From an optimization exercise on the open Yosys and OpenROAD flow, aimed at small area; shortcuts taken in it are not production practice.
RTL that was checked went through simulation tests only; none was proved equivalent to the original.
The series may have gaps, and a smaller design here may also do less where the tests do not look.
Only the layout flow was run in runs 2 to 7; the RTL was not checked for function there.

Run 1, routed metal, one color a layer:
Two of the layers only.
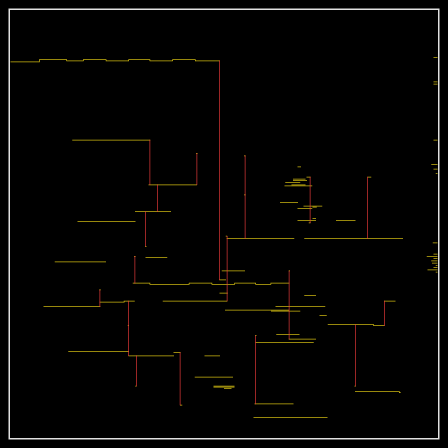
Run 1, signal routing as the flow saved it:
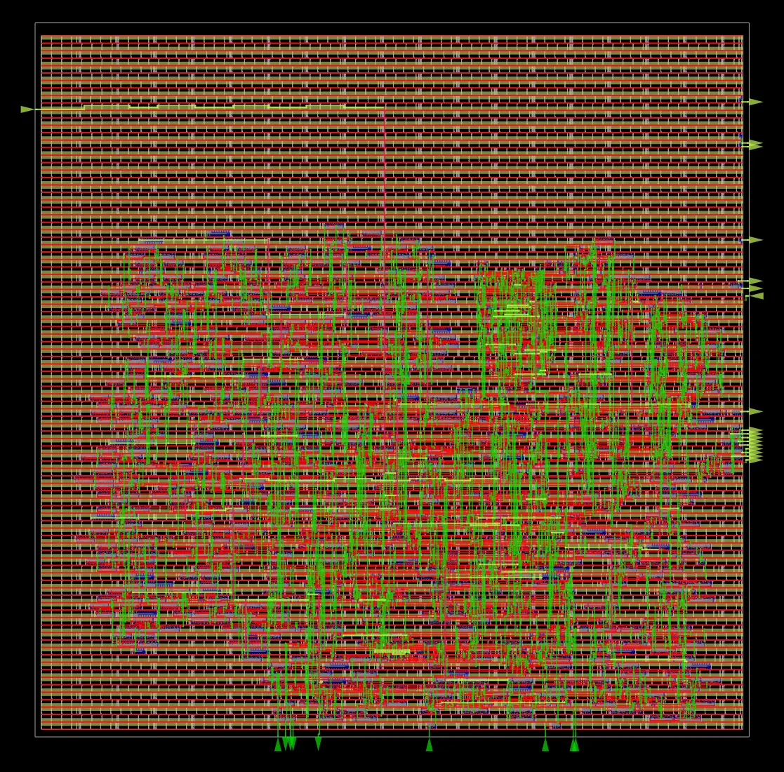
Run 1, sequential cells grouped by signal name:
The bar under the picture is 100 um long. Other sequential cells in the stronger gray, the rest of the logic in the fainter gray.
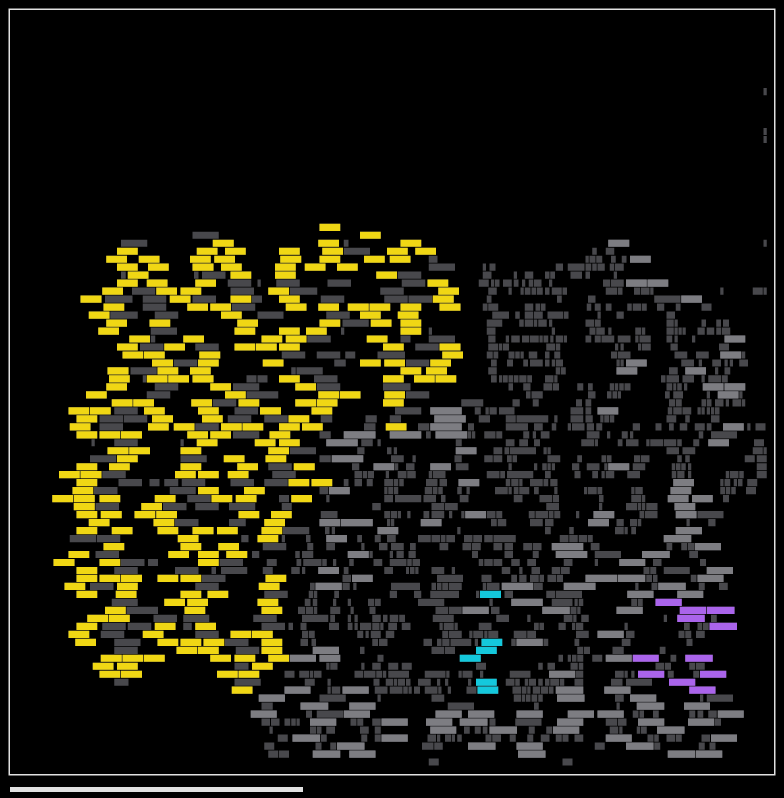
[design.v]
module input_debounce(CLK, RESET, Btn, Btn_pulse);
input CLK;
input RESET;
input Btn;
output Btn_pulse;
localparam [10:0] RST = 11'd58;
reg s;
reg P;
reg [10:0] C;
assign Btn_pulse = P;
wire last = (C[9] == 1'b0) && (C[7:0] == 8'b0011_0000);
wire go   = (Btn ^ s) & ~P;            
wire adv  = go & ~last;
wire [10:0] Cs = {C[9:0], ~(C[10] ^ C[8])};
always @(posedge CLK, posedge RESET)
begin
	if (RESET) begin
		s <= 1'b0;
		P <= 1'b0;
		C <= RST;
	end
	else begin
		C <= adv ? Cs : RST;
		if (go & last) s <= ~s;
		P <= go & last & ~s;
	end
end
endmodule
module hvsync_generator(clk, reset, vga_h_sync, vga_v_sync, xb, xs, yb, ys);
input clk;
input reset;
output vga_h_sync, vga_v_sync;
output reg [3:0] xb;
output reg [5:0] xs;
output reg [3:0] yb;
output reg [5:0] ys;
reg vga_HS, vga_VS;
wire xs_end = (xs == 6'd50);
wire x_wrap = xs_end && (xb == 4'd15);
wire x_800  = (xb == 4'd13) && (xs == 6'd30);    
wire y_521  = (yb == 4'd9)  && (ys == 6'd31);    
wire ys_end = (ys == 6'd50);
wire y_wrap = (yb == 4'd10) && (ys == 6'd21);
always @(posedge clk)
begin
	if (reset) begin
		xb <= 4'd13; xs <= 6'd31;
	end
	else if (x_wrap) begin
		xb <= 4'd0; xs <= 6'd0;
	end
	else if (xs_end) begin
		xb <= xb + 4'd1; xs <= 6'd1;
	end
	else
		xs <= xs + 6'd1;
end
always @(posedge clk)
begin
	if (reset) begin
		yb <= 4'd9; ys <= 6'd32;
	end
	else if (y_521 || x_800) begin
		if (y_wrap) begin
			yb <= 4'd0; ys <= 6'd0;
		end
		else if (ys_end) begin
			yb <= yb + 4'd1; ys <= 6'd1;
		end
		else
			ys <= ys + 6'd1;
	end
end
always @(posedge clk)
begin
	vga_HS <= ((xb == 4'd10) && (xs >= 6'd36)) || (xb == 4'd11) || ((xb == 4'd12) && (xs <= 6'd31));
	vga_VS <= ((yb == 4'd8) && (ys == 6'd50)) || ((yb == 4'd9) && (ys == 6'd1));
end
assign vga_h_sync = ~vga_HS;
assign vga_v_sync = ~vga_VS;
endmodule
module display_interface(
	CLK, RESET,
	HSYNC, VSYNC, R, G, B,
	PIECE, CUR_SQ, NEXT_SQ, COL_END,
	CURSOR_ADDR, SELECT_ADDR, SELECT_EN
	);
input wire CLK, RESET;
output wire HSYNC, VSYNC;
output wire [2:0] R;
output wire [2:0] G;
output wire [1:0] B;
input wire [3:0] PIECE;
output wire [5:0] CUR_SQ;
output wire [5:0] NEXT_SQ;
output wire COL_END;
input wire [5:0] CURSOR_ADDR;
input wire [5:0] SELECT_ADDR;
input wire SELECT_EN;
wire [3:0] xb, yb;
wire [5:0] xs, ys;
hvsync_generator syncgen(.clk(CLK), .reset(RESET),
	.vga_h_sync(HSYNC), .vga_v_sync(VSYNC),
	.xb(xb), .xs(xs), .yb(yb), .ys(ys));
wire [2:0] row = yb[2:0];
wire [2:0] col = xb[2:0];
assign CUR_SQ  = {row, col};
assign NEXT_SQ = {row, (xb[3] || col == 3'd7) ? 3'd0 : col + 3'd1};
assign COL_END = (xs == 6'd50);
localparam [0:63] pawnArt = {
	8'b00000000, 8'b00000000, 8'b00000000, 8'b00000000,
	8'b00011000, 8'b00111100, 8'b01111110, 8'b01111110 };
localparam [0:63] bishopArt = {
	8'b00000000, 8'b00011000, 8'b00111100, 8'b00111100,
	8'b00011000, 8'b00011000, 8'b00111100, 8'b11100111 };
localparam [0:63] knightArt = {
	8'b00011000, 8'b01111100, 8'b11111110, 8'b11101111,
	8'b00000111, 8'b00011111, 8'b00111111, 8'b01111110 };
localparam [0:63] queenArt = {
	8'b00000000, 8'b01010101, 8'b01010101, 8'b01010101,
	8'b01010101, 8'b01111111, 8'b01111111, 8'b01111111 };
localparam [0:63] kingArt = {
	8'b00011000, 8'b01111110, 8'b00011000, 8'b00011000,
	8'b00111100, 8'b01111110, 8'b01111110, 8'b00111100 };
localparam [0:63] rookArt = {
	8'b00000000, 8'b01011010, 8'b01111110, 8'b00111100,
	8'b00011000, 8'b00011000, 8'b00111100, 8'b01111110 };
function [2:0] art_idx;
	input [5:0] s;
	begin
		if      (s <= 6'd10) art_idx = 3'd0;
		else if (s <= 6'd15) art_idx = 3'd1;
		else if (s <= 6'd20) art_idx = 3'd2;
		else if (s <= 6'd25) art_idx = 3'd3;
		else if (s <= 6'd30) art_idx = 3'd4;
		else if (s <= 6'd35) art_idx = 3'd5;
		else if (s <= 6'd40) art_idx = 3'd6;
		else                 art_idx = 3'd7;
	end
endfunction
wire [5:0] art_a = {art_idx(ys), art_idx(xs)};
reg art_bit;
always @(*) begin
	case (PIECE[2:0])
		3'd1: art_bit = pawnArt[art_a];
		3'd2: art_bit = knightArt[art_a];
		3'd3: art_bit = bishopArt[art_a];
		3'd4: art_bit = rookArt[art_a];
		3'd5: art_bit = queenArt[art_a];
		3'd6: art_bit = kingArt[art_a];
		default: art_bit = 1'b0;
	endcase
end
wire in_board = ~xb[3] && ~yb[3] && !(col == 3'd7 && xs == 6'd50) && !(row == 3'd7 && ys == 6'd50);
wire border = (xs <= 6'd5) || (xs >= 6'd45) || (ys <= 6'd5) || (ys >= 6'd45);
wire dark = row[0] ^ col[0];
localparam C_OUT = 3'd0, C_DARK = 3'd1, C_LIGHT = 3'd2, C_BLACK = 3'd3,
           C_WHITE = 3'd4, C_CURSOR = 3'd5, C_SEL = 3'd6;
reg [2:0] code;
reg [2:0] code_next;
always @(*) begin
	if (RESET || !in_board) code_next = C_OUT;
	else if (border) begin
		if (CURSOR_ADDR == CUR_SQ) code_next = C_CURSOR;
		else if (SELECT_EN && SELECT_ADDR == CUR_SQ) code_next = C_SEL;
		else code_next = dark ? C_DARK : C_LIGHT;
	end
	else if (art_bit) code_next = PIECE[3] ? C_BLACK : C_WHITE;
	else code_next = dark ? C_DARK : C_LIGHT;
end
always @(posedge CLK) code <= code_next;
reg [7:0] color;
always @(*) begin
	case (code)
		C_DARK:   color = 8'b101_000_00;
		C_LIGHT:  color = 8'b111_110_10;
		C_BLACK:  color = 8'b001_001_01;
		C_WHITE:  color = 8'b111_111_11;
		C_CURSOR: color = 8'b000_000_11;
		C_SEL:    color = 8'b111_000_00;
		default:  color = 8'b000_000_00;
	endcase
end
assign R = color[7:5];
assign G = color[4:2];
assign B = color[1:0];
endmodule
module game_logic(
	CLK, RESET,
	BtnL, BtnU, BtnR, BtnD, BtnC,
	cursor_contents, cursor_stale, ahead_empty,
	cursor_addr, selected_addr, sel_piece, dest_addr,
	state, player_to_move, move_is_legal
	);
input wire CLK, RESET;
input wire BtnL, BtnU, BtnR, BtnD, BtnC;
input wire [3:0] cursor_contents;
input wire cursor_stale;  
input wire ahead_empty;   
output reg [5:0] cursor_addr;
output reg [5:0] selected_addr;
output reg [3:0] sel_piece;
output reg [5:0] dest_addr;
output reg [2:0] state;
output wire move_is_legal;
localparam PIECE_NONE   = 3'b000;
localparam PIECE_PAWN   = 3'b001;
localparam PIECE_KNIGHT = 3'b010;
localparam PIECE_BISHOP = 3'b011;
localparam PIECE_ROOK   = 3'b100;
localparam PIECE_QUEEN  = 3'b101;
localparam PIECE_KING   = 3'b110;
localparam COLOR_WHITE  = 0;
localparam COLOR_BLACK  = 1;
localparam INITIAL = 3'b000,
	PIECE_SEL = 3'b001, PIECE_MOVE = 3'b010,
	WRITE_NEW_PIECE = 3'b011, ERASE_OLD_PIECE = 3'b100;
output reg player_to_move;
reg sel_empty;
wire [2:0] sel_type = sel_empty ? PIECE_NONE : sel_piece[2:0];
wire cur_own = (cursor_contents[3] == player_to_move) && (cursor_contents[2:0] != PIECE_NONE);
always @(posedge CLK, posedge RESET) begin
	if (RESET) begin
		state <= INITIAL;
		player_to_move <= COLOR_WHITE;
		cursor_addr <= 6'b110_100;
	end
	else begin
		case (state)
			INITIAL: state <= PIECE_SEL;
			PIECE_SEL:
				if (BtnC && cur_own) state <= PIECE_MOVE;
			PIECE_MOVE:
				if (BtnC) begin
					if (!cur_own && legal) state <= WRITE_NEW_PIECE;
					else if (!cur_own) state <= PIECE_SEL;
				end
			WRITE_NEW_PIECE: state <= ERASE_OLD_PIECE;
			ERASE_OLD_PIECE: begin
				state <= PIECE_SEL;
				player_to_move <= ~player_to_move;
			end
			default: ;
		endcase
		if      (BtnL && cursor_addr[2:0] != 3'b000) cursor_addr <= cursor_addr - 6'b000_001;
		else if (BtnR && cursor_addr[2:0] != 3'b111) cursor_addr <= cursor_addr + 6'b000_001;
		else if (BtnU && cursor_addr[5:3] != 3'b000) cursor_addr <= cursor_addr - 6'b001_000;
		else if (BtnD && cursor_addr[5:3] != 3'b111) cursor_addr <= cursor_addr + 6'b001_000;
	end
end
always @(posedge CLK) begin
	if (state == INITIAL) begin
		selected_addr <= 6'd0;
		sel_piece <= {1'b1, PIECE_ROOK};
		sel_empty <= 1'b0;
	end
	else begin
		if ((state == PIECE_SEL || state == PIECE_MOVE) && BtnC && cur_own) begin
			selected_addr <= cursor_addr;
			sel_piece <= cursor_contents;
			sel_empty <= 1'b0;
		end
		if (state == ERASE_OLD_PIECE) sel_empty <= 1'b1;
	end
	if (state == PIECE_MOVE) dest_addr <= cursor_addr;
end
wire [2:0] cr = cursor_addr[5:3], cc = cursor_addr[2:0];
wire [2:0] sr = selected_addr[5:3], sc = selected_addr[2:0];
wire [2:0] h_delta = (cc >= sc) ? cc - sc : sc - cc;
wire [2:0] v_delta = (cr >= sr) ? cr - sr : sr - cr;
wire dest_empty = (cursor_contents[2:0] == PIECE_NONE);
reg legal;
always @(*) begin
	case (sel_type)
		PIECE_PAWN:
			if (cursor_stale)
				legal = 1'b0;
			else if (player_to_move == COLOR_WHITE)
				legal = (cr < sr) && (
					  (v_delta == 3'd2 && h_delta == 3'd0 && sr == 3'b110 && dest_empty && ahead_empty)
					|| (v_delta == 3'd1 && h_delta == 3'd0 && dest_empty)
					|| (v_delta == 3'd1 && h_delta == 3'd1 && cursor_contents[3] == COLOR_BLACK && !dest_empty));
			else
				legal = (cr > sr) && (
					  (v_delta == 3'd2 && h_delta == 3'd0 && sr == 3'b001 && dest_empty && ahead_empty)
					|| (v_delta == 3'd1 && h_delta == 3'd0 && dest_empty)
					|| (v_delta == 3'd1 && h_delta == 3'd1 && cursor_contents[3] == COLOR_WHITE && !dest_empty));
		PIECE_ROOK:   legal = (h_delta == 3'd0 || v_delta == 3'd0);
		PIECE_QUEEN:  legal = (h_delta == 3'd0 || v_delta == 3'd0 || h_delta == v_delta);
		PIECE_KING:   legal = (h_delta <= 3'd1) && (v_delta <= 3'd1);
		PIECE_BISHOP: legal = (h_delta == v_delta);
		PIECE_KNIGHT: legal = (h_delta == 3'd2 && v_delta == 3'd1) || (v_delta == 3'd2 && h_delta == 3'd1);
		default:      legal = 1'b0;
	endcase
end
assign move_is_legal = legal && (state != INITIAL);
endmodule
`timescale 1ns / 1ps
module chess_top( MemOE, MemWR, RamCS, FlashCS, QuadSpiFlashCS,
		ClkPort,
		BtnL, BtnU, BtnD, BtnR, BtnC,
		Sw0,
		vga_hsync, vga_vsync,
		vga_r0, vga_r1, vga_r2,
		vga_g0, vga_g1, vga_g2,
		vga_b0, vga_b1,
		Ld0, Ld1, Ld2, Ld3, Ld4
	);
input		Sw0;
input		BtnL, BtnU, BtnD, BtnR, BtnC;
input		ClkPort;
output wire	MemOE, MemWR, RamCS, FlashCS, QuadSpiFlashCS;
assign MemOE = 1'b0;
assign MemWR = 1'b0;
assign RamCS = 1'b0;
assign FlashCS = 1'b0;
assign QuadSpiFlashCS = 1'b0;
output wire vga_hsync, vga_vsync;
output wire vga_r0, vga_r1, vga_r2;
output wire vga_g0, vga_g1, vga_g2;
output wire vga_b0, vga_b1;
output wire Ld0, Ld1, Ld2, Ld3, Ld4;
wire Reset = Sw0;
wire[2:0] vga_r;
wire[2:0] vga_g;
wire[1:0] vga_b;
assign vga_r0 = vga_r[2]; assign vga_r1 = vga_r[1]; assign vga_r2 = vga_r[0];
assign vga_g0 = vga_g[2]; assign vga_g1 = vga_g[1]; assign vga_g2 = vga_b[0];
assign vga_b0 = vga_b[1]; assign vga_b1 = vga_b[0];
wire BtnC_pulse, BtnU_pulse, BtnR_pulse, BtnL_pulse, BtnD_pulse;
input_debounce L_debounce(.CLK(ClkPort), .RESET(Reset), .Btn(BtnL), .Btn_pulse(BtnL_pulse));
input_debounce R_debounce(.CLK(ClkPort), .RESET(Reset), .Btn(BtnR), .Btn_pulse(BtnR_pulse));
input_debounce U_debounce(.CLK(ClkPort), .RESET(Reset), .Btn(BtnU), .Btn_pulse(BtnU_pulse));
input_debounce D_debounce(.CLK(ClkPort), .RESET(Reset), .Btn(BtnD), .Btn_pulse(BtnD_pulse));
input_debounce C_debounce(.CLK(ClkPort), .RESET(Reset), .Btn(BtnC), .Btn_pulse(BtnC_pulse));
function [3:0] init_piece;
	input [5:0] sq;
	reg [2:0] back;
	begin
		case (sq[2:0])
			3'd0, 3'd7: back = 3'd4;
			3'd1, 3'd6: back = 3'd2;
			3'd2, 3'd5: back = 3'd3;
			3'd3:       back = 3'd5;
			default:    back = 3'd6;
		endcase
		case (sq[5:3])
			3'd0: init_piece = {1'b1, back};
			3'd1: init_piece = 4'b1001;
			3'd6: init_piece = 4'b0001;
			3'd7: init_piece = {1'b0, back};
			default: init_piece = 4'b0000;
		endcase
	end
endfunction
wire [5:0] cursor_addr, selected_addr, dest_addr;
wire [3:0] sel_piece;
wire [2:0] logic_state;
wire [3:0] cursor_contents;
reg ahead_empty;
wire player_is_black;
game_logic logic_module(
	.CLK(ClkPort), .RESET(Reset),
	.BtnL(BtnL_pulse), .BtnU(BtnU_pulse), .BtnR(BtnR_pulse), .BtnD(BtnD_pulse), .BtnC(BtnC_pulse),
	.cursor_contents(cursor_contents), .cursor_stale(pend_dest && cursor_addr == dest_addr),
	.ahead_empty(ahead_empty),
	.cursor_addr(cursor_addr), .selected_addr(selected_addr),
	.sel_piece(sel_piece), .dest_addr(dest_addr),
	.state(logic_state), .player_to_move(player_is_black), .move_is_legal(Ld4));
assign { Ld3, Ld2, Ld1, Ld0 } = { 1'b0, logic_state };
wire st_initial = (logic_state == 3'd0);
wire st_write   = (logic_state == 3'd3);
wire st_erase   = (logic_state == 3'd4);
reg [255:0] ring;            
reg [5:0] phase;             
reg init_pending;
reg pend_dest, pend_src;     
wire [3:0] slot0  = ring[3:0];
wire [3:0] slot32 = ring[131:128];
reg [3:0] head_in;           
always @(*) begin
	if (init_pending) head_in = init_piece(phase);
	else if (pend_dest && phase == dest_addr) head_in = sel_piece;
	else if (pend_src && phase == selected_addr) head_in = 4'b0000;
	else head_in = slot0;
end
always @(posedge ClkPort) begin
	ring <= {head_in, ring[255:4]};
	phase <= st_initial ? 6'd0 : phase + 6'd1;
	init_pending <= st_initial | (init_pending & (phase != 6'd63));
	pend_dest <= ~st_initial & (st_write | (pend_dest & (phase != dest_addr)));
	pend_src  <= ~st_initial & (st_erase | (pend_src & (phase != selected_addr)));
end
wire [5:0] cursor_slot = cursor_addr - phase;
assign cursor_contents = ring[{cursor_slot, 2'b00} +: 4];
wire [5:0] ahead_sq = {(player_is_black ? 3'd2 : 3'd5), selected_addr[2:0]};
always @(posedge ClkPort)
	if (phase == ahead_sq) ahead_empty <= (head_in[2:0] == 3'b000);
wire [5:0] cur_sq, next_sq;
wire col_end;
reg [3:0] dcur, dnext;
wire [5:0] next_off = next_sq - phase;
wire [5:0] cur_off = cur_sq - phase;
always @(posedge ClkPort) begin
	if (next_off[4:0] == 5'd0) dnext <= next_off[5] ? slot32 : head_in;
	if (col_end) dcur <= (next_off == 6'd0) ? head_in : dnext;
	else if (cur_off == 6'd0) dcur <= head_in;
end
reg [3:0] disp_piece;
always @(*) begin
	if (init_pending) disp_piece = init_piece(cur_sq);
	else if (pend_dest && cur_sq == dest_addr) disp_piece = sel_piece;
	else if (pend_src && cur_sq == selected_addr) disp_piece = 4'b0000;
	else disp_piece = dcur;
end
display_interface display_interface(
	.CLK(ClkPort), .RESET(Reset),
	.HSYNC(vga_hsync), .VSYNC(vga_vsync),
	.R(vga_r), .G(vga_g), .B(vga_b),
	.PIECE(disp_piece), .CUR_SQ(cur_sq), .NEXT_SQ(next_sq), .COL_END(col_end),
	.CURSOR_ADDR(cursor_addr), .SELECT_ADDR(selected_addr),
	.SELECT_EN(logic_state == 3'd2));
endmodule
[run.sh]
#!/bin/bash
# synth_recipe.tcl (not shown) runs the flow's synth.tcl, then flattens the netlist and writes it again
# the make line also repeats each setting of config.mk as NAME=value (left out here)
make -C /OpenROAD-flow-scripts/flow DESIGN_CONFIG=/design/flow/config.mk WORK_HOME=/design/flow/orfs CLKGATE_MAP_FILE= SYNTH_SCRIPT=/design/flow/synth_recipe.tcl finish
[config.mk]
export PLATFORM = sky130hd
export DESIGN_NAME = chess_top
export DESIGN_NICKNAME = chess_top
export VERILOG_FILES = /design/flow/design.v
export SDC_FILE = /design/flow/constraint.sdc
export NUM_CORES = 8
export LEC_CHECK = 0
export CAP_MARGIN = 20
export CORE_MARGIN = 2
export CORE_UTILIZATION = 25
export PLACE_DENSITY = 0.45
export SLEW_MARGIN = 20
[constraint.sdc]
create_clock -name core_clock -period 10.0 [get_ports {ClkPort}]
set_input_delay 2.0000 -clock core_clock [delete_from_list [all_inputs] [get_ports {ClkPort}]]
set_output_delay 2.0000 -clock core_clock [all_outputs]
set_load 0.01 [all_outputs]
==> results.txt, run 1 <==
The starting density of the core is 25.40%. The iteration-0 DRC count of the detailed router is 515. The commonest cells after synthesis are 301 x sky130_fd_sc_hd__dfxtp_1, 75 x sky130_fd_sc_hd__mux4_2, 67 x sky130_fd_sc_hd__nor2_1. The worst setup slack after layout is 1.966 ns. At the worst endpoint, the arrival time is 6.03 ns. In this run the worst path has a maximum fanout of 64. In this run the standard cell core region covers 64700 um2. The depth of the most critical reg-to-reg path came out at 10. The number of endpoints failing setup at the final stage is 0. TritonCTS built the clock tree. Summing the areas of all xor and xnor instances in the mapped netlist gives 4.561% of the synthesized area. Yosys attributes the largest share of cell area to sky130_fd_sc_hd__dfxtp_1 37%, sky130_fd_sc_hd__mux4_2 10%, sky130_fd_sc_hd__dfrtp_1 7.9%. The flow ran to the end and the layout has no timing, DRC or antenna violations. The top-level I/O count is 27.

The arithmetic-cell share of the synthesized area counting full adders, half adders and majority gates is 5.178%. The worst setup timing slack at the placement stage came out at 2.476 ns. The synthesized area per cell is 12.04 um2.

After routing, the total negative slack on setup checks comes to 0 ns. The remaining global-route overflow is 0. The die area came out at 67800 um2. The number of warnings reported in the yosys synthesis log is 5.

In the final design database the tool counted 1434 nets. The first-pass iteration count of the detailed router came out at 4. Setup repair after global routing left no endpoint under its margin.
## Picture notes: 'routed metal, one color a layer'
[red] met4 | wire length: 617 um
[yellow] met3 | wire length: 1220 um

## Picture notes: 'signal routing as the flow saved it'
total via count after detailed routing: 10120
met1 routed wirelength after detailed routing: 17160 um
total global routing track utilization: 10.44%

## Picture notes: 'sequential cells grouped by signal name'
[yellow] ring | flops: 256
[cyan] logic_module.selected_addr | flops: 6
[purple] R_debounce.C | flops: 11 | where: bottom right
not colored: 118
Layout Utilization: 28.87%
sequential fraction of total cell area: 44.88%
Sequential Area: 8382 um2

-- run 1: cell type report --
class / count / area [um2] / share of cell area, %
well taps: 855 / 1070 / 5.728
clock inverters: 20 / 216.5 / 1.159
inverters: 57 / 215.2 / 1.152
clock buffers: 56 / 1134 / 6.070
repair buffers: 29 / 267.8 / 1.434
multi-input cells: 845 / 7392 / 39.58
flip-flops and latches: 391 / 8382 / 44.88
-- run 1: layer usage --
| layer | track usage (%) | routed length [um] |
|---|---|---|
| met5 | 0 | 0 |
| met4 | 2.635 | 617 |
| met3 | 1.972 | 1215 |
| met2 | 16.18 | 15510 |
| met1 | 14.90 | 17160 |
-- run 1: flip-flops by register name, summed over array words and instances, names as in the netlist, 3 cells and up --
name	count
logic_module.state	3
C_debounce.C	11
logic_module.sel_piece	4
phase	6
display_interface.syncgen.yb	4
logic_module.cursor_addr	6
L_debounce.C	11
display_interface.syncgen.ys	6
display_interface.syncgen.xs	6
R_debounce.C	11
ring	256
dnext	4
dcur	4
D_debounce.C	11
logic_module.dest_addr	6
logic_module.selected_addr	6
display_interface.code	3
U_debounce.C	11
display_interface.syncgen.xb	4
-- run 1: placed cells by master, fill, tap and decap left out, types with 29 or more instances in the layout --
cell / synthesis / routed
sky130_fd_sc_hd__dfxtp_1: 301 / 301
sky130_fd_sc_hd__mux4_2: 75 / 75
sky130_fd_sc_hd__nor2_1: 67 / 67
sky130_fd_sc_hd__a21oi_1: 56 / 56
sky130_fd_sc_hd__inv_1: 56 / 55
sky130_fd_sc_hd__ha_1: 56 / 55
sky130_fd_sc_hd__dfrtp_1: 52 / 52
sky130_fd_sc_hd__xnor2_1: 51 / 51
sky130_fd_sc_hd__nand2_1: 51 / 51
sky130_fd_sc_hd__clkbuf_16: 0 / 42
sky130_fd_sc_hd__o21ai_0: 37 / 37
sky130_fd_sc_hd__nand2b_1: 35 / 35
sky130_fd_sc_hd__nand3_1: 33 / 33
sky130_fd_sc_hd__and2_1: 30 / 30
sky130_fd_sc_hd__nor3_1: 30 / 29
sky130_fd_sc_hd__xor2_1: 29 / 29
==> run 2: changes to the inputs <==
--- a/design.v
+++ b/design.v
@@ -27,53 +27,73 @@
 end
 endmodule
-module hvsync_generator(clk, reset, vga_h_sync, vga_v_sync, xb, xs, yb, ys);
+module hvsync_generator(clk, reset, vga_h_sync, vga_v_sync, xb, xu, xr5, yb, yu, yr5);
 input clk;
 input reset;
 output vga_h_sync, vga_v_sync;
 output reg [3:0] xb;
-output reg [5:0] xs;
+output reg [3:0] xu;
+output wire xr5;
 output reg [3:0] yb;
-output reg [5:0] ys;
+output reg [3:0] yu;
+output wire yr5;
+reg [2:0] xr, yr;
 reg vga_HS, vga_VS;
-wire xs_end = (xs == 6'd50);
-wire x_wrap = xs_end && (xb == 4'd15);
-wire x_800  = (xb == 4'd13) && (xs == 6'd30);    
-wire y_521  = (yb == 4'd9)  && (ys == 6'd31);    
-wire ys_end = (ys == 6'd50);
-wire y_wrap = (yb == 4'd10) && (ys == 6'd21);
+assign xr5 = xr[2] & ~xr[1];
+assign yr5 = yr[2] & ~yr[1];
+wire xr1 = ~xr[2] & xr[0] & ~xr[1];
+wire yr1 = ~yr[2] & yr[0] & ~yr[1];
+wire x_blk_end = xr5 && (xu == 4'd8);                
+wire x_wrap    = x_blk_end && (xb == 4'd15);
+wire x_800     = xr5 && (xu == 4'd7) && (xb == 4'd13);  
+reg [3:0] xu_next;
+always @(*) begin
+	case (xu)
+		4'd15: xu_next = 4'd0;
+		4'd0:  xu_next = 4'd1;
+		4'd1:  xu_next = 4'd2;
+		4'd2:  xu_next = 4'd3;
+		4'd3:  xu_next = 4'd7;
+		4'd7:  xu_next = 4'd6;
+		4'd6:  xu_next = 4'd5;
+		4'd5:  xu_next = 4'd4;
+		4'd4:  xu_next = 4'd8;
+		default: xu_next = 4'd15;
+	endcase
+end
+wire y_521     = yr1 && (yu == 4'd5) && (yb == 4'd9);
+wire y_blk_end = yr5 && (yu == 4'd8);
+wire y_wrap    = yr1 && (yu == 4'd3) && (yb == 4'd10);
 always @(posedge clk)
 begin
 	if (reset) begin
-		xb <= 4'd13; xs <= 6'd31;
-	end
-	else if (x_wrap) begin
-		xb <= 4'd0; xs <= 6'd0;
+		xb <= 4'd13; xu <= 4'd6; xr <= 3'b001;      
 	end
-	else if (xs_end) begin
-		xb <= xb + 4'd1; xs <= 6'd1;
+	else begin
+		xr <= {xr[1:0], (~xr[2] | ~xr[1]) & ~x_wrap};
+		if (xr5) xu <= xu_next;
+		if (x_blk_end) xb <= xb + 4'd1;
 	end
-	else
-		xs <= xs + 6'd1;
 end
 always @(posedge clk)
 begin
 	if (reset) begin
-		yb <= 4'd9; ys <= 6'd32;
+		yb <= 4'd9; yu <= 4'd5; yr <= 3'b011;       
 	end
 	else if (y_521 || x_800) begin
 		if (y_wrap) begin
-			yb <= 4'd0; ys <= 6'd0;
+			yb <= 4'd0; yu <= 4'd15; yr <= 3'b000;
 		end
-		else if (ys_end) begin
-			yb <= yb + 4'd1; ys <= 6'd1;
+		else begin
+			yr <= {yr[1:0], ~yr[2] | ~yr[1]};
+			if (yr5) yu <= (yu == 4'd8) ? 4'd15 : yu + 4'd1;
+			if (y_blk_end) yb <= yb + 4'd1;
 		end
-		else
-			ys <= ys + 6'd1;
 	end
 end
 always @(posedge clk)
 begin
-	vga_HS <= ((xb == 4'd10) && (xs >= 6'd36)) || (xb == 4'd11) || ((xb == 4'd12) && (xs <= 6'd31));
-	vga_VS <= ((yb == 4'd8) && (ys == 6'd50)) || ((yb == 4'd9) && (ys == 6'd1));
+	vga_HS <= ((xb == 4'd10) && (xu == 4'd5 || xu == 4'd4 || xu == 4'd8)) || (xb == 4'd11)
+	       || ((xb == 4'd12) && (xu == 4'd15 || xu <= 4'd3 || xu == 4'd7 || (xu == 4'd6 && xr1)));
+	vga_VS <= ((yb == 4'd8) && (yu == 4'd8) && yr5) || ((yb == 4'd9) && (yu == 4'd15) && yr1);
 end
 assign vga_h_sync = ~vga_HS;
@@ -98,60 +118,54 @@
 input wire [5:0] SELECT_ADDR;
 input wire SELECT_EN;
-wire [3:0] xb, yb;
-wire [5:0] xs, ys;
+wire [3:0] xb, yb, xu, yu;
+wire xr5, yr5;
 hvsync_generator syncgen(.clk(CLK), .reset(RESET),
 	.vga_h_sync(HSYNC), .vga_v_sync(VSYNC),
-	.xb(xb), .xs(xs), .yb(yb), .ys(ys));
+	.xb(xb), .xu(xu), .xr5(xr5), .yb(yb), .yu(yu), .yr5(yr5));
 wire [2:0] row = yb[2:0];
 wire [2:0] col = xb[2:0];
 assign CUR_SQ  = {row, col};
 assign NEXT_SQ = {row, (xb[3] || col == 3'd7) ? 3'd0 : col + 3'd1};
-assign COL_END = (xs == 6'd50);
-localparam [0:63] pawnArt = {
-	8'b00000000, 8'b00000000, 8'b00000000, 8'b00000000,
-	8'b00011000, 8'b00111100, 8'b01111110, 8'b01111110 };
-localparam [0:63] bishopArt = {
-	8'b00000000, 8'b00011000, 8'b00111100, 8'b00111100,
-	8'b00011000, 8'b00011000, 8'b00111100, 8'b11100111 };
-localparam [0:63] knightArt = {
-	8'b00011000, 8'b01111100, 8'b11111110, 8'b11101111,
-	8'b00000111, 8'b00011111, 8'b00111111, 8'b01111110 };
-localparam [0:63] queenArt = {
-	8'b00000000, 8'b01010101, 8'b01010101, 8'b01010101,
-	8'b01010101, 8'b01111111, 8'b01111111, 8'b01111111 };
-localparam [0:63] kingArt = {
-	8'b00011000, 8'b01111110, 8'b00011000, 8'b00011000,
-	8'b00111100, 8'b01111110, 8'b01111110, 8'b00111100 };
-localparam [0:63] rookArt = {
-	8'b00000000, 8'b01011010, 8'b01111110, 8'b00111100,
-	8'b00011000, 8'b00011000, 8'b00111100, 8'b01111110 };
-function [2:0] art_idx;
-	input [5:0] s;
-	begin
-		if      (s <= 6'd10) art_idx = 3'd0;
-		else if (s <= 6'd15) art_idx = 3'd1;
-		else if (s <= 6'd20) art_idx = 3'd2;
-		else if (s <= 6'd25) art_idx = 3'd3;
-		else if (s <= 6'd30) art_idx = 3'd4;
-		else if (s <= 6'd35) art_idx = 3'd5;
-		else if (s <= 6'd40) art_idx = 3'd6;
-		else                 art_idx = 3'd7;
-	end
-endfunction
-wire [5:0] art_a = {art_idx(ys), art_idx(xs)};
+assign COL_END = (xu == 4'd8) && xr5;       
 reg art_bit;
 always @(*) begin
-	case (PIECE[2:0])
-		3'd1: art_bit = pawnArt[art_a];
-		3'd2: art_bit = knightArt[art_a];
-		3'd3: art_bit = bishopArt[art_a];
-		3'd4: art_bit = rookArt[art_a];
-		3'd5: art_bit = queenArt[art_a];
-		3'd6: art_bit = kingArt[art_a];
+	case ({PIECE[2:0], yu[2:0], xu[2:0]})
+		9'o143, 9'o147, 9'o152, 9'o153, 9'o156, 9'o157, 9'o161, 9'o162,
+		9'o163, 9'o165, 9'o166, 9'o167, 9'o171, 9'o172, 9'o173, 9'o175,
+		9'o176, 9'o177:
+			art_bit = 1'b1;
+		9'o203, 9'o207, 9'o211, 9'o212, 9'o213, 9'o216, 9'o217, 9'o220,
+		9'o221, 9'o222, 9'o223, 9'o225, 9'o226, 9'o227, 9'o230, 9'o231,
+		9'o232, 9'o234, 9'o235, 9'o236, 9'o237, 9'o244, 9'o245, 9'o246,
+		9'o253, 9'o254, 9'o255, 9'o256, 9'o257, 9'o262, 9'o263, 9'o264,
+		9'o265, 9'o266, 9'o267, 9'o271, 9'o272, 9'o273, 9'o275, 9'o276,
+		9'o277:
+			art_bit = 1'b1;
+		9'o313, 9'o317, 9'o322, 9'o323, 9'o326, 9'o327, 9'o332, 9'o333,
+		9'o336, 9'o337, 9'o343, 9'o347, 9'o353, 9'o357, 9'o362, 9'o363,
+		9'o366, 9'o367, 9'o370, 9'o371, 9'o372, 9'o374, 9'o375, 9'o376:
+			art_bit = 1'b1;
+		9'o411, 9'o413, 9'o415, 9'o417, 9'o421, 9'o422, 9'o423, 9'o425,
+		9'o426, 9'o427, 9'o432, 9'o433, 9'o436, 9'o437, 9'o443, 9'o447,
+		9'o453, 9'o457, 9'o462, 9'o463, 9'o466, 9'o467, 9'o471, 9'o472,
+		9'o473, 9'o475, 9'o476, 9'o477:
+			art_bit = 1'b1;
+		9'o511, 9'o513, 9'o514, 9'o516, 9'o521, 9'o523, 9'o524, 9'o526,
+		9'o531, 9'o533, 9'o534, 9'o536, 9'o541, 9'o543, 9'o544, 9'o546,
+		9'o551, 9'o552, 9'o553, 9'o554, 9'o555, 9'o556, 9'o557, 9'o561,
+		9'o562, 9'o563, 9'o564, 9'o565, 9'o566, 9'o567, 9'o571, 9'o572,
+		9'o573, 9'o574, 9'o575, 9'o576, 9'o577:
+			art_bit = 1'b1;
+		9'o603, 9'o607, 9'o611, 9'o612, 9'o613, 9'o615, 9'o616, 9'o617,
+		9'o623, 9'o627, 9'o633, 9'o637, 9'o642, 9'o643, 9'o646, 9'o647,
+		9'o651, 9'o652, 9'o653, 9'o655, 9'o656, 9'o657, 9'o661, 9'o662,
+		9'o663, 9'o665, 9'o666, 9'o667, 9'o672, 9'o673, 9'o676, 9'o677:
+			art_bit = 1'b1;
 		default: art_bit = 1'b0;
 	endcase
 end
-wire in_board = ~xb[3] && ~yb[3] && !(col == 3'd7 && xs == 6'd50) && !(row == 3'd7 && ys == 6'd50);
-wire border = (xs <= 6'd5) || (xs >= 6'd45) || (ys <= 6'd5) || (ys >= 6'd45);
+wire in_board = ~xb[3] && ~yb[3] && !(col == 3'd7 && COL_END) && !(row == 3'd7 && yu == 4'd8 && yr5);
+wire border = (xu == 4'd15) || (xu == 4'd8) || (xu == 4'd4 && xr5)
+           || (yu == 4'd15) || (yu == 4'd8) || (yu == 4'd7 && yr5);
 wire dark = row[0] ^ col[0];
 localparam C_OUT = 3'd0, C_DARK = 3'd1, C_LIGHT = 3'd2, C_BLACK = 3'd3,
@@ -243,8 +257,8 @@
 			default: ;
 		endcase
-		if      (BtnL && cursor_addr[2:0] != 3'b000) cursor_addr <= cursor_addr - 6'b000_001;
-		else if (BtnR && cursor_addr[2:0] != 3'b111) cursor_addr <= cursor_addr + 6'b000_001;
-		else if (BtnU && cursor_addr[5:3] != 3'b000) cursor_addr <= cursor_addr - 6'b001_000;
-		else if (BtnD && cursor_addr[5:3] != 3'b111) cursor_addr <= cursor_addr + 6'b001_000;
+		if      (BtnL && cursor_addr[2:0] != 3'b000) cursor_addr[2:0] <= cursor_addr[2:0] - 3'd1;
+		else if (BtnR && cursor_addr[2:0] != 3'b111) cursor_addr[2:0] <= cursor_addr[2:0] + 3'd1;
+		else if (BtnU && cursor_addr[5:3] != 3'b000) cursor_addr[5:3] <= cursor_addr[5:3] - 3'd1;
+		else if (BtnD && cursor_addr[5:3] != 3'b111) cursor_addr[5:3] <= cursor_addr[5:3] + 3'd1;
 	end
 end
@@ -400,15 +414,15 @@
 wire col_end;
 reg [3:0] dcur, dnext;
-wire [5:0] next_off = next_sq - phase;
-wire [5:0] cur_off = cur_sq - phase;
+wire next_any  = (next_sq[4:0] == phase[4:0]);      
+wire next_head = next_any && (next_sq[5] == phase[5]);
+wire cur_head  = (cur_sq == phase);
 always @(posedge ClkPort) begin
-	if (next_off[4:0] == 5'd0) dnext <= next_off[5] ? slot32 : head_in;
-	if (col_end) dcur <= (next_off == 6'd0) ? head_in : dnext;
-	else if (cur_off == 6'd0) dcur <= head_in;
+	if (next_any) dnext <= next_head ? head_in : slot32;
+	if (col_end) dcur <= next_head ? head_in : dnext;
+	else if (cur_head) dcur <= head_in;
 end
 reg [3:0] disp_piece;
 always @(*) begin
-	if (init_pending) disp_piece = init_piece(cur_sq);
-	else if (pend_dest && cur_sq == dest_addr) disp_piece = sel_piece;
+	if (pend_dest && cur_sq == dest_addr) disp_piece = sel_piece;
 	else if (pend_src && cur_sq == selected_addr) disp_piece = 4'b0000;
 	else disp_piece = dcur;
--- a/config.mk
+++ b/config.mk
@@ -9,4 +9,6 @@
 export CORE_MARGIN = 2
 export CORE_UTILIZATION = 25
+export CTS_BUF_LIST = sky130_fd_sc_hd__clkbuf_4
+export CTS_CLUSTER_SIZE = 30
 export PLACE_DENSITY = 0.45
 export SLEW_MARGIN = 20
==> results.txt, run 2 <==
The worst-path maximum fanout came out at 49. The detailed router used layers up to and including met5. Gates resized during post-CTS repair numbered 0.

The initial utilization of the core area, before any placement, comes to 25.28%. The terminus of the critical flop-to-flop path is logic_module.selected_addr[3]. The iteration-0 DRC count of the detailed router is 450. The xor and xnor area share after synthesis is 4.620%.

ring holds more flip-flops than any other register. The post-synthesis share of cell area spent on and, or, nand and nor gates is 13.71%. The share of flip-flops with an asynchronous set or reset after synthesis is 19.08%. The arithmetic-cell share of the synthesized area counting full adders, half adders and majority gates came out at 3.712%. The main combinational cell family by area after synthesis is simple AND/OR/NAND/NOR gates.

The multiplexer share of the synthesized area is 13.45%. Leaving out fill and tap cells, the most frequent cell in the layout is sky130_fd_sc_hd__dfxtp_1. The library cells used most frequently in the layout, excluding fill and tap cells, are 303 x sky130_fd_sc_hd__dfxtp_1, 157 x sky130_fd_sc_hd__clkbuf_4, 81 x sky130_fd_sc_hd__nand2_1. By count the netlist is led by 303 x sky130_fd_sc_hd__dfxtp_1, 81 x sky130_fd_sc_hd__nand2_1, 63 x sky130_fd_sc_hd__mux2i_1, 61 x sky130_fd_sc_hd__nor2_1.

The flow ran to the end and the layout has no timing, DRC or antenna violations. Once detail routing completed, the nets flagged for antenna violations numbered 0.

The number of endpoints failing setup at the final stage came out at 0. For this run the aggregate overflow at the end of global routing stands at 0. The first TritonRoute pass finished after 4 iterations. The register with the most flip-flops in the layout has 256 of them. The depth of the most critical reg-to-reg path came out at 14. The total core area came out at 61600 um2. Counting every sink on the clock net gives 393. The tightest min-delay check is of the register to register type. TritonCTS built the clock tree. The top-level I/O count is 27. The worst setup path is captured at a primary output.

The vertical extent of the die is 253.6 um. The width of the chip is 253.6 um. The mapped cell area came out at 15570 um2. The number of warnings reported in the yosys synthesis log came out at 5.

In this run, synthesis inferred 15 flip-flops with an integrated enable. The die covers 64300 um2. By area the synthesized netlist is led by sky130_fd_sc_hd__dfxtp_1 39%, sky130_fd_sc_hd__dfrtp_1 8.4%, sky130_fd_sc_hd__mux4_2 7.5%.

Setup repair after global routing left no endpoint under its margin. The routed length on met3 came out at 1681 um. Summed over all failing endpoints, the final setup total negative slack is 0 ns. At the end of the flow, the number of nets in the layout was 1443.

The first global-routing pass estimated 55500 um of wire. After synthesis, flip-flops and latches occupy 54.09% of the total area.

The synthesized area per cell is 11.74 um2. The arrival time at the worst endpoint came out at 6.34 ns. In the final routing, the length of wire on met1 measures 16230 um.
[run 2: cell types whose count changed in the layout (fill, tap and decap cells not counted), sizes merged, moves of 21 or more]
| cell | previous run | this run |
|---|---|---|
| clkbuf | 56 | 157 |
| mux2i | 23 | 63 |
| mux4 | 80 | 55 |
| nand2 | 52 | 81 |
| clkinv | 13 | 35 |
| ha | 56 | 35 |
[run 2: through the flow]
stage | hold WS [ns] | setup WS [ns] | util, %
after floorplan | 0.3224 | 4.221 | -
after detailed placement | 0.3284 | 2.435 | 26.96
after global placement | 0.3305 | 2.504 | 26.96
after CTS | 0.3162 | 1.501 | 29.14
after global routing | 0.3173 | 1.244 | 29.15
final | 0.3204 | 1.657 | 29.15
[run 2: metal layers]
metal / GRT usage (%) / up-vias
met5: 0 / -
met2: 16.87 / 206
met1: 13.93 / 4897
li1: - / 4924
met3: 3.042 / 67
met4: 5.173 / 2
[run 2: area by class of cell]
class | instances | area, um2 | share of cell area (%)
clock inverters | 36 | 165.2 | 0.9197
clock buffers | 157 | 1179 | 6.564
diodes | 2 | 5.005 | 0.02787
repair buffers | 30 | 275.3 | 1.533
multi-input cells | 818 | 6694 | 37.28
well taps | 837 | 1047 | 5.832
flip-flops and latches | 393 | 8422 | 46.90
inverters | 45 | 170.2 | 0.9476
[run 2: worst max-delay path: stages, from the launching register on]
cell and delay [ns]:
sky130_fd_sc_hd__dfrtp_1 0.61, sky130_fd_sc_hd__inv_1 0.26, sky130_fd_sc_hd__fa_4 1.39, sky130_fd_sc_hd__buf_4 0.40, sky130_fd_sc_hd__mux4_2 0.34, sky130_fd_sc_hd__mux4_2 0.49
sky130_fd_sc_hd__a21oi_1 0.15, sky130_fd_sc_hd__a22oi_1 0.18, sky130_fd_sc_hd__nor3_2 0.39, sky130_fd_sc_hd__nand2_1 0.10, sky130_fd_sc_hd__a221o_1 0.41, sky130_fd_sc_hd__a21oi_1 0.19
sky130_fd_sc_hd__clkdlybuf4s50_1 0.57
Run 2, signal routing as the flow saved it:
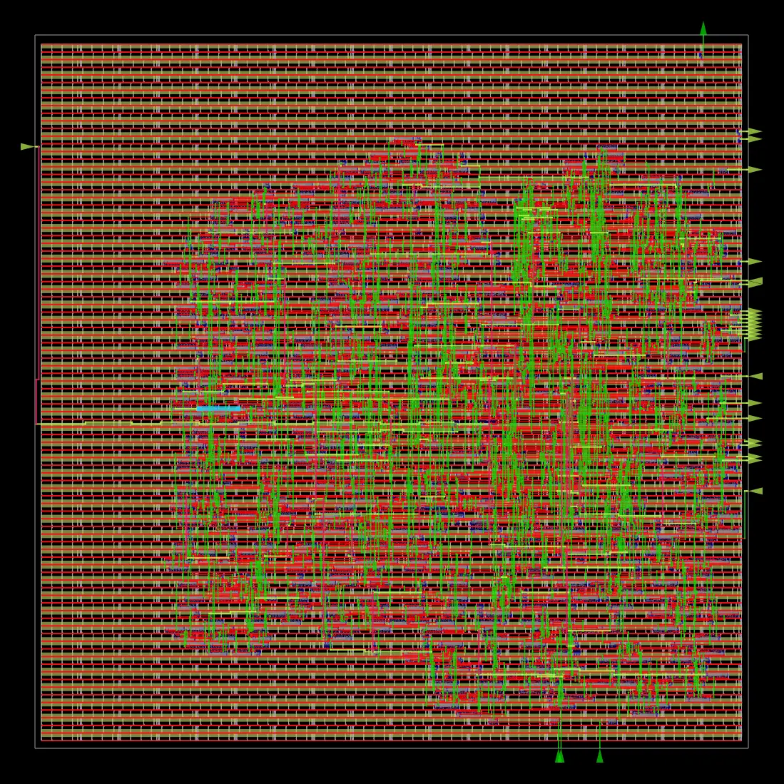
per-cell routed wire length: 14.59 um
routed length on met2: 15060 um

Run 2, met1 routing:
The bar under the picture is 100 um long.
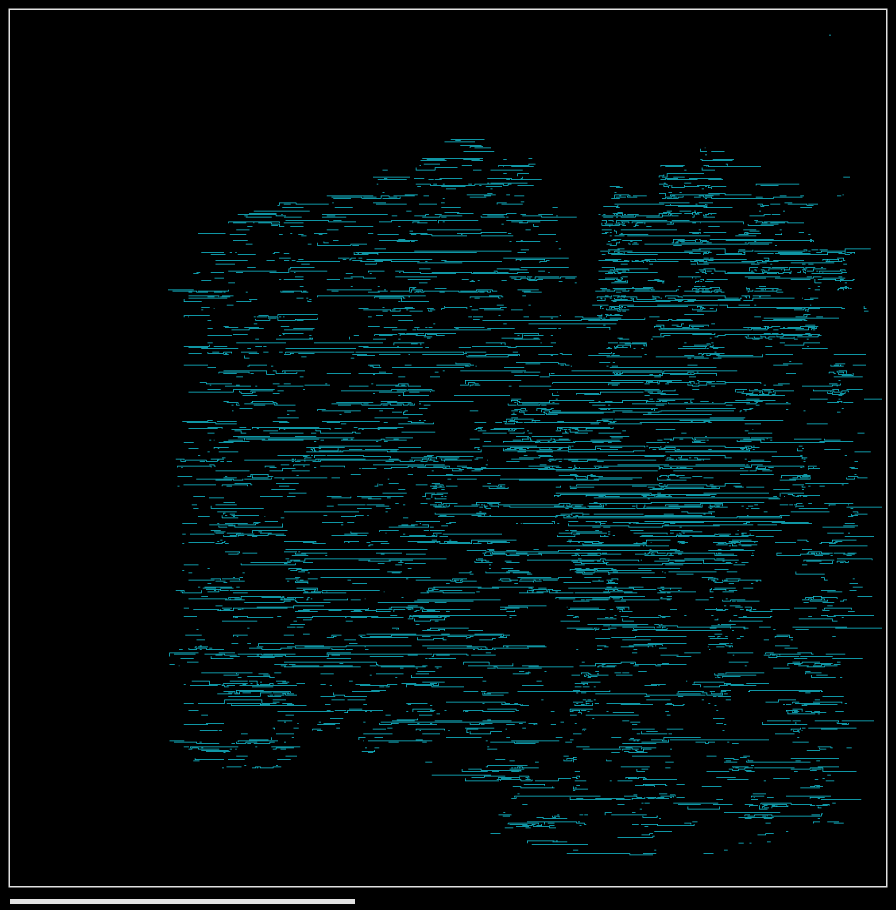
wire length on this layer: 16200 um
main direction: horizontal
longest straight run: 53.4 um
share of all routed wire: 48%
nets with wire on the layer: 1360

Run 2, sequential cells grouped by signal name:
The bar under the picture is 100 um long. Other sequential cells in the stronger gray, the rest of the logic in the fainter gray.
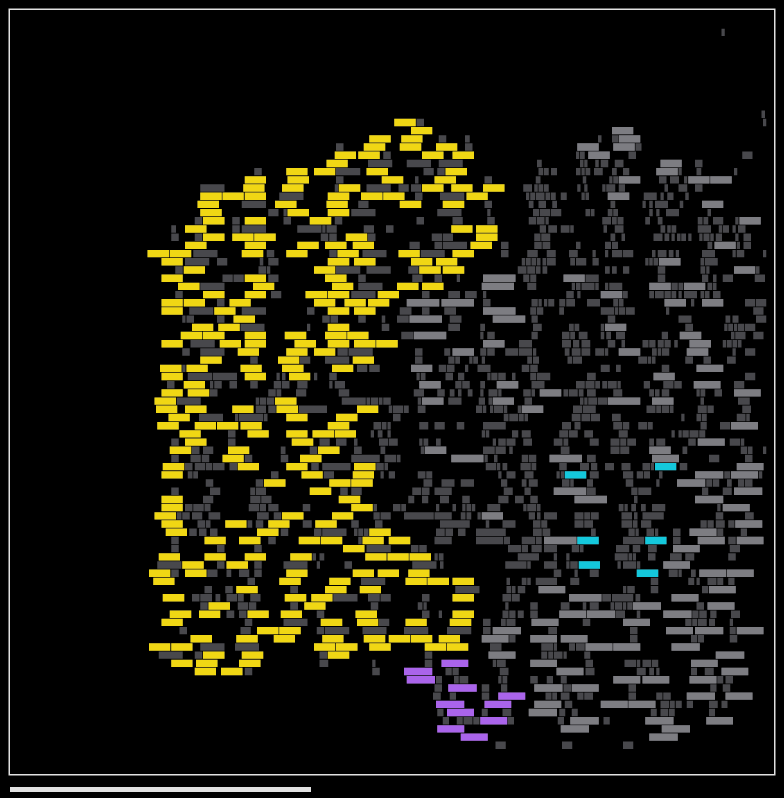
[yellow] ring | flops: 256
[purple] R_debounce.C | flops: 11 | where: bottom middle
[cyan] logic_module.selected_addr | flops: 6
not colored: 120

Run 2, routed metal, one color a layer:
Two of the layers only.
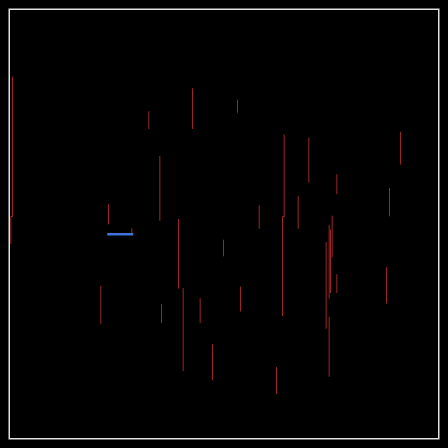
[blue] met5 | wire length: 13.8 um
[red] met4 | wire length: 830 um
total global routing track utilization: 10.87%
total via count after detailed routing: 10100

==> run 3: changes to the inputs <==
--- a/config.mk
+++ b/config.mk
@@ -8,7 +8,6 @@
 export CAP_MARGIN = 20
 export CORE_MARGIN = 2
-export CORE_UTILIZATION = 25
-export CTS_BUF_LIST = sky130_fd_sc_hd__clkbuf_4
-export CTS_CLUSTER_SIZE = 30
-export PLACE_DENSITY = 0.45
+export CORE_UTILIZATION = 60
+export CTS_BUF_LIST = sky130_fd_sc_hd__clkbuf_8
+export PLACE_DENSITY = 0.7
 export SLEW_MARGIN = 20
==> results.txt, run 3 <==
The flow ran to the end and the layout has no timing, DRC or antenna violations. The arithmetic-cell share of the synthesized area counting full adders, half adders and majority gates came out at 3.712%. The global routing stage identified its most utilized layer as met2. After detailed routing, the wire length on met1 is 14100 um. By area, the combinational part of the netlist is dominated by simple AND/OR/NAND/NOR gates. The met2 routing resource usage after global routing came out at 36.29%. The total core area came out at 25330 um2.

The number of antenna diodes in the final layout is 0. Counting flops per register, the top entry is ring. The final net count came out at 1396.

The first-pass iteration count of the detailed router is 5. In this run the cell area of the synthesized design comes to 15570 um2. The residual antenna-violating net count after detailed routing is 0. The die area came out at 27260 um2. The share of flip-flops with an asynchronous set or reset after synthesis is 19.08%. The number of sinks on the clock net came out at 393. The number of endpoints failing setup at the final stage is 0. The worst-path maximum fanout came out at 68. The vertical extent of the die is 165.1 um.

The path class of the tightest hold or removal check is register to register. Post-CTS repair changed the size of 0 cells. The total vias in the final route came out at 9876. Yosys attributes the largest share of cell area to sky130_fd_sc_hd__dfxtp_1 39%, sky130_fd_sc_hd__dfrtp_1 8.4%, sky130_fd_sc_hd__mux4_2 7.5%. The xor and xnor area share after synthesis is 4.620%.

The library cells used most frequently in the layout, excluding fill and tap cells, are 303 x sky130_fd_sc_hd__dfxtp_1, 90 x sky130_fd_sc_hd__clkbuf_8, 81 x sky130_fd_sc_hd__nand2_1. The starting density of the core came out at 61.48%. Pin placement for this block handled 27 I/O pins. The library cell used most frequently in the layout, excluding fill and tap cells, is sky130_fd_sc_hd__dfxtp_1. The number of enable flip-flop cells after synthesis is 15. The worst setup path is captured at a primary output. Walking the worst path, the cells encountered are inv_1 -> ha_4 -> fa_4 -> buf_4 -> mux4_2 -> mux2i_1 -> mux2i_1 -> a2bb2o_1 -> a31oi_1 -> nor3_2 -> nand2_1 -> a221o_1 -> a21oi_1 -> clkdlybuf4s50_1. The most numerous cell type found on the critical path is sky130_fd_sc_hd__mux2i_1. The synthesized area per cell is 11.74 um2.

The flip-flop count of the largest register, all copies and words added is 256. The total overflow left after global routing is 0.
## run 3: cell counts after synthesis
Identical to the previous run, type by type.
## run 3: final timing paths
| check | slack (ns) | endpoint | cells past startpoint |
|---|---|---|---|
| worst max register to register | 4.58 | logic_module.sel_piece[2] | 13 |
| worst min register to register | 0.34 | ring[220] | 0 |
| min in group asynchronous | 2.31 | logic_module.cursor_addr[3] | 3 |
| max in group asynchronous | 7.20 | R_debounce.C[6] | 3 |
| worst max-delay path | 1.92 | Ld4 | 14 |
| worst min-delay path | 0.34 | ring[220] | 0 |
## run 3: cells by family after synthesis
family	after synthesis
AO/OA/AOI/OAI	163
other	1
buffers and inverters	120
multiplexers	137
flip-flops	393
XOR/XNOR	80
adder cells (fa/ha/maj)	42
AND/OR/NAND/NOR	390
## run 3: layout make-up
cell class              instances  area (um2)  share of cell area (%)
well taps                     330       412.9                   2.365
clock inverters                23       251.5                   1.441
flip-flops and latches        393        8422                   48.24
clock buffers                  90        1239                   7.096
multi-input cells             818        6694                   38.35
repair buffers                 28       267.8                   1.534
inverters                      45       170.2                  0.9748
## run 3: worst reg2reg max path, cell delays in order (launching register included)
cell	delay (ns)
sky130_fd_sc_hd__dfrtp_1	0.56
sky130_fd_sc_hd__inv_1	0.22
sky130_fd_sc_hd__ha_4	0.22
sky130_fd_sc_hd__fa_4	1.30
sky130_fd_sc_hd__buf_4	0.57
sky130_fd_sc_hd__mux2i_1	0.24
sky130_fd_sc_hd__mux2i_1	0.09
sky130_fd_sc_hd__mux4_2	0.53
sky130_fd_sc_hd__mux2i_1	0.19
sky130_fd_sc_hd__nand4b_1	0.30
sky130_fd_sc_hd__nor4_4	0.71
sky130_fd_sc_hd__buf_6	0.25
sky130_fd_sc_hd__nor3_1	0.06
sky130_fd_sc_hd__a21oi_1	0.12
## run 3: per-stage QoR
step,setup slack [ns],cell area (um2),hold slack (ns),util (%)
detailed placement,2.552,15950,0.3279,62.98
global placement,2.620,15950,0.3265,62.98
finish,1.925,17460,0.3414,68.93
floorplan,4.221,15590,0.3224,-
global route,1.544,17460,0.3306,68.93
CTS,1.887,17440,0.3220,68.87
Run 3, signal routing as the flow saved it:
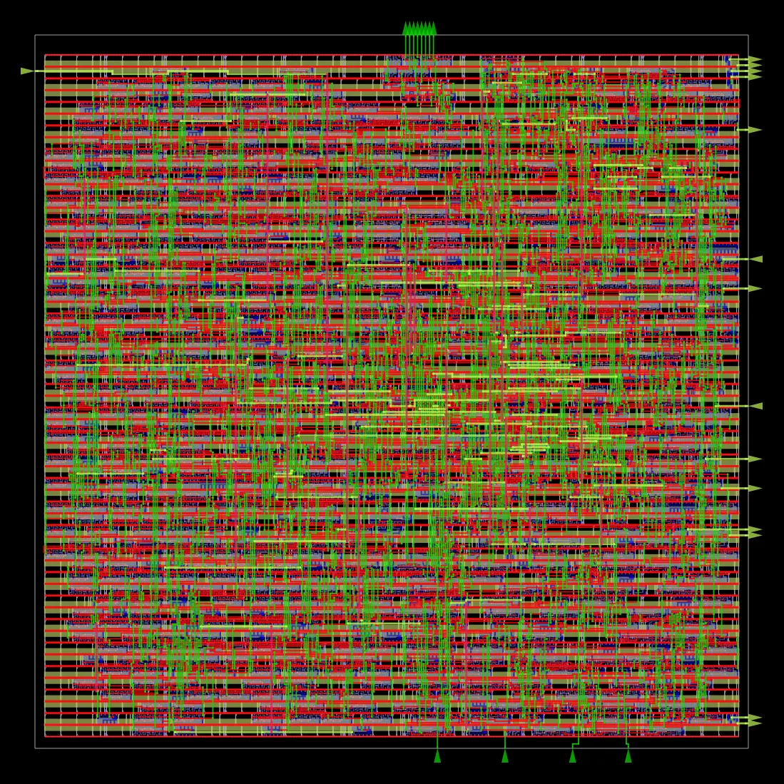
DR top layer: met4
total global routing track utilization: 22.82%
routed length on met2: 13900 um
met3 layer wire length in the routed design: 1353 um

Run 3, metal 4:
The bar under the picture is 50 um long.
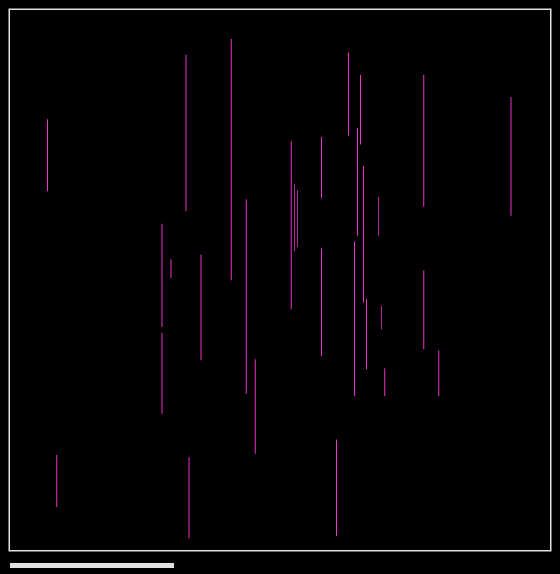
longest straight run: 73.4 um
nets with wire on the layer: 18
main direction: vertical
wire length on this layer: 861 um
share of all routed wire: 2.9%

Run 3, met1 routing:
The bar under the picture is 50 um long.
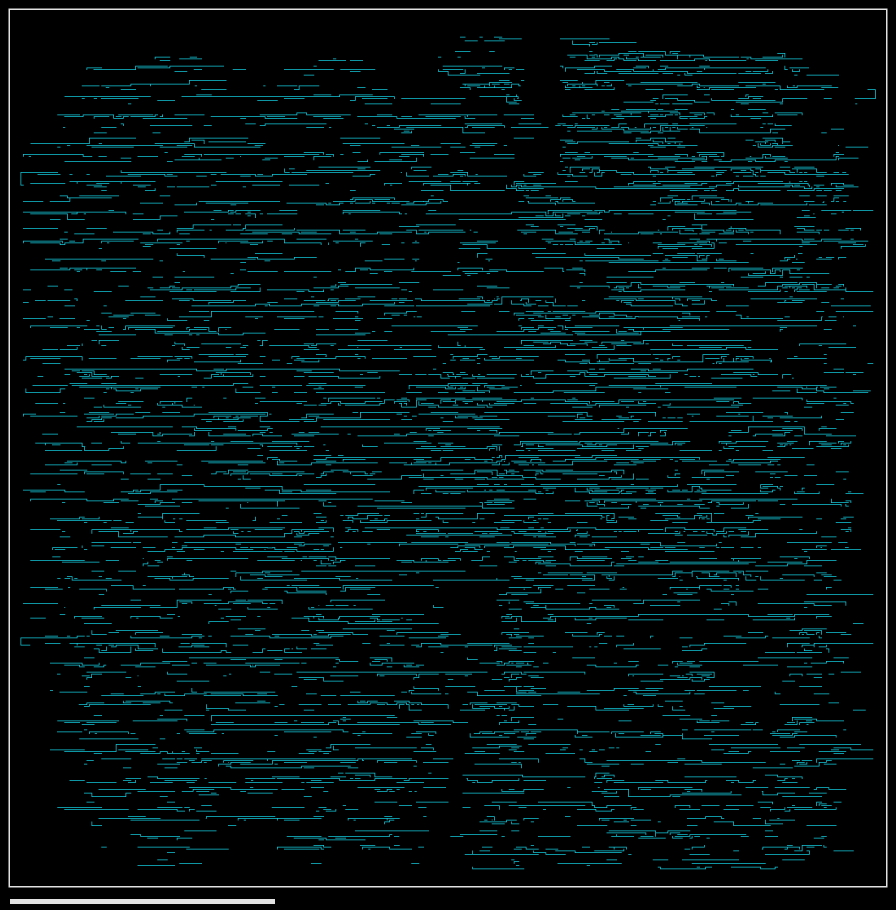
nets with wire on the layer: 1315
share of all routed wire: 47%
main direction: horizontal

Run 3, sequential cells grouped by signal name:
The bar under the picture is 50 um long. Other sequential cells in the stronger gray, the rest of the logic in the fainter gray.
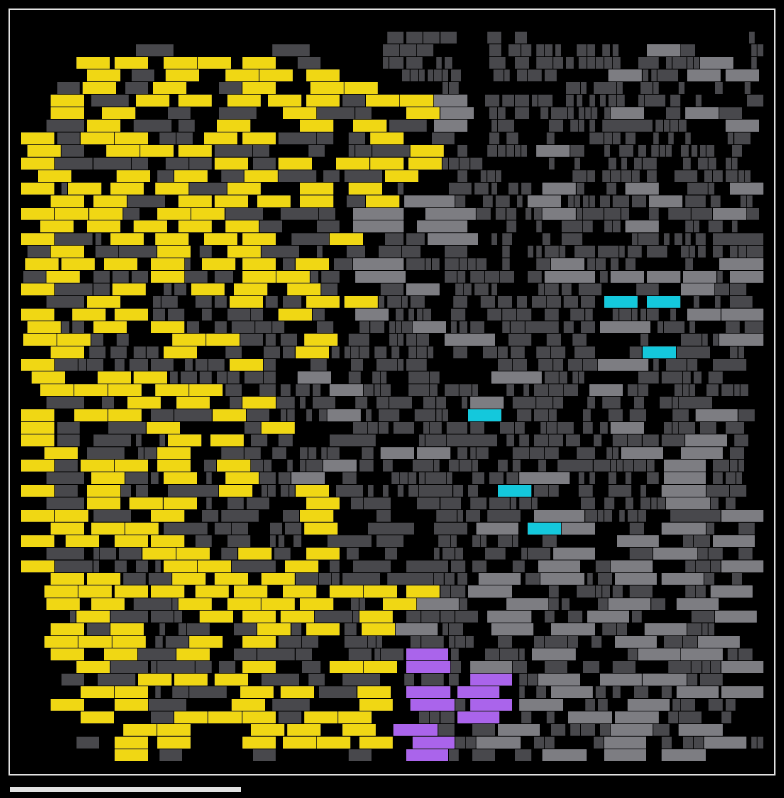
[yellow] ring | flops: 256
[cyan] logic_module.selected_addr | flops: 6 | where: right middle
[purple] R_debounce.C | flops: 11 | where: bottom middle
not colored: 120
Layout Utilization: 68.93%
sequential fraction of total cell area: 48.24%
Sequential Area: 8422 um2

==> run 4: changes to the inputs <==
--- a/config.mk
+++ b/config.mk
@@ -8,6 +8,8 @@
 export CAP_MARGIN = 20
 export CORE_MARGIN = 2
-export CORE_UTILIZATION = 60
-export CTS_BUF_LIST = sky130_fd_sc_hd__clkbuf_8
-export PLACE_DENSITY = 0.7
+export CORE_UTILIZATION = 50
+export CTS_BUF_LIST = sky130_fd_sc_hd__clkbuf_16
+export CTS_CLUSTER_DIAMETER = 80
+export CTS_CLUSTER_SIZE = 22
+export PLACE_DENSITY = 0.65
 export SLEW_MARGIN = 20
==> results.txt, run 4 <==
Leaving out fill and tap cells, the most frequent cell in the layout is sky130_fd_sc_hd__dfxtp_1. The multi-input combinational cells in the finished layout cover a total of 6694 um2. The number of sinks on the clock net is 393. The worst-path maximum fanout is 60. More flip-flops sit in one register than any other, and that register is ring. The starting density of the core is 50.90%. The share of flip-flops with an asynchronous set or reset after synthesis is 19.08%. The number of diodes is 0. The number of warnings reported in the yosys synthesis log came out at 5. The top-level I/O count is 27. The flow ran to the end and the layout has no timing, DRC or antenna violations. STA puts the critical path data arrival time at 6.10 ns. The detail route stage leaves a number of antenna-violating nets equal to 0.

The depth of the most critical reg-to-reg path is 15. The first global-routing pass estimated 48980 um of wire. The flip-flop count of the largest register, all copies and words added is 256. STA classifies the critical path endpoint as a primary output. In this design, the largest share of critical-path delay is due to adder cells.

The path with the worst hold slack has its endpoint at ring[142].

TritonCTS built the clock tree. Registers take 8422 um2. The signal on the critical path passes through inv_1 -> ha_4 -> fa_4 -> buf_4 -> mux4_2 -> mux4_2 -> mux2i_1 -> mux2i_1 -> nor3_2 -> nand2_1 -> a221o_1 -> a21oi_1 -> clkdlybuf4s50_1. In the layout the commonest cells are 303 x sky130_fd_sc_hd__dfxtp_1, 81 x sky130_fd_sc_hd__nand2_1, 63 x sky130_fd_sc_hd__mux2i_1.

The total negative slack for setup checks came out at 0 ns. The worst path buffer plus inverter count is 3. The delay contributed by the slowest stage of the critical path is 1.27 ns.

The terminus of the critical flop-to-flop path is logic_module.selected_addr[1]. The sequential element share of the synthesized area came out at 54.09%. Setup violations remaining at the end of the flow were counted as 0. Gates resized during post-CTS repair numbered 0. The largest individual stage delay along the critical path comes from the cell sky130_fd_sc_hd__fa_4.
[run 4: cell count changes in the layout (fill, tap and decap cells not counted), sizes merged]
| cell | before | now |
|---|---|---|
| clkbuf | 90 | 22 |
| bufinv | 5 | 0 |
| inv | 52 | 47 |
| clkinv | 11 | 7 |
| buf | 8 | 7 |
[run 4: kinds of logic after synthesis]
family          Yosys count  synth area share (%)
compound gates          163                 6.975
xor+xnor                 80                 4.620
fa+ha+maj                42                 3.712
buf+inv                 120                 3.423
flops                   393                 54.09
mux                     137                 13.45
other cells               1               0.02408
simple gates            390                 13.71
[run 4: worst register-to-register path: cells and delay by family, from the launching register on]
kind	cells	cell delay, ns
AOI/OAI and AO/OA	1	0.09
adders and majority gates	2	1.49
buffers and inverters	3	1.02
DFF	1	0.56
muxes	4	0.97
and+or+nand+nor	5	1.11
[run 4: per-layer routing]
layer / share of wire, % / GRT usage (%) / vias to the layer above
met2: 46 / 29.45 / 137
met3: 3.0 / 2.183 / 39
li1: - / - / 4642
met1: 48 / 25.74 / 4634
met4: 2.5 / 4.710 / 0
met5: 0 / 0 / -
[run 4: cell type report]
class	count	area share, %
Clock buffer	22	3.302
Clock inverter	9	0.4728
Inverter	45	1.021
Multi-Input combinational cell	818	40.15
Sequential cell	393	50.52
Tap cell	396	2.972
Timing Repair Buffer	27	1.561
[run 4: through the flow]
step / cells / area (um2) / utilization (%) / hold WS (ns) / setup slack, ns
final: 1710 / 16670 / 54.50 / 0.3396 / 1.899
after floorplan: 1331 / 15590 / - / 0.3224 / 4.221
after detailed placement: 1678 / 16030 / 52.39 / 0.3309 / 2.404
after global routing: 1710 / 16670 / 54.50 / 0.3527 / 1.561
after CTS: 1709 / 16660 / 54.45 / 0.3407 / 1.815
after global placement: 1678 / 16030 / 52.39 / 0.3273 / 2.485
[run 4: worst max-delay path by stage]
stage / endpoint / slack, ns
3_3_place_gp: Ld4 / 2.48
2_1_floorplan: Ld4 / 4.22
5_1_grt: Ld4 / 1.56
3_5_place_dp: Ld4 / 2.40
4_1_cts: Ld4 / 1.82
6_report: Ld4 / 1.90
Run 4, routed metal, one color a layer:
Two of the layers only.
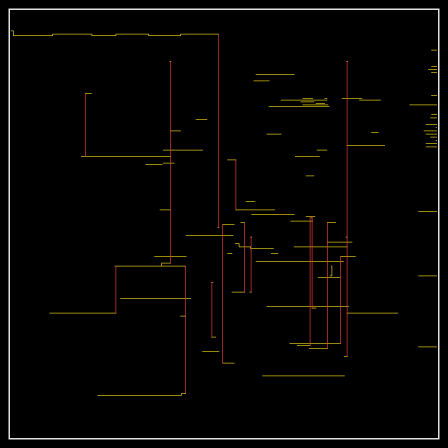
[red] met4 | wire length: 728 um
[yellow] met3 | wire length: 891 um
per-cell routed wire length: 17.11 um
total via count after detailed routing: 9452
Post-Route WL: 29260 um
total global routing track utilization: 18.09%

Run 4, signal routing as the flow saved it:
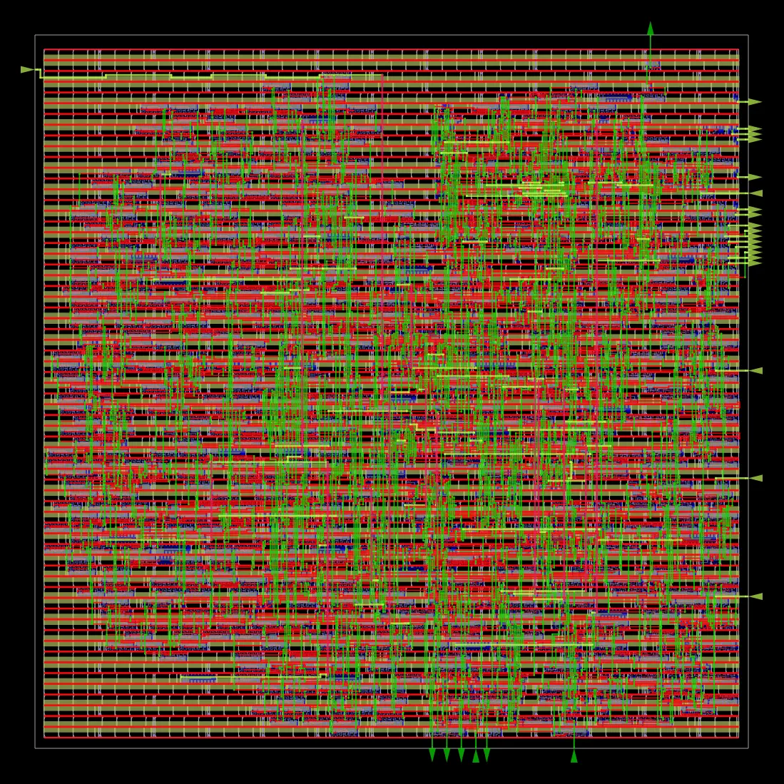
met3 layer wire length in the routed design: 891 um
met1 routed wirelength after detailed routing: 14120 um

Run 4, metal 4:
The bar under the picture is 50 um long.
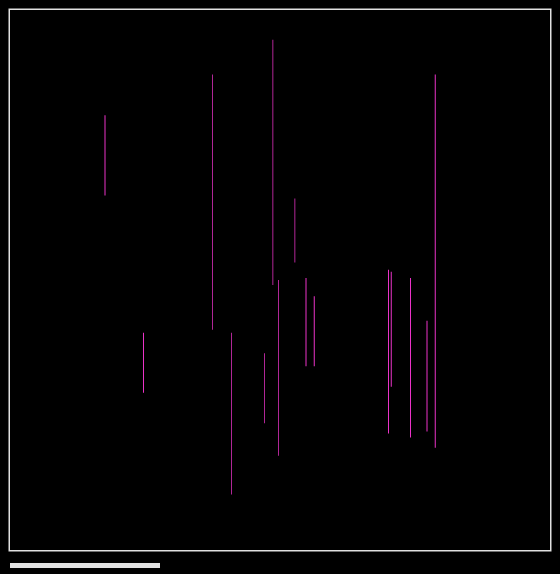
main direction: vertical
longest straight run: 124 um
share of all routed wire: 2.5%

Run 4, sequential cells grouped by signal name:
The bar under the picture is 50 um long. Other sequential cells in the stronger gray, the rest of the logic in the fainter gray.
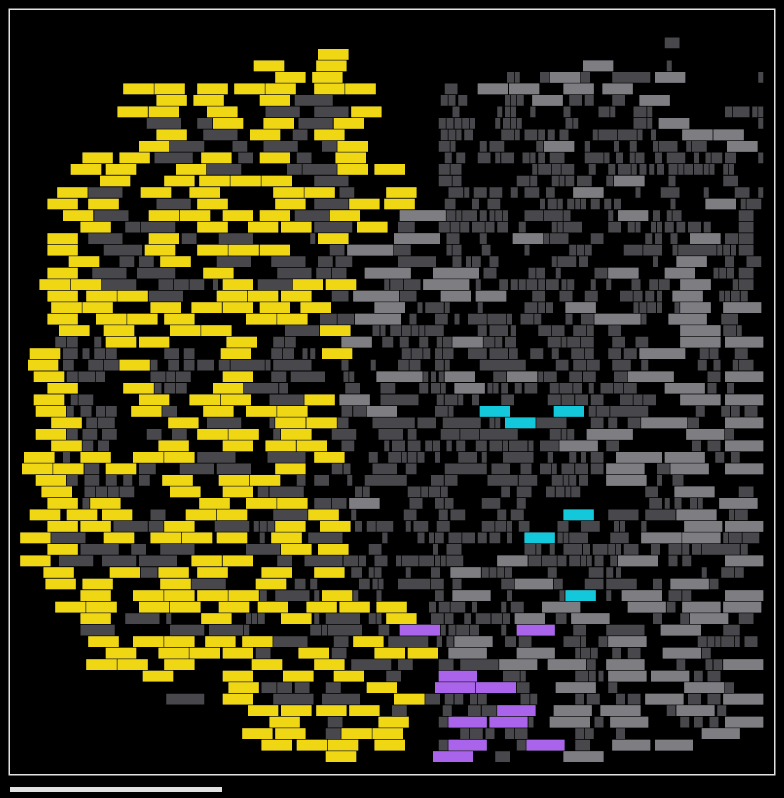
[purple] R_debounce.C | flops: 11 | where: bottom middle
[cyan] logic_module.selected_addr | flops: 6
[yellow] ring | flops: 256

==> run 5: changes to the inputs <==
--- a/config.mk
+++ b/config.mk
@@ -10,6 +10,6 @@
 export CORE_UTILIZATION = 50
 export CTS_BUF_LIST = sky130_fd_sc_hd__clkbuf_16
-export CTS_CLUSTER_DIAMETER = 80
-export CTS_CLUSTER_SIZE = 22
+export CTS_CLUSTER_DIAMETER = 100
+export CTS_CLUSTER_SIZE = 30
 export PLACE_DENSITY = 0.65
 export SLEW_MARGIN = 20
==> results.txt, run 5 <==
The run finished with no timing, DRC or antenna violations.

In the layout the commonest cells are 303 x sky130_fd_sc_hd__dfxtp_1, 81 x sky130_fd_sc_hd__nand2_1, 63 x sky130_fd_sc_hd__mux2i_1. The signal on the critical path passes through inv_1 -> ha_4 -> fa_4 -> buf_4 -> mux4_2 -> mux4_2 -> mux2i_1 -> mux2i_1 -> nor3_2 -> nand2_1 -> a221o_1 -> a21oi_1 -> clkdlybuf4s50_1.

The share of flip-flops with an asynchronous set or reset after synthesis came out at 19.08%. The number of antenna violations at the first check in global routing is 0. Across the whole layout, storage elements account for 8422 um2. The final design area excluding fillers came out at 16550 um2.

The iteration-0 DRC count of the detailed router is 474. Once detail routing completed, the nets flagged for antenna violations numbered 0. The die area is 32570 um2. Clock latency on the worst-skew pair, taken at its later pin, is 0.54 ns. Setup repair after global routing left no endpoint under its margin.

The placed instance count came out at 1678. In this run, synthesis inferred 15 flip-flops with an integrated enable. The met2 routing resource usage after global routing came out at 29.11%. For this configuration, the core starts out at a cell density of 50.90%. In this run the worst hold path is classified as register to register. TritonCTS built the clock tree. The library cell used most frequently in the layout, excluding fill and tap cells, is sky130_fd_sc_hd__dfxtp_1. The number of diodes is 0. The vertical extent of the die is 180.5 um.

In the post-synthesis netlist, the biggest area contributors are sky130_fd_sc_hd__dfxtp_1 39%, sky130_fd_sc_hd__dfrtp_1 8.4%, sky130_fd_sc_hd__mux4_2 7.5%. The routed length per placed instance is 17.06 um. The total overflow left after global routing is 0. The tree built by TritonCTS fans out to 393 sinks.

The delay contributed by the slowest stage of the critical path is 1.28 ns. The flip-flop count of the largest register, all copies and words added came out at 256. Setup total negative slack on the finished layout was measured at 0 ns. The number of warnings reported in the yosys synthesis log came out at 5.

The slowest library cell on the worst path is sky130_fd_sc_hd__fa_4. The post-route non-filler standard cell count came out at 1704. In the global route stage, met3 resource usage came out at 1.960%. The worst setup path is captured at a primary output. The arrival time at the worst endpoint is 6.14 ns. The synthesized area per cell came out at 11.74 um2.

The final net count is 1352. The number of instances resized during post-cts repair came out at 0. The multi-input combinational cell area came out at 6694 um2. In this run the standard cell core region covers 30590 um2. In this run the cell area of the synthesized design comes to 15570 um2. The number of endpoints failing setup at the final stage is 0. The fraction of final layout cells sized beyond drive strength 1 came out at 10.86%.

The global-route track usage on met1 is 25.82%. Across every metal layer, demand over resource in global routing totals 18.00%. In the post-synthesis netlist, the cell with the most instances is sky130_fd_sc_hd__dfxtp_1.

The first global-routing pass estimated 48760 um of wire. After clock tree synthesis, the clock-pin slew on the worst setup and hold paths is 0.12 ns. The first-pass iteration count of the detailed router is 5. After detailed placement, the total cell area comes to 16030 um2.
-- run 5: cell count changes in the layout (fill, tap and decap cells not counted) --
cell,change
sky130_fd_sc_hd__inv_6,+1
sky130_fd_sc_hd__inv_8,-1
sky130_fd_sc_hd__buf_16,+1
sky130_fd_sc_hd__inv_1,-1
sky130_fd_sc_hd__clkinv_1,+1
sky130_fd_sc_hd__clkinv_4,-2
sky130_fd_sc_hd__clkbuf_16,-5
-- run 5: worst max-delay path: cells and delay by family, from the launching register on --
family                   cells  cell delay [ns]
AO/OA/AOI/OAI                2             0.50
AND/OR/NAND/NOR              2             0.57
multiplexers                 4             1.10
adder cells (fa/ha/maj)      2             1.50
flip-flops                   1             0.58
buffers and inverters        3             1.31
-- run 5: final cells by class --
type	count	share of cell area (%)
well taps	396	2.993
clock inverters	7	0.3553
multi-input cells	818	40.44
repair buffers	28	1.738
clock buffers	17	2.570
inverters	45	1.028
flip-flops and latches	393	50.88
-- run 5: worst paths after layout --
| check | start | end | slack, ns | cells after the start |
|---|---|---|---|---|
| hold / removal | ring[42] | ring[38] | 0.33 | 0 |
| min in group asynchronous | Sw0 | U_debounce.C[2] | 2.36 | 3 |
| hold reg to reg | ring[42] | ring[38] | 0.33 | 0 |
| setup / recovery | logic_module.cursor_addr[0] | Ld4 | 1.86 | 13 |
| max in group asynchronous | Sw0 | L_debounce.P | 7.11 | 3 |
| setup reg to reg | logic_module.cursor_addr[0] | logic_module.selected_addr[1] | 4.62 | 15 |
-- run 5: kinds of logic (layout without fill, tap and decap cells) --
logic type	count (synthesis)	count (layout)	synth area share, %
AOI/OAI and AO/OA	163	163	6.975
xor gates and xnor gates	80	80	4.620
adders and majority gates	42	42	3.712
buffers and inverters	120	97	3.423
DFF	393	393	54.09
muxes	137	137	13.45
other	1	6	0.02408
and+or+nand+nor	390	390	13.71
-- run 5: through the flow --
step | hold slack [ns] | setup WS, ns
after detailed placement | 0.3309 | 2.404
after global placement | 0.3273 | 2.485
after CTS | 0.3294 | 1.818
after floorplan | 0.3224 | 4.221
after global routing | 0.3268 | 1.574
final | 0.3275 | 1.857
-- run 5: routing by layer --
layer	vias to the layer above	part of all wire, %	wire (um)
met4	0	2.5	740
met2	136	46	13420
met5	-	0	0
li1	4641	-	-
met1	4589	48	14060
met3	39	2.9	854
Run 5, routed metal, one color a layer:
Two of the layers only.
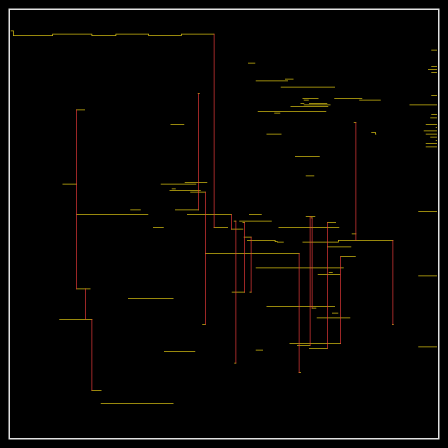
[red] met4 | wire length: 741 um
[yellow] met3 | wire length: 854 um

Run 5, sequential cells grouped by signal name:
The bar under the picture is 50 um long. Other sequential cells in the stronger gray, the rest of the logic in the fainter gray.
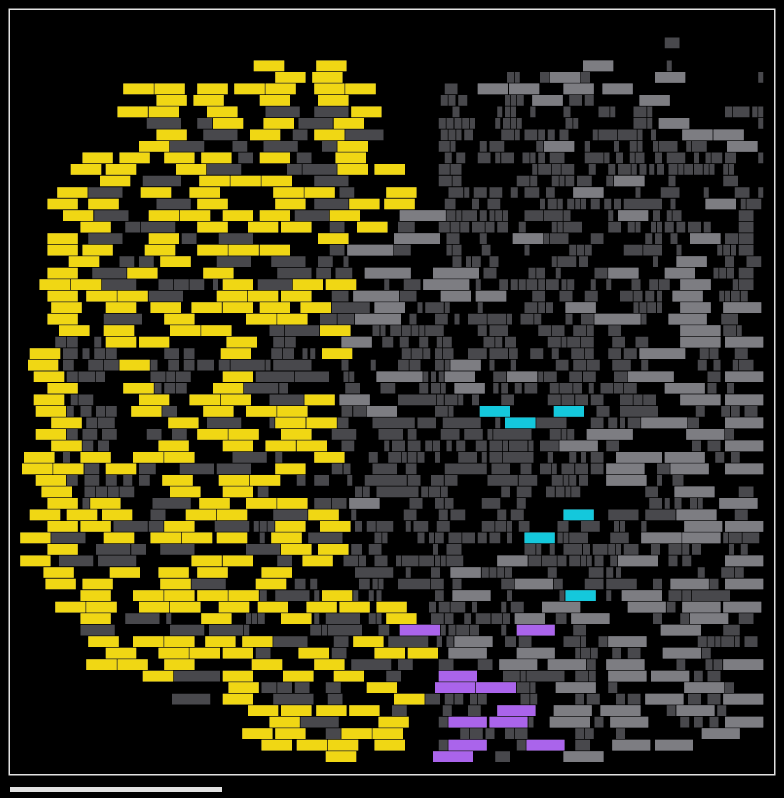
[purple] R_debounce.C | flops: 11 | where: bottom middle
[yellow] ring | flops: 256
[cyan] logic_module.selected_addr | flops: 6
Layout Utilization: 54.11%
sequential fraction of total cell area: 50.88%

Run 5, metal 4:
The bar under the picture is 50 um long.
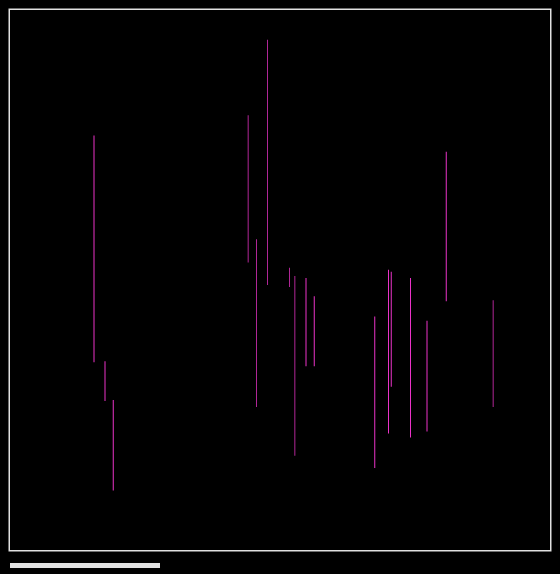
wire length on this layer: 741 um
share of all routed wire: 2.6%
main direction: vertical
longest straight run: 81.6 um

Run 5, signal routing as the flow saved it:
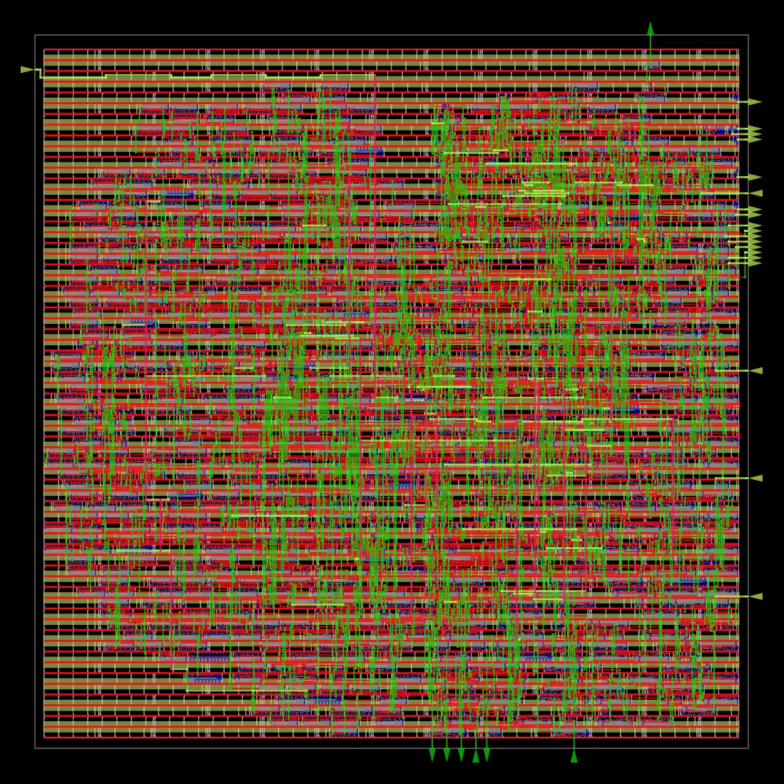
Post-Route WL: 29070 um
total via count after detailed routing: 9405

==> run 6: changes to the inputs <==
--- a/config.mk
+++ b/config.mk
@@ -8,8 +8,8 @@
 export CAP_MARGIN = 20
 export CORE_MARGIN = 2
-export CORE_UTILIZATION = 50
+export CORE_UTILIZATION = 70
 export CTS_BUF_LIST = sky130_fd_sc_hd__clkbuf_16
 export CTS_CLUSTER_DIAMETER = 100
 export CTS_CLUSTER_SIZE = 30
-export PLACE_DENSITY = 0.65
+export PLACE_DENSITY = 0.85
 export SLEW_MARGIN = 20
==> results.txt, run 6 <==
The run finished with no timing, DRC or antenna violations. The flip-flop count of the largest register, all copies and words added came out at 256. TritonCTS built the clock tree.

The number of gates resized after CTS was 0. After clock tree synthesis, the clock-pin slew on the worst setup and hold paths is 0.11 ns. The reg-to-reg setup timing slack is 4.58 ns. In this run the critical register-to-register path is launched from logic_module.cursor_addr[1]. On the critical path the largest part of the delay comes from adder cells. The register with the most flip-flops is ring.

The residual antenna-violating net count after detailed routing came out at 0. The worst path buffer plus inverter count came out at 3. The worst-path maximum fanout came out at 57. After synthesis, the most frequently instantiated cells are 303 x sky130_fd_sc_hd__dfxtp_1, 81 x sky130_fd_sc_hd__nand2_1, 63 x sky130_fd_sc_hd__mux2i_1, 61 x sky130_fd_sc_hd__nor2_1. In this run, synthesis inferred 15 flip-flops with an integrated enable. The number of diodes came out at 0. In this run the critical register-to-register path is captured at logic_module.selected_addr[4]. The starting density of the core is 71.35%.

The post-synthesis share of cell area spent on and, or, nand and nor gates came out at 13.71%. The worst hold path passes through 0 cells.

The xor and xnor area share after synthesis came out at 4.620%. Before CTS, the worst setup slack after placement is 2.434 ns. Summing the areas of all fa, ha and maj instances in the mapped netlist gives 3.712% of the synthesized area. Summing the areas of all compound-gate instances in the mapped netlist gives 6.975% of the synthesized area. The worst setup slack after layout is 1.813 ns.

For this design, the slowest cell found on the critical path is sky130_fd_sc_hd__fa_4. In this run the worst setup path begins at logic_module.cursor_addr[1]. Leaving out fill and tap cells, the most frequent cell in the layout is sky130_fd_sc_hd__dfxtp_1. The arrival time at the worst endpoint came out at 6.19 ns. The remaining global-route overflow came out at 0. The worst register-to-register path has a depth of 14. Sorting the synthesized cells by area gives the leading types as sky130_fd_sc_hd__dfxtp_1 39%, sky130_fd_sc_hd__dfrtp_1 8.4%, sky130_fd_sc_hd__mux4_2 7.5%. In the layout the commonest cells are 303 x sky130_fd_sc_hd__dfxtp_1, 81 x sky130_fd_sc_hd__nand2_1, 63 x sky130_fd_sc_hd__mux2i_1. The number of warnings reported in the yosys synthesis log came out at 5. The die area came out at 23450 um2. Setup violations remaining at the end of the flow were counted as 0. Summing every instance area after synthesis gives 15570 um2.

The worst setup path is captured at a primary output. In this run the most critical hold path is launched from ring[183]. The multi-input combinational cell area came out at 6694 um2. The width of the chip is 153.1 um. The clock network latency to the later pin of the worst-skew pair is 0.54 ns. On the worst path, the slowest cell contributes a delay of 1.45 ns.
==> run 6: final cells by class <==
class	count	share of cell area, %
repair buffers	28	1.633
flip-flops and latches	393	51.37
multi-input cells	818	40.83
inverters	45	1.038
well taps	280	2.137
clock buffers	17	2.595
clock inverters	9	0.4045
==> run 6: worst max-delay path by stage <==
stage | end | slack (ns) | cells after the start
floorplan | Ld4 | 4.22 | 16
global placement | Ld4 | 2.60 | 14
detailed placement | Ld4 | 2.43 | 14
CTS | Ld4 | 1.87 | 14
global route | Ld4 | 1.47 | 14
finish | Ld4 | 1.81 | 14
==> run 6: logic make-up after synthesis <==
| kind of cell | count (synthesis) |
|---|---|
| mux | 137 |
| other cells | 1 |
| fa+ha+maj | 42 |
| buf+inv | 120 |
| flops | 393 |
| compound gates | 163 |
| simple gates | 390 |
| xor+xnor | 80 |
==> run 6: worst reg2reg max path, delay by kind of cell, from the launching register on <==
| family | cells | cell delay (ns) |
|---|---|---|
| buffers and inverters | 3 | 1.01 |
| DFF | 1 | 0.63 |
| adders and majority gates | 1 | 1.45 |
| and+or+nand+nor | 5 | 1.21 |
| muxes | 4 | 0.93 |
| AOI/OAI and AO/OA | 1 | 0.10 |
==> run 6: per-layer routing <==
metal,global-route usage [%],vias up,part of all wire (%)
met5,0,-,0
met3,2.779,71,4.4
met2,42.35,254,48
met1,35.63,4709,45
met4,7.716,0,3.0
li1,-,4635,-
==> run 6: metrics by stage <==
step | instance area [um2] | hold slack [ns] | std cells | utilization, %
5_1_grt | 16400 | 0.3295 | 1590 | 75.13
2_1_floorplan | 15590 | 0.3224 | 1331 | -
4_1_cts | 16380 | 0.3277 | 1589 | 75.06
3_3_place_gp | 15890 | 0.3272 | 1563 | 72.81
6_report | 16400 | 0.3290 | 1590 | 75.13
3_5_place_dp | 15890 | 0.3298 | 1563 | 72.81
Run 6, routed metal, one color a layer:
Two of the layers only.
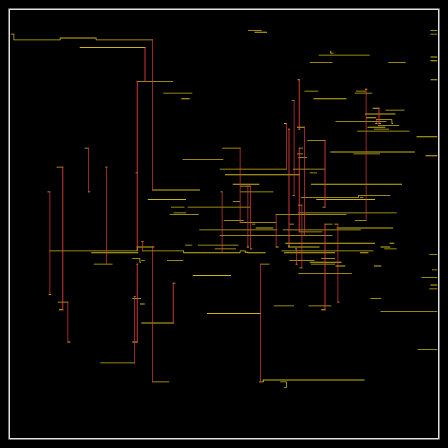
[yellow] met3 | wire length: 1310 um
[red] met4 | wire length: 884 um
total global routing track utilization: 25.44%
Post-Route WL: 29620 um
per-cell routed wire length: 18.63 um
total via count after detailed routing: 9669

Run 6, metal 4:
The bar under the picture is 50 um long.
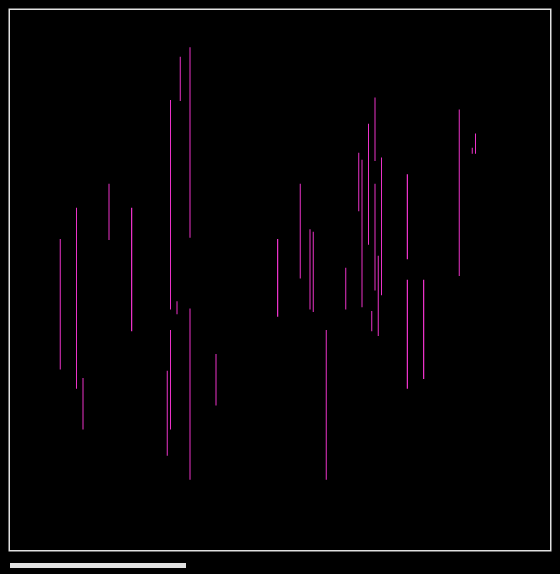
nets with wire on the layer: 25
longest straight run: 59.2 um
share of all routed wire: 3.0%
main direction: vertical
wire length on this layer: 884 um

Run 6, met1 routing:
The bar under the picture is 50 um long.
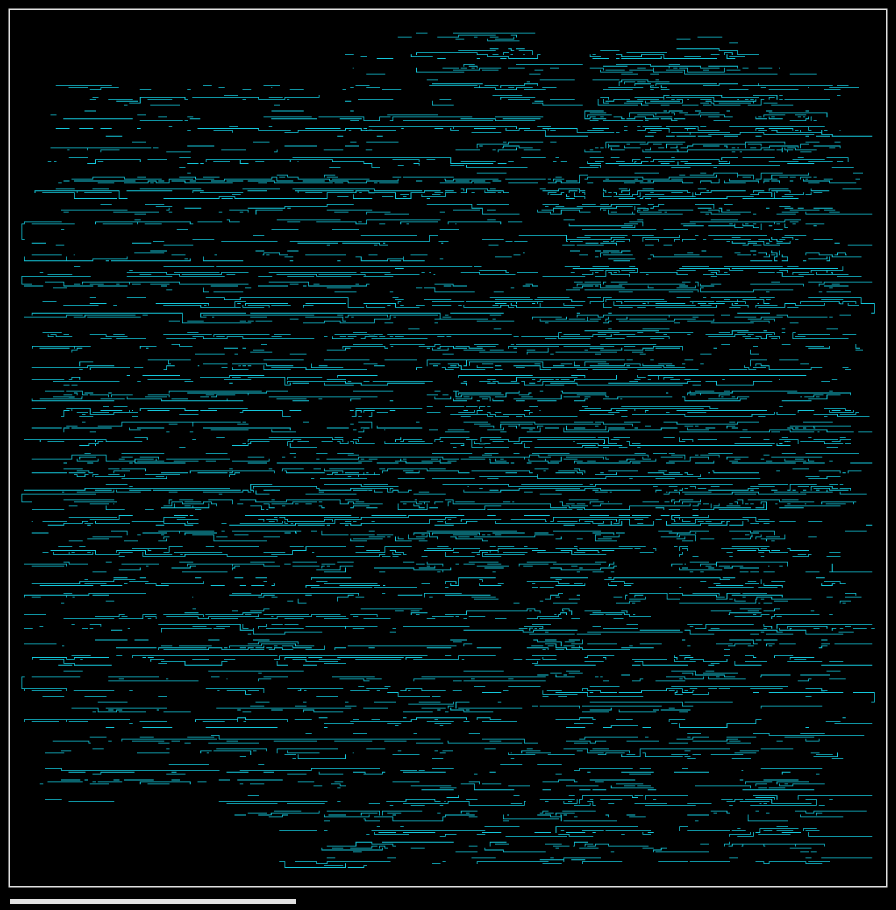
share of all routed wire: 45%
nets with wire on the layer: 1265
wire length on this layer: 13200 um
met1 track demand over resource in global routing: 35.63%

Run 6, sequential cells grouped by signal name:
The bar under the picture is 50 um long. Other sequential cells in the stronger gray, the rest of the logic in the fainter gray.
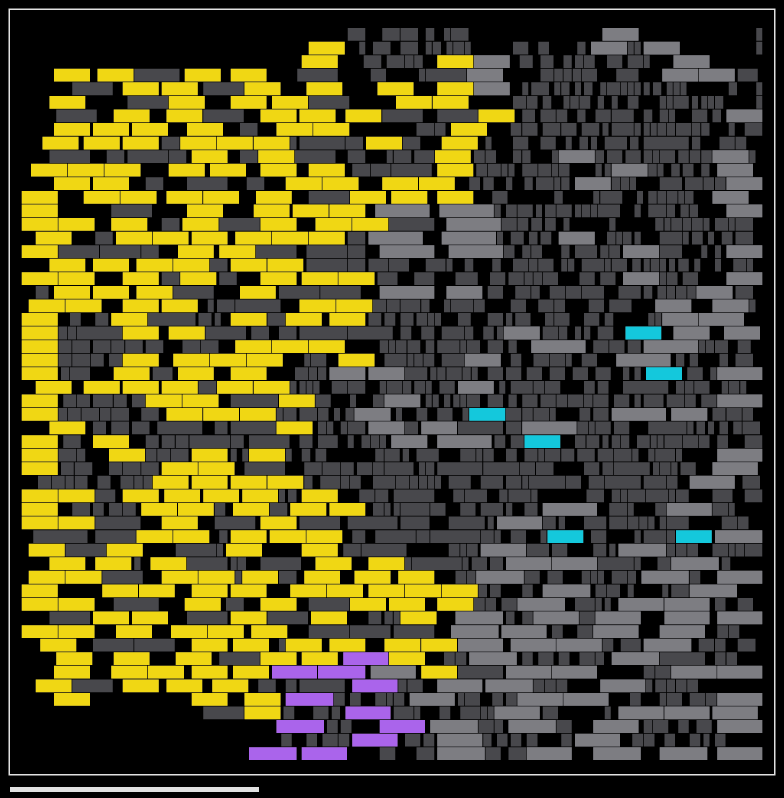
[purple] R_debounce.C | flops: 11 | where: bottom middle
[yellow] ring | flops: 256
[cyan] logic_module.selected_addr | flops: 6 | where: right middle
not colored: 120

==> run 7: changes to the inputs <==
--- a/config.mk
+++ b/config.mk
@@ -8,8 +8,8 @@
 export CAP_MARGIN = 20
 export CORE_MARGIN = 2
-export CORE_UTILIZATION = 70
+export CORE_UTILIZATION = 50
 export CTS_BUF_LIST = sky130_fd_sc_hd__clkbuf_16
-export CTS_CLUSTER_DIAMETER = 100
+export CTS_CLUSTER_DIAMETER = 60
 export CTS_CLUSTER_SIZE = 30
-export PLACE_DENSITY = 0.85
+export PLACE_DENSITY = 0.8
 export SLEW_MARGIN = 20
==> results.txt, run 7 <==
The total core area is 30590 um2. The worst-path maximum fanout is 66. The area of all sequential standard cells is 8422 um2.

The path with the worst hold slack has its endpoint at ring[76]. The residual antenna-violating net count after detailed routing is 0. The top-level I/O count is 27. By area the synthesized netlist is led by sky130_fd_sc_hd__dfxtp_1 39%, sky130_fd_sc_hd__dfrtp_1 8.4%, sky130_fd_sc_hd__mux4_2 7.5%. The number of sinks on the clock net is 393. The final design area excluding fillers is 16970 um2. In this run the cell area of the synthesized design comes to 15570 um2. The run finished with no timing, DRC or antenna violations. The startpoint of the worst hold path is ring[80].

Clock-pin slew was measured on the worst setup and hold paths at 0.10 ns. The commonest cells after synthesis are 303 x sky130_fd_sc_hd__dfxtp_1, 81 x sky130_fd_sc_hd__nand2_1, 63 x sky130_fd_sc_hd__mux2i_1, 61 x sky130_fd_sc_hd__nor2_1. The sequential element share of the synthesized area came out at 54.09%. The number of antenna violations at the first check in global routing is 0. In this run the critical register-to-register path is captured at logic_module.selected_addr[5]. Traced cell by cell, the critical path runs through inv_1 -> ha_4 -> fa_4 -> buf_4 -> nand3b_1 -> mux2_2 -> nand4_1 -> mux2i_1 -> mux2i_1 -> mux2_2 -> nand4b_1 -> nand4bb_1 -> a221o_1 -> a21oi_1 -> clkdlybuf4s50_1.

The number of endpoints failing setup at the final stage is 0. The multi-input combinational cell area came out at 6694 um2. The fraction of final layout cells sized beyond drive strength 1 is 12.57%. TritonCTS built the clock tree.

Setup total negative slack on the finished layout was measured at 0 ns. The number of instances resized during post-cts repair came out at 0. The placement-stage cell area is 16030 um2.
-- run 7: cell counts after synthesis --
No cell type changed its count.
-- run 7: cell type report --
type	instances	share of cell area, %
Sequential cell	393	49.64
Multi-Input combinational cell	818	39.45
Clock buffer	26	3.835
Tap cell	396	2.920
Clock inverter	19	1.578
Timing Repair Buffer	28	1.578
Inverter	45	1.003
-- run 7: metrics by stage --
step | setup slack, ns | utilization, % | instances
final | 1.706 | 55.47 | 1725
after global routing | 1.305 | 55.47 | 1725
after CTS | 1.684 | 55.42 | 1724
after detailed placement | 2.329 | 52.42 | 1679
after global placement | 2.478 | 52.42 | 1679
after floorplan | 4.221 | - | 1331
-- run 7: metal layers --
layer,share of wire (%),GRT usage [%]
met1,46,24.85
met2,47,29.65
met3,4.7,2.526
met4,2.6,5.871
met5,0,0
-- run 7: critical path: cells and delay by family, from the launching register on --
| family | cells | cell delay (ns) |
|---|---|---|
| buf+inv | 3 | 1.23 |
| simple gates | 4 | 0.58 |
| compound gates | 2 | 0.61 |
| mux | 4 | 1.14 |
| fa+ha+maj | 2 | 1.58 |
| flops | 1 | 0.58 |
-- run 7: how the worst max path moves through the flow --
stage	start	to	cells after the start
6_report	logic_module.cursor_addr[0]	Ld4	15
5_1_grt	logic_module.cursor_addr[1]	Ld4	14
4_1_cts	logic_module.cursor_addr[1]	Ld4	14
3_5_place_dp	logic_module.cursor_addr[1]	Ld4	14
3_3_place_gp	logic_module.cursor_addr[1]	Ld4	14
2_1_floorplan	logic_module.cursor_addr[0]	Ld4	16
-- run 7: logic make-up after synthesis --
| group | count (synthesis) | synth area share [%] |
|---|---|---|
| other cells | 1 | 0.02408 |
| mux | 137 | 13.45 |
| buf+inv | 120 | 3.423 |
| fa+ha+maj | 42 | 3.712 |
| compound gates | 163 | 6.975 |
| xor+xnor | 80 | 4.620 |
| simple gates | 390 | 13.71 |
| flops | 393 | 54.09 |
Run 7, routed metal, one color a layer:
Two of the layers only.
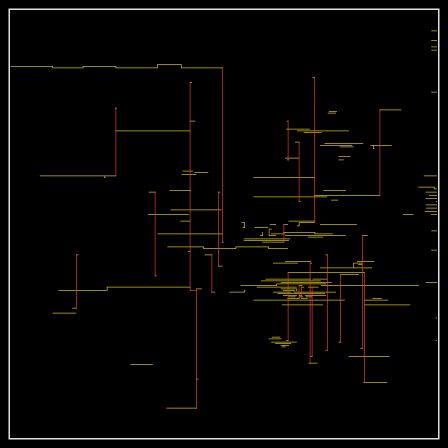
[red] met4 | wire length: 765 um
[yellow] met3 | wire length: 1360 um
total global routing track utilization: 18.08%
total via count after detailed routing: 9794
Post-Route WL: 29310 um
per-cell routed wire length: 16.99 um

Run 7, sequential cells grouped by signal name:
The bar under the picture is 50 um long. Other sequential cells in the stronger gray, the rest of the logic in the fainter gray.
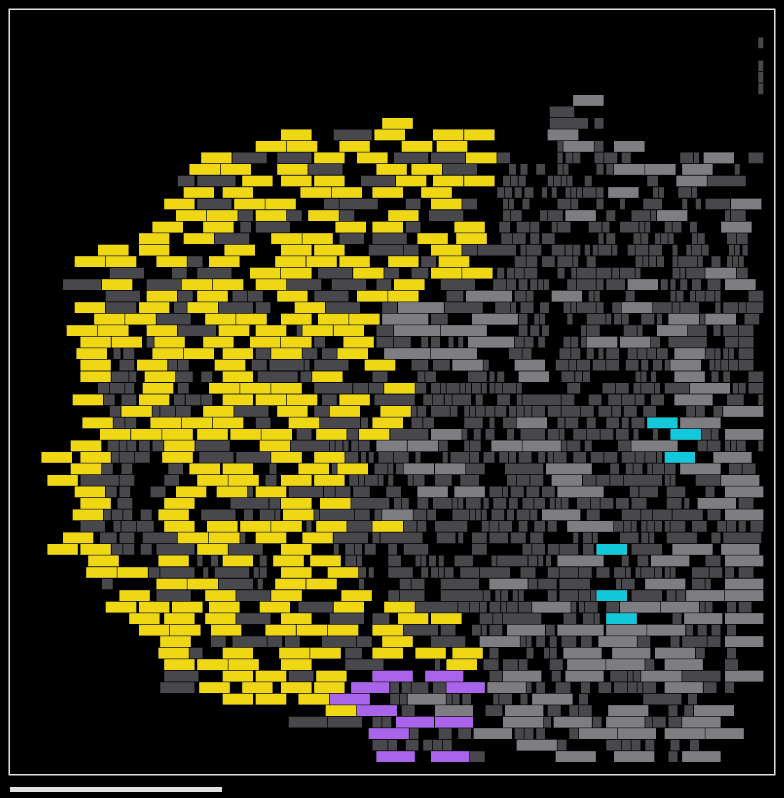
[purple] R_debounce.C | flops: 11 | where: bottom middle
[cyan] logic_module.selected_addr | flops: 6
[yellow] ring | flops: 256

Run 7, metal 4:
The bar under the picture is 50 um long.
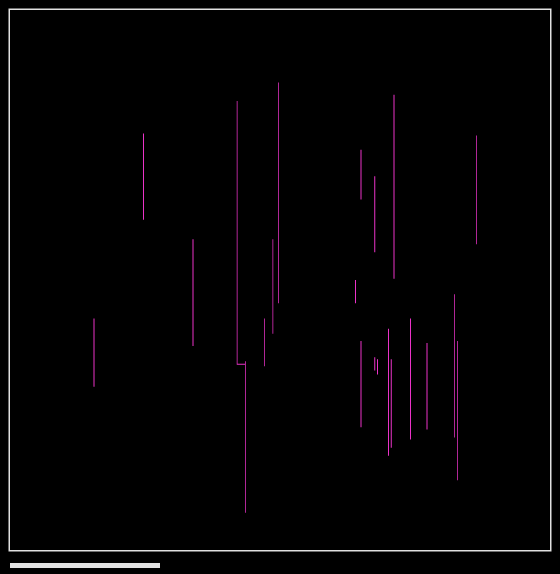
longest straight run: 87.8 um
main direction: vertical
wire length on this layer: 765 um

Run 7, signal routing as the flow saved it:
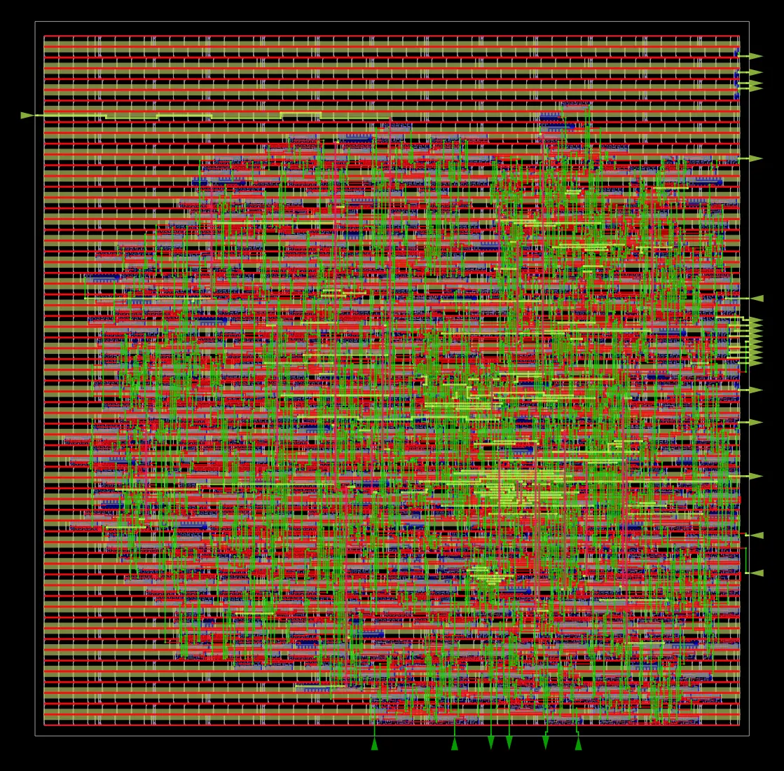
met3 layer wire length in the routed design: 1364 um
routed length on met2: 13790 um

==> run 8: changes to the inputs <==
--- a/design.v
+++ b/design.v
@@ -281,6 +281,8 @@
 wire [2:0] cr = cursor_addr[5:3], cc = cursor_addr[2:0];
 wire [2:0] sr = selected_addr[5:3], sc = selected_addr[2:0];
-wire [2:0] h_delta = (cc >= sc) ? cc - sc : sc - cc;
-wire [2:0] v_delta = (cr >= sr) ? cr - sr : sr - cr;
+wire [3:0] dh = {1'b0, cc} - {1'b0, sc};
+wire [3:0] dv = {1'b0, cr} - {1'b0, sr};
+wire [2:0] h_delta = (dh[2:0] ^ {3{dh[3]}}) + {2'b0, dh[3]};
+wire [2:0] v_delta = (dv[2:0] ^ {3{dv[3]}}) + {2'b0, dv[3]};
 wire dest_empty = (cursor_contents[2:0] == PIECE_NONE);
 reg legal;
@@ -392,9 +394,11 @@
 wire [3:0] slot0  = ring[3:0];
 wire [3:0] slot32 = ring[131:128];
+wire absorb_dest = pend_dest && (phase == dest_addr);
+wire absorb_src  = pend_src && (phase == selected_addr);
 reg [3:0] head_in;           
 always @(*) begin
 	if (init_pending) head_in = init_piece(phase);
-	else if (pend_dest && phase == dest_addr) head_in = sel_piece;
-	else if (pend_src && phase == selected_addr) head_in = 4'b0000;
+	else if (absorb_dest) head_in = sel_piece;
+	else if (absorb_src) head_in = 4'b0000;
 	else head_in = slot0;
 end
@@ -403,6 +407,6 @@
 	phase <= st_initial ? 6'd0 : phase + 6'd1;
 	init_pending <= st_initial | (init_pending & (phase != 6'd63));
-	pend_dest <= ~st_initial & (st_write | (pend_dest & (phase != dest_addr)));
-	pend_src  <= ~st_initial & (st_erase | (pend_src & (phase != selected_addr)));
+	pend_dest <= ~st_initial & (st_write | (pend_dest & ~absorb_dest));
+	pend_src  <= ~st_initial & (st_erase | (pend_src & ~absorb_src));
 end
 wire [5:0] cursor_slot = cursor_addr - phase;
@@ -416,9 +420,11 @@
 wire next_any  = (next_sq[4:0] == phase[4:0]);      
 wire next_head = next_any && (next_sq[5] == phase[5]);
-wire cur_head  = (cur_sq == phase);
+wire cur_is_dest = (cur_sq == dest_addr);
+wire cur_is_src  = (cur_sq == selected_addr);
 always @(posedge ClkPort) begin
 	if (next_any) dnext <= next_head ? head_in : slot32;
 	if (col_end) dcur <= next_head ? head_in : dnext;
-	else if (cur_head) dcur <= head_in;
+	else if (absorb_dest && cur_is_dest) dcur <= sel_piece;
+	else if (absorb_src && cur_is_src) dcur <= 4'b0000;
 end
 reg [3:0] disp_piece;
--- a/config.mk
+++ b/config.mk
@@ -10,6 +10,6 @@
 export CORE_UTILIZATION = 50
 export CTS_BUF_LIST = sky130_fd_sc_hd__clkbuf_16
-export CTS_CLUSTER_DIAMETER = 60
+export CTS_CLUSTER_DIAMETER = 100
 export CTS_CLUSTER_SIZE = 30
-export PLACE_DENSITY = 0.8
+export PLACE_DENSITY = 0.65
 export SLEW_MARGIN = 20
==> results.txt, run 8 <==
The run finished with no timing, DRC or antenna violations. Setup violations remaining at the end of the flow were counted as 0. The startpoint identified for the worst register-to-register timing path is logic_module.cursor_addr[0].

The residual antenna-violating net count after detailed routing is 0. The sequential element share of the synthesized area is 55.13%. The number of instances resized during post-cts repair came out at 0.

OpenSTA, run right after detailed placement, puts the worst setup slack at 2.673 ns. The number of sinks on the clock net came out at 393. The die area came out at 31970 um2. The detailed router finished its first iteration with 638 violations. The top-level I/O count came out at 27.

The worst setup path is captured at a primary output. At the end of the flow, the number of nets in the layout was 1276. After detailed placement, the total cell area comes to 15650 um2. The vertical extent of the die is 178.8 um. ring holds more flip-flops than any other register. The register with the most flip-flops in the layout has 256 of them. The width of the chip came out at 178.8 um. Sorting the synthesized cells by area gives the leading types as sky130_fd_sc_hd__dfxtp_1 40%, sky130_fd_sc_hd__mux4_2 11%, sky130_fd_sc_hd__dfrtp_1 8.5%.

The finished layout holds 1628 standard cells, fillers aside. The remaining global-route overflow came out at 0. In the layout the commonest cells are 303 x sky130_fd_sc_hd__dfxtp_1, 72 x sky130_fd_sc_hd__mux4_2, 72 x sky130_fd_sc_hd__nand2_1. The number of diodes came out at 0. The starting density of the core came out at 51.13%.

The arithmetic-cell share of the synthesized area counting full adders, half adders and majority gates came out at 3.391%. Tracing the worst setup path back leads to its startpoint at logic_module.cursor_addr[0]. Setup repair after global routing left no endpoint under its margin.

The delay contributed by the slowest stage of the critical path is 1.24 ns. The commonest cells after synthesis are 303 x sky130_fd_sc_hd__dfxtp_1, 72 x sky130_fd_sc_hd__mux4_2, 72 x sky130_fd_sc_hd__nand2_1, 70 x sky130_fd_sc_hd__nor2_1, 52 x sky130_fd_sc_hd__dfrtp_1. Counting flops with an async set or reset pin after synthesis yields a share of 19.08%. The first-pass iteration count of the detailed router came out at 5.

The clock network latency to the later pin of the worst-skew pair is 0.54 ns. In the final layout, the share of cells above drive strength 1 is 12.60%. The total core area came out at 29870 um2.
[run 8: cell count changes after synthesis, sizes merged, moves of 7 or more]
cell,delta
a21oi,-11
buf,-8
mux2i,-26
mux4,+17
nand2,-8
nor2,+9
nor3,-7
nor3b,-20
o31ai,-8
[run 8: kinds of logic (layout without fill, tap and decap cells)]
family / Yosys count / in the layout
xor+xnor: 82 / 82
mux: 124 / 124
simple gates: 355 / 355
other cells: 1 / 6
fa+ha+maj: 38 / 38
compound gates: 142 / 142
flops: 393 / 393
buf+inv: 118 / 98
[run 8: routing by layer]
| metal | routed length [um] | global-route usage (%) | up-vias |
|---|---|---|---|
| met1 | 14540 | 28.69 | 4414 |
| met3 | 1115 | 2.332 | 38 |
| met5 | 0 | 0 | - |
| met2 | 12080 | 27.15 | 164 |
| li1 | - | - | 4370 |
| met4 | 588 | 4.709 | 0 |
[run 8: final timing paths]
kind | end | slack, ns | cells past startpoint
max | Ld4 | 2.08 | 14
min | ring[172] | 0.34 | 0
max reg2reg | logic_module.sel_piece[3] | 4.88 | 13
min reg2reg | ring[172] | 0.34 | 0
max in group asynchronous | R_debounce.C[8] | 6.97 | 3
min in group asynchronous | logic_module.player_to_move | 2.46 | 3
[run 8: final cells by class]
type	count	area share [%]
flip-flops and latches	393	52.19
clock buffers	17	2.636
repair buffers	27	1.590
inverters	46	1.078
well taps	390	3.024
multi-input cells	747	39.11
clock inverters	8	0.3722
Run 8, signal routing as the flow saved it:
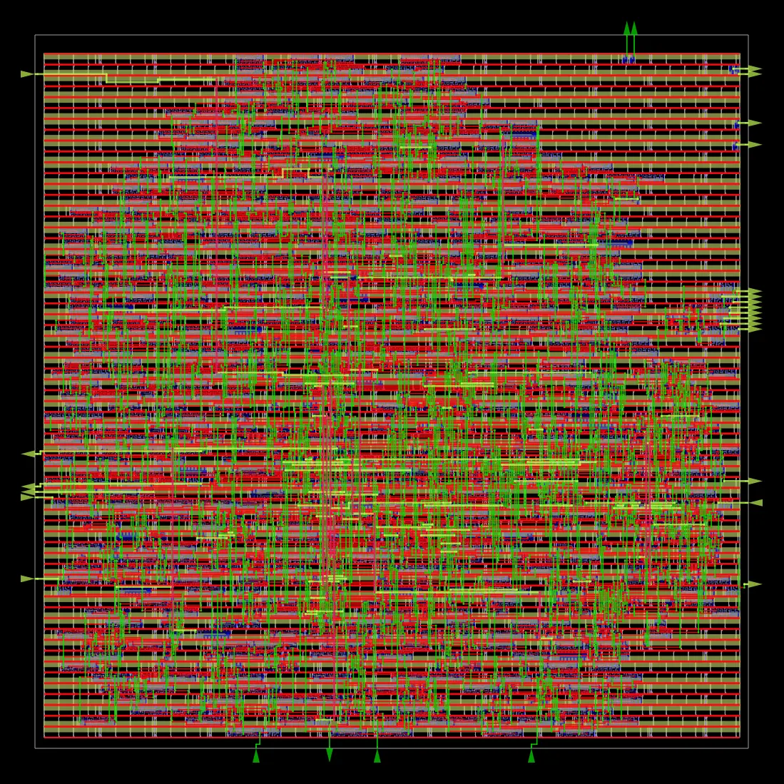
total via count after detailed routing: 8986
met1 routed wirelength after detailed routing: 14540 um
total global routing track utilization: 18.43%

Run 8, metal 4:
The bar under the picture is 50 um long.
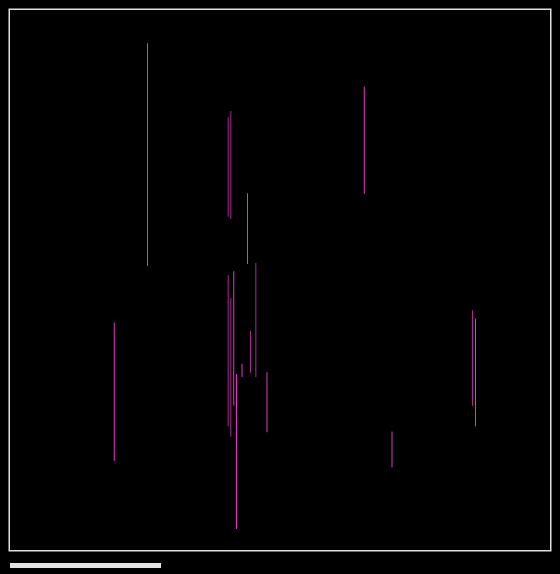
wire length on this layer: 589 um
longest straight run: 73.4 um
nets with wire on the layer: 11
main direction: vertical
Post-Route WL: 28320 um

Run 8, routed metal, one color a layer:
Two of the layers only.
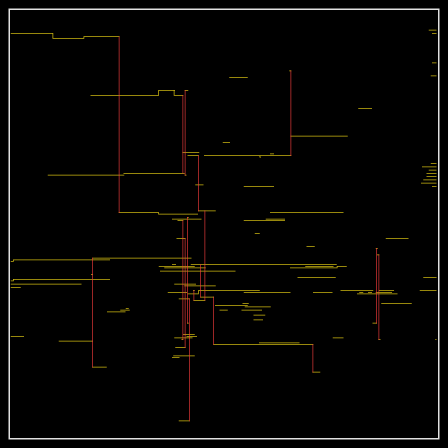
[red] met4 | wire length: 589 um
[yellow] met3 | wire length: 1120 um
per-cell routed wire length: 17.39 um

Run 8, met1 routing:
The bar under the picture is 50 um long.
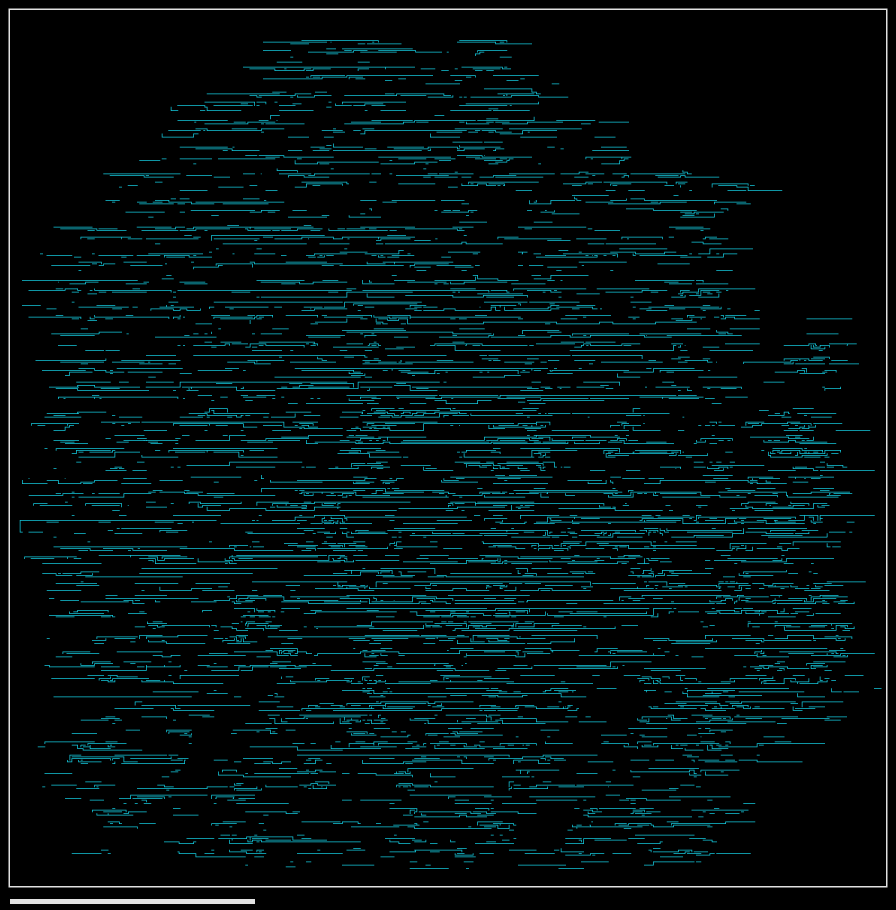
main direction: horizontal
nets with wire on the layer: 1192
share of all routed wire: 51%
longest straight run: 51.5 um


==> notes/layouts.md <==
Pictures saved along the way, in no particular order.

Met1 routing.
Plate I
The bar under the picture is 50 um long.
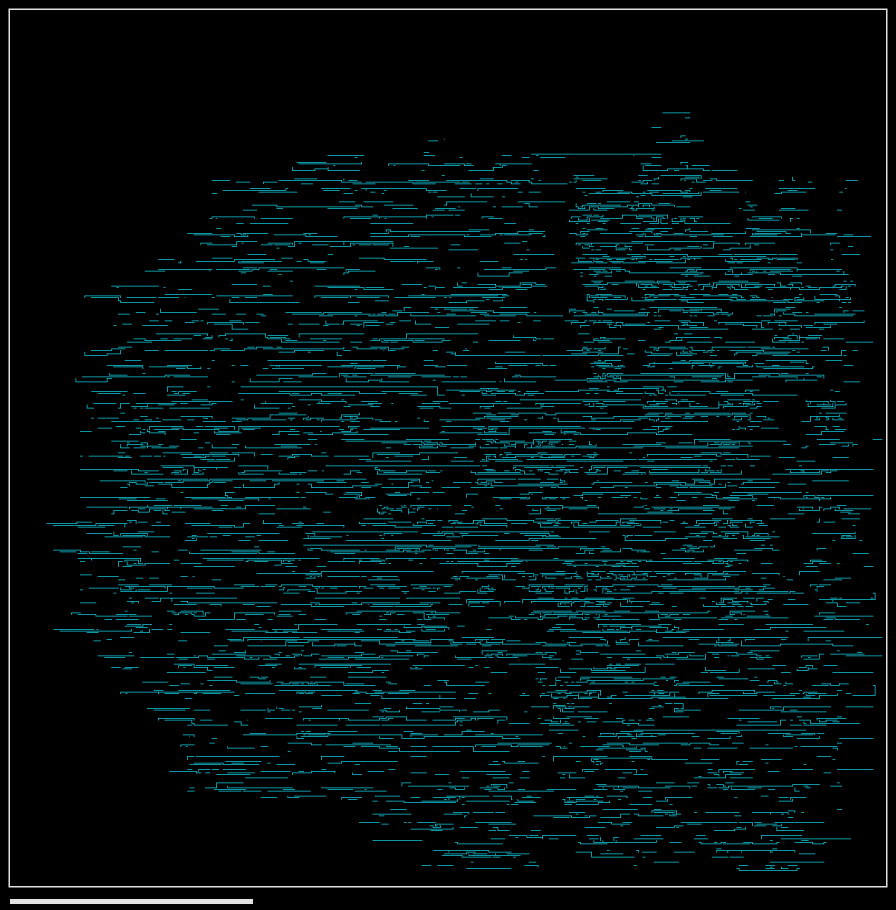
Plate II
The bar under the picture is 100 um long.
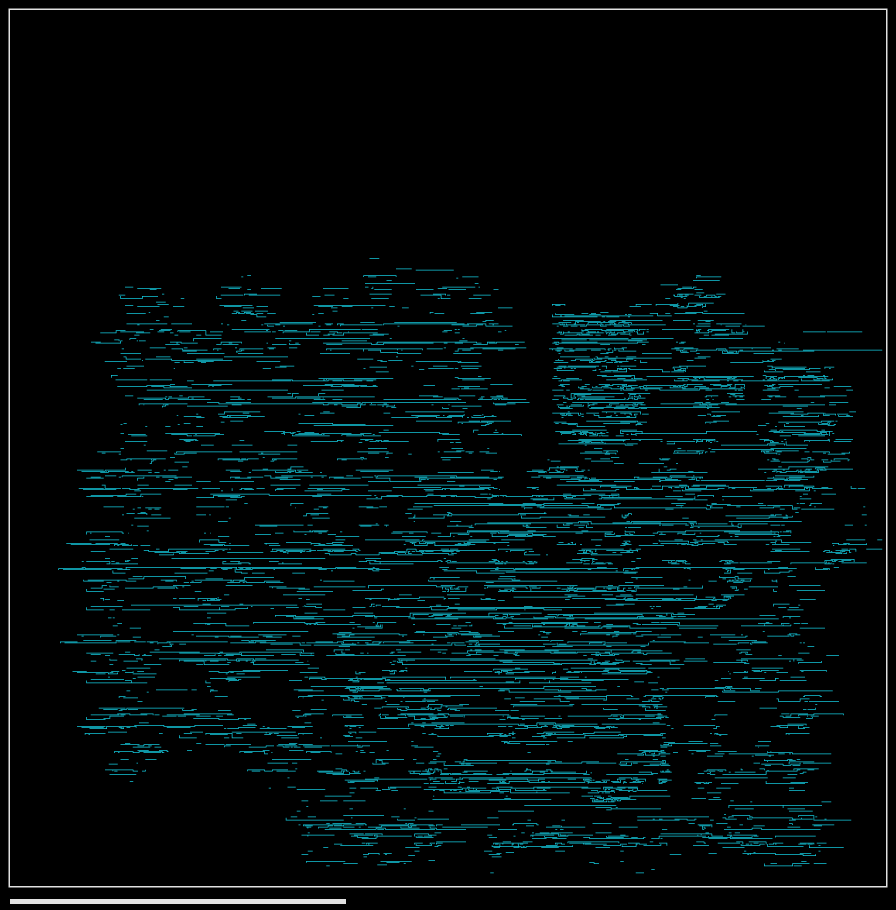
Plate III
The bar under the picture is 50 um long.
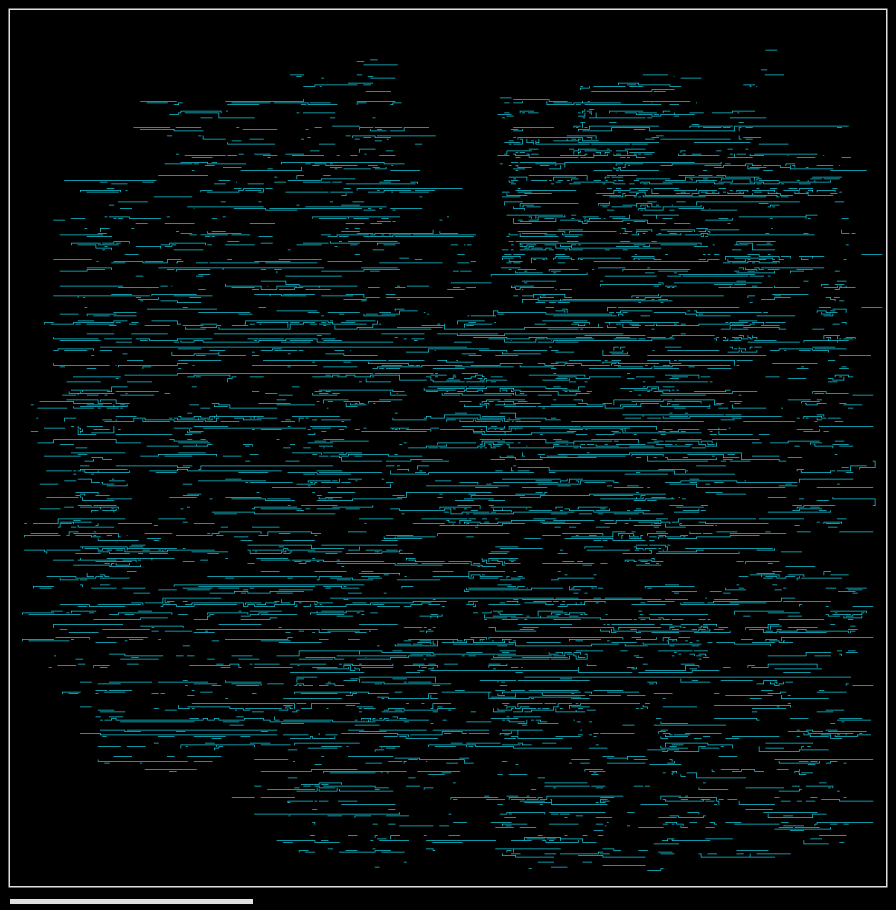
Run 7 is Plate I.
Run 4 is Plate III.
Run 1 is Plate II.
- largest die: Plate II

Key to Plate I:
longest straight run: 40.5 um
share of all routed wire: 46%
nets with wire on the layer: 1278

## what the ideal ports hide
No port has a modelled driver above. Below, the same layouts with a new extraction and two added sets of constraints. Step 1: set_driving_cell puts a clkbuf_16 on ClkPort and a buf_2 on each other input, an assumption about the parent block. Step 2 adds t to the input delays and takes it off the output delays; t is the mean of the earliest and latest rising clock arrival at the registers after step 1. Input paths then give back, and output paths get back, about the clock's delay inside the block. Slacks: ideal / step 1 / step 2; pairs: ideal / step 1.
run | shift t [ns] | setup WS [ns] | worst setup path after step 2 | cell pins on the clock port's net
run 1 | 0.606 | 1.966 / 1.907 / 2.513 | register to output | 1
run 2 | 0.854 | 1.657 / 1.606 / 2.460 | register to output | 1
run 3 | 0.647 | 1.925 / 1.881 / 2.528 | register to output | 1
run 4 | 0.587 | 1.899 / 1.851 / 2.439 | register to output | 1
run 5 | 0.569 | 1.857 / 1.808 / 2.377 | register to output | 1
run 6 | 0.560 | 1.813 / 1.771 / 2.331 | register to output | 1
run 7 | 0.597 | 1.706 / 1.658 / 2.255 | register to output | 1
run 8 | 0.575 | 2.083 / 2.035 / 2.609 | register to output | 1
After both steps setup and hold are still met in every run listed.
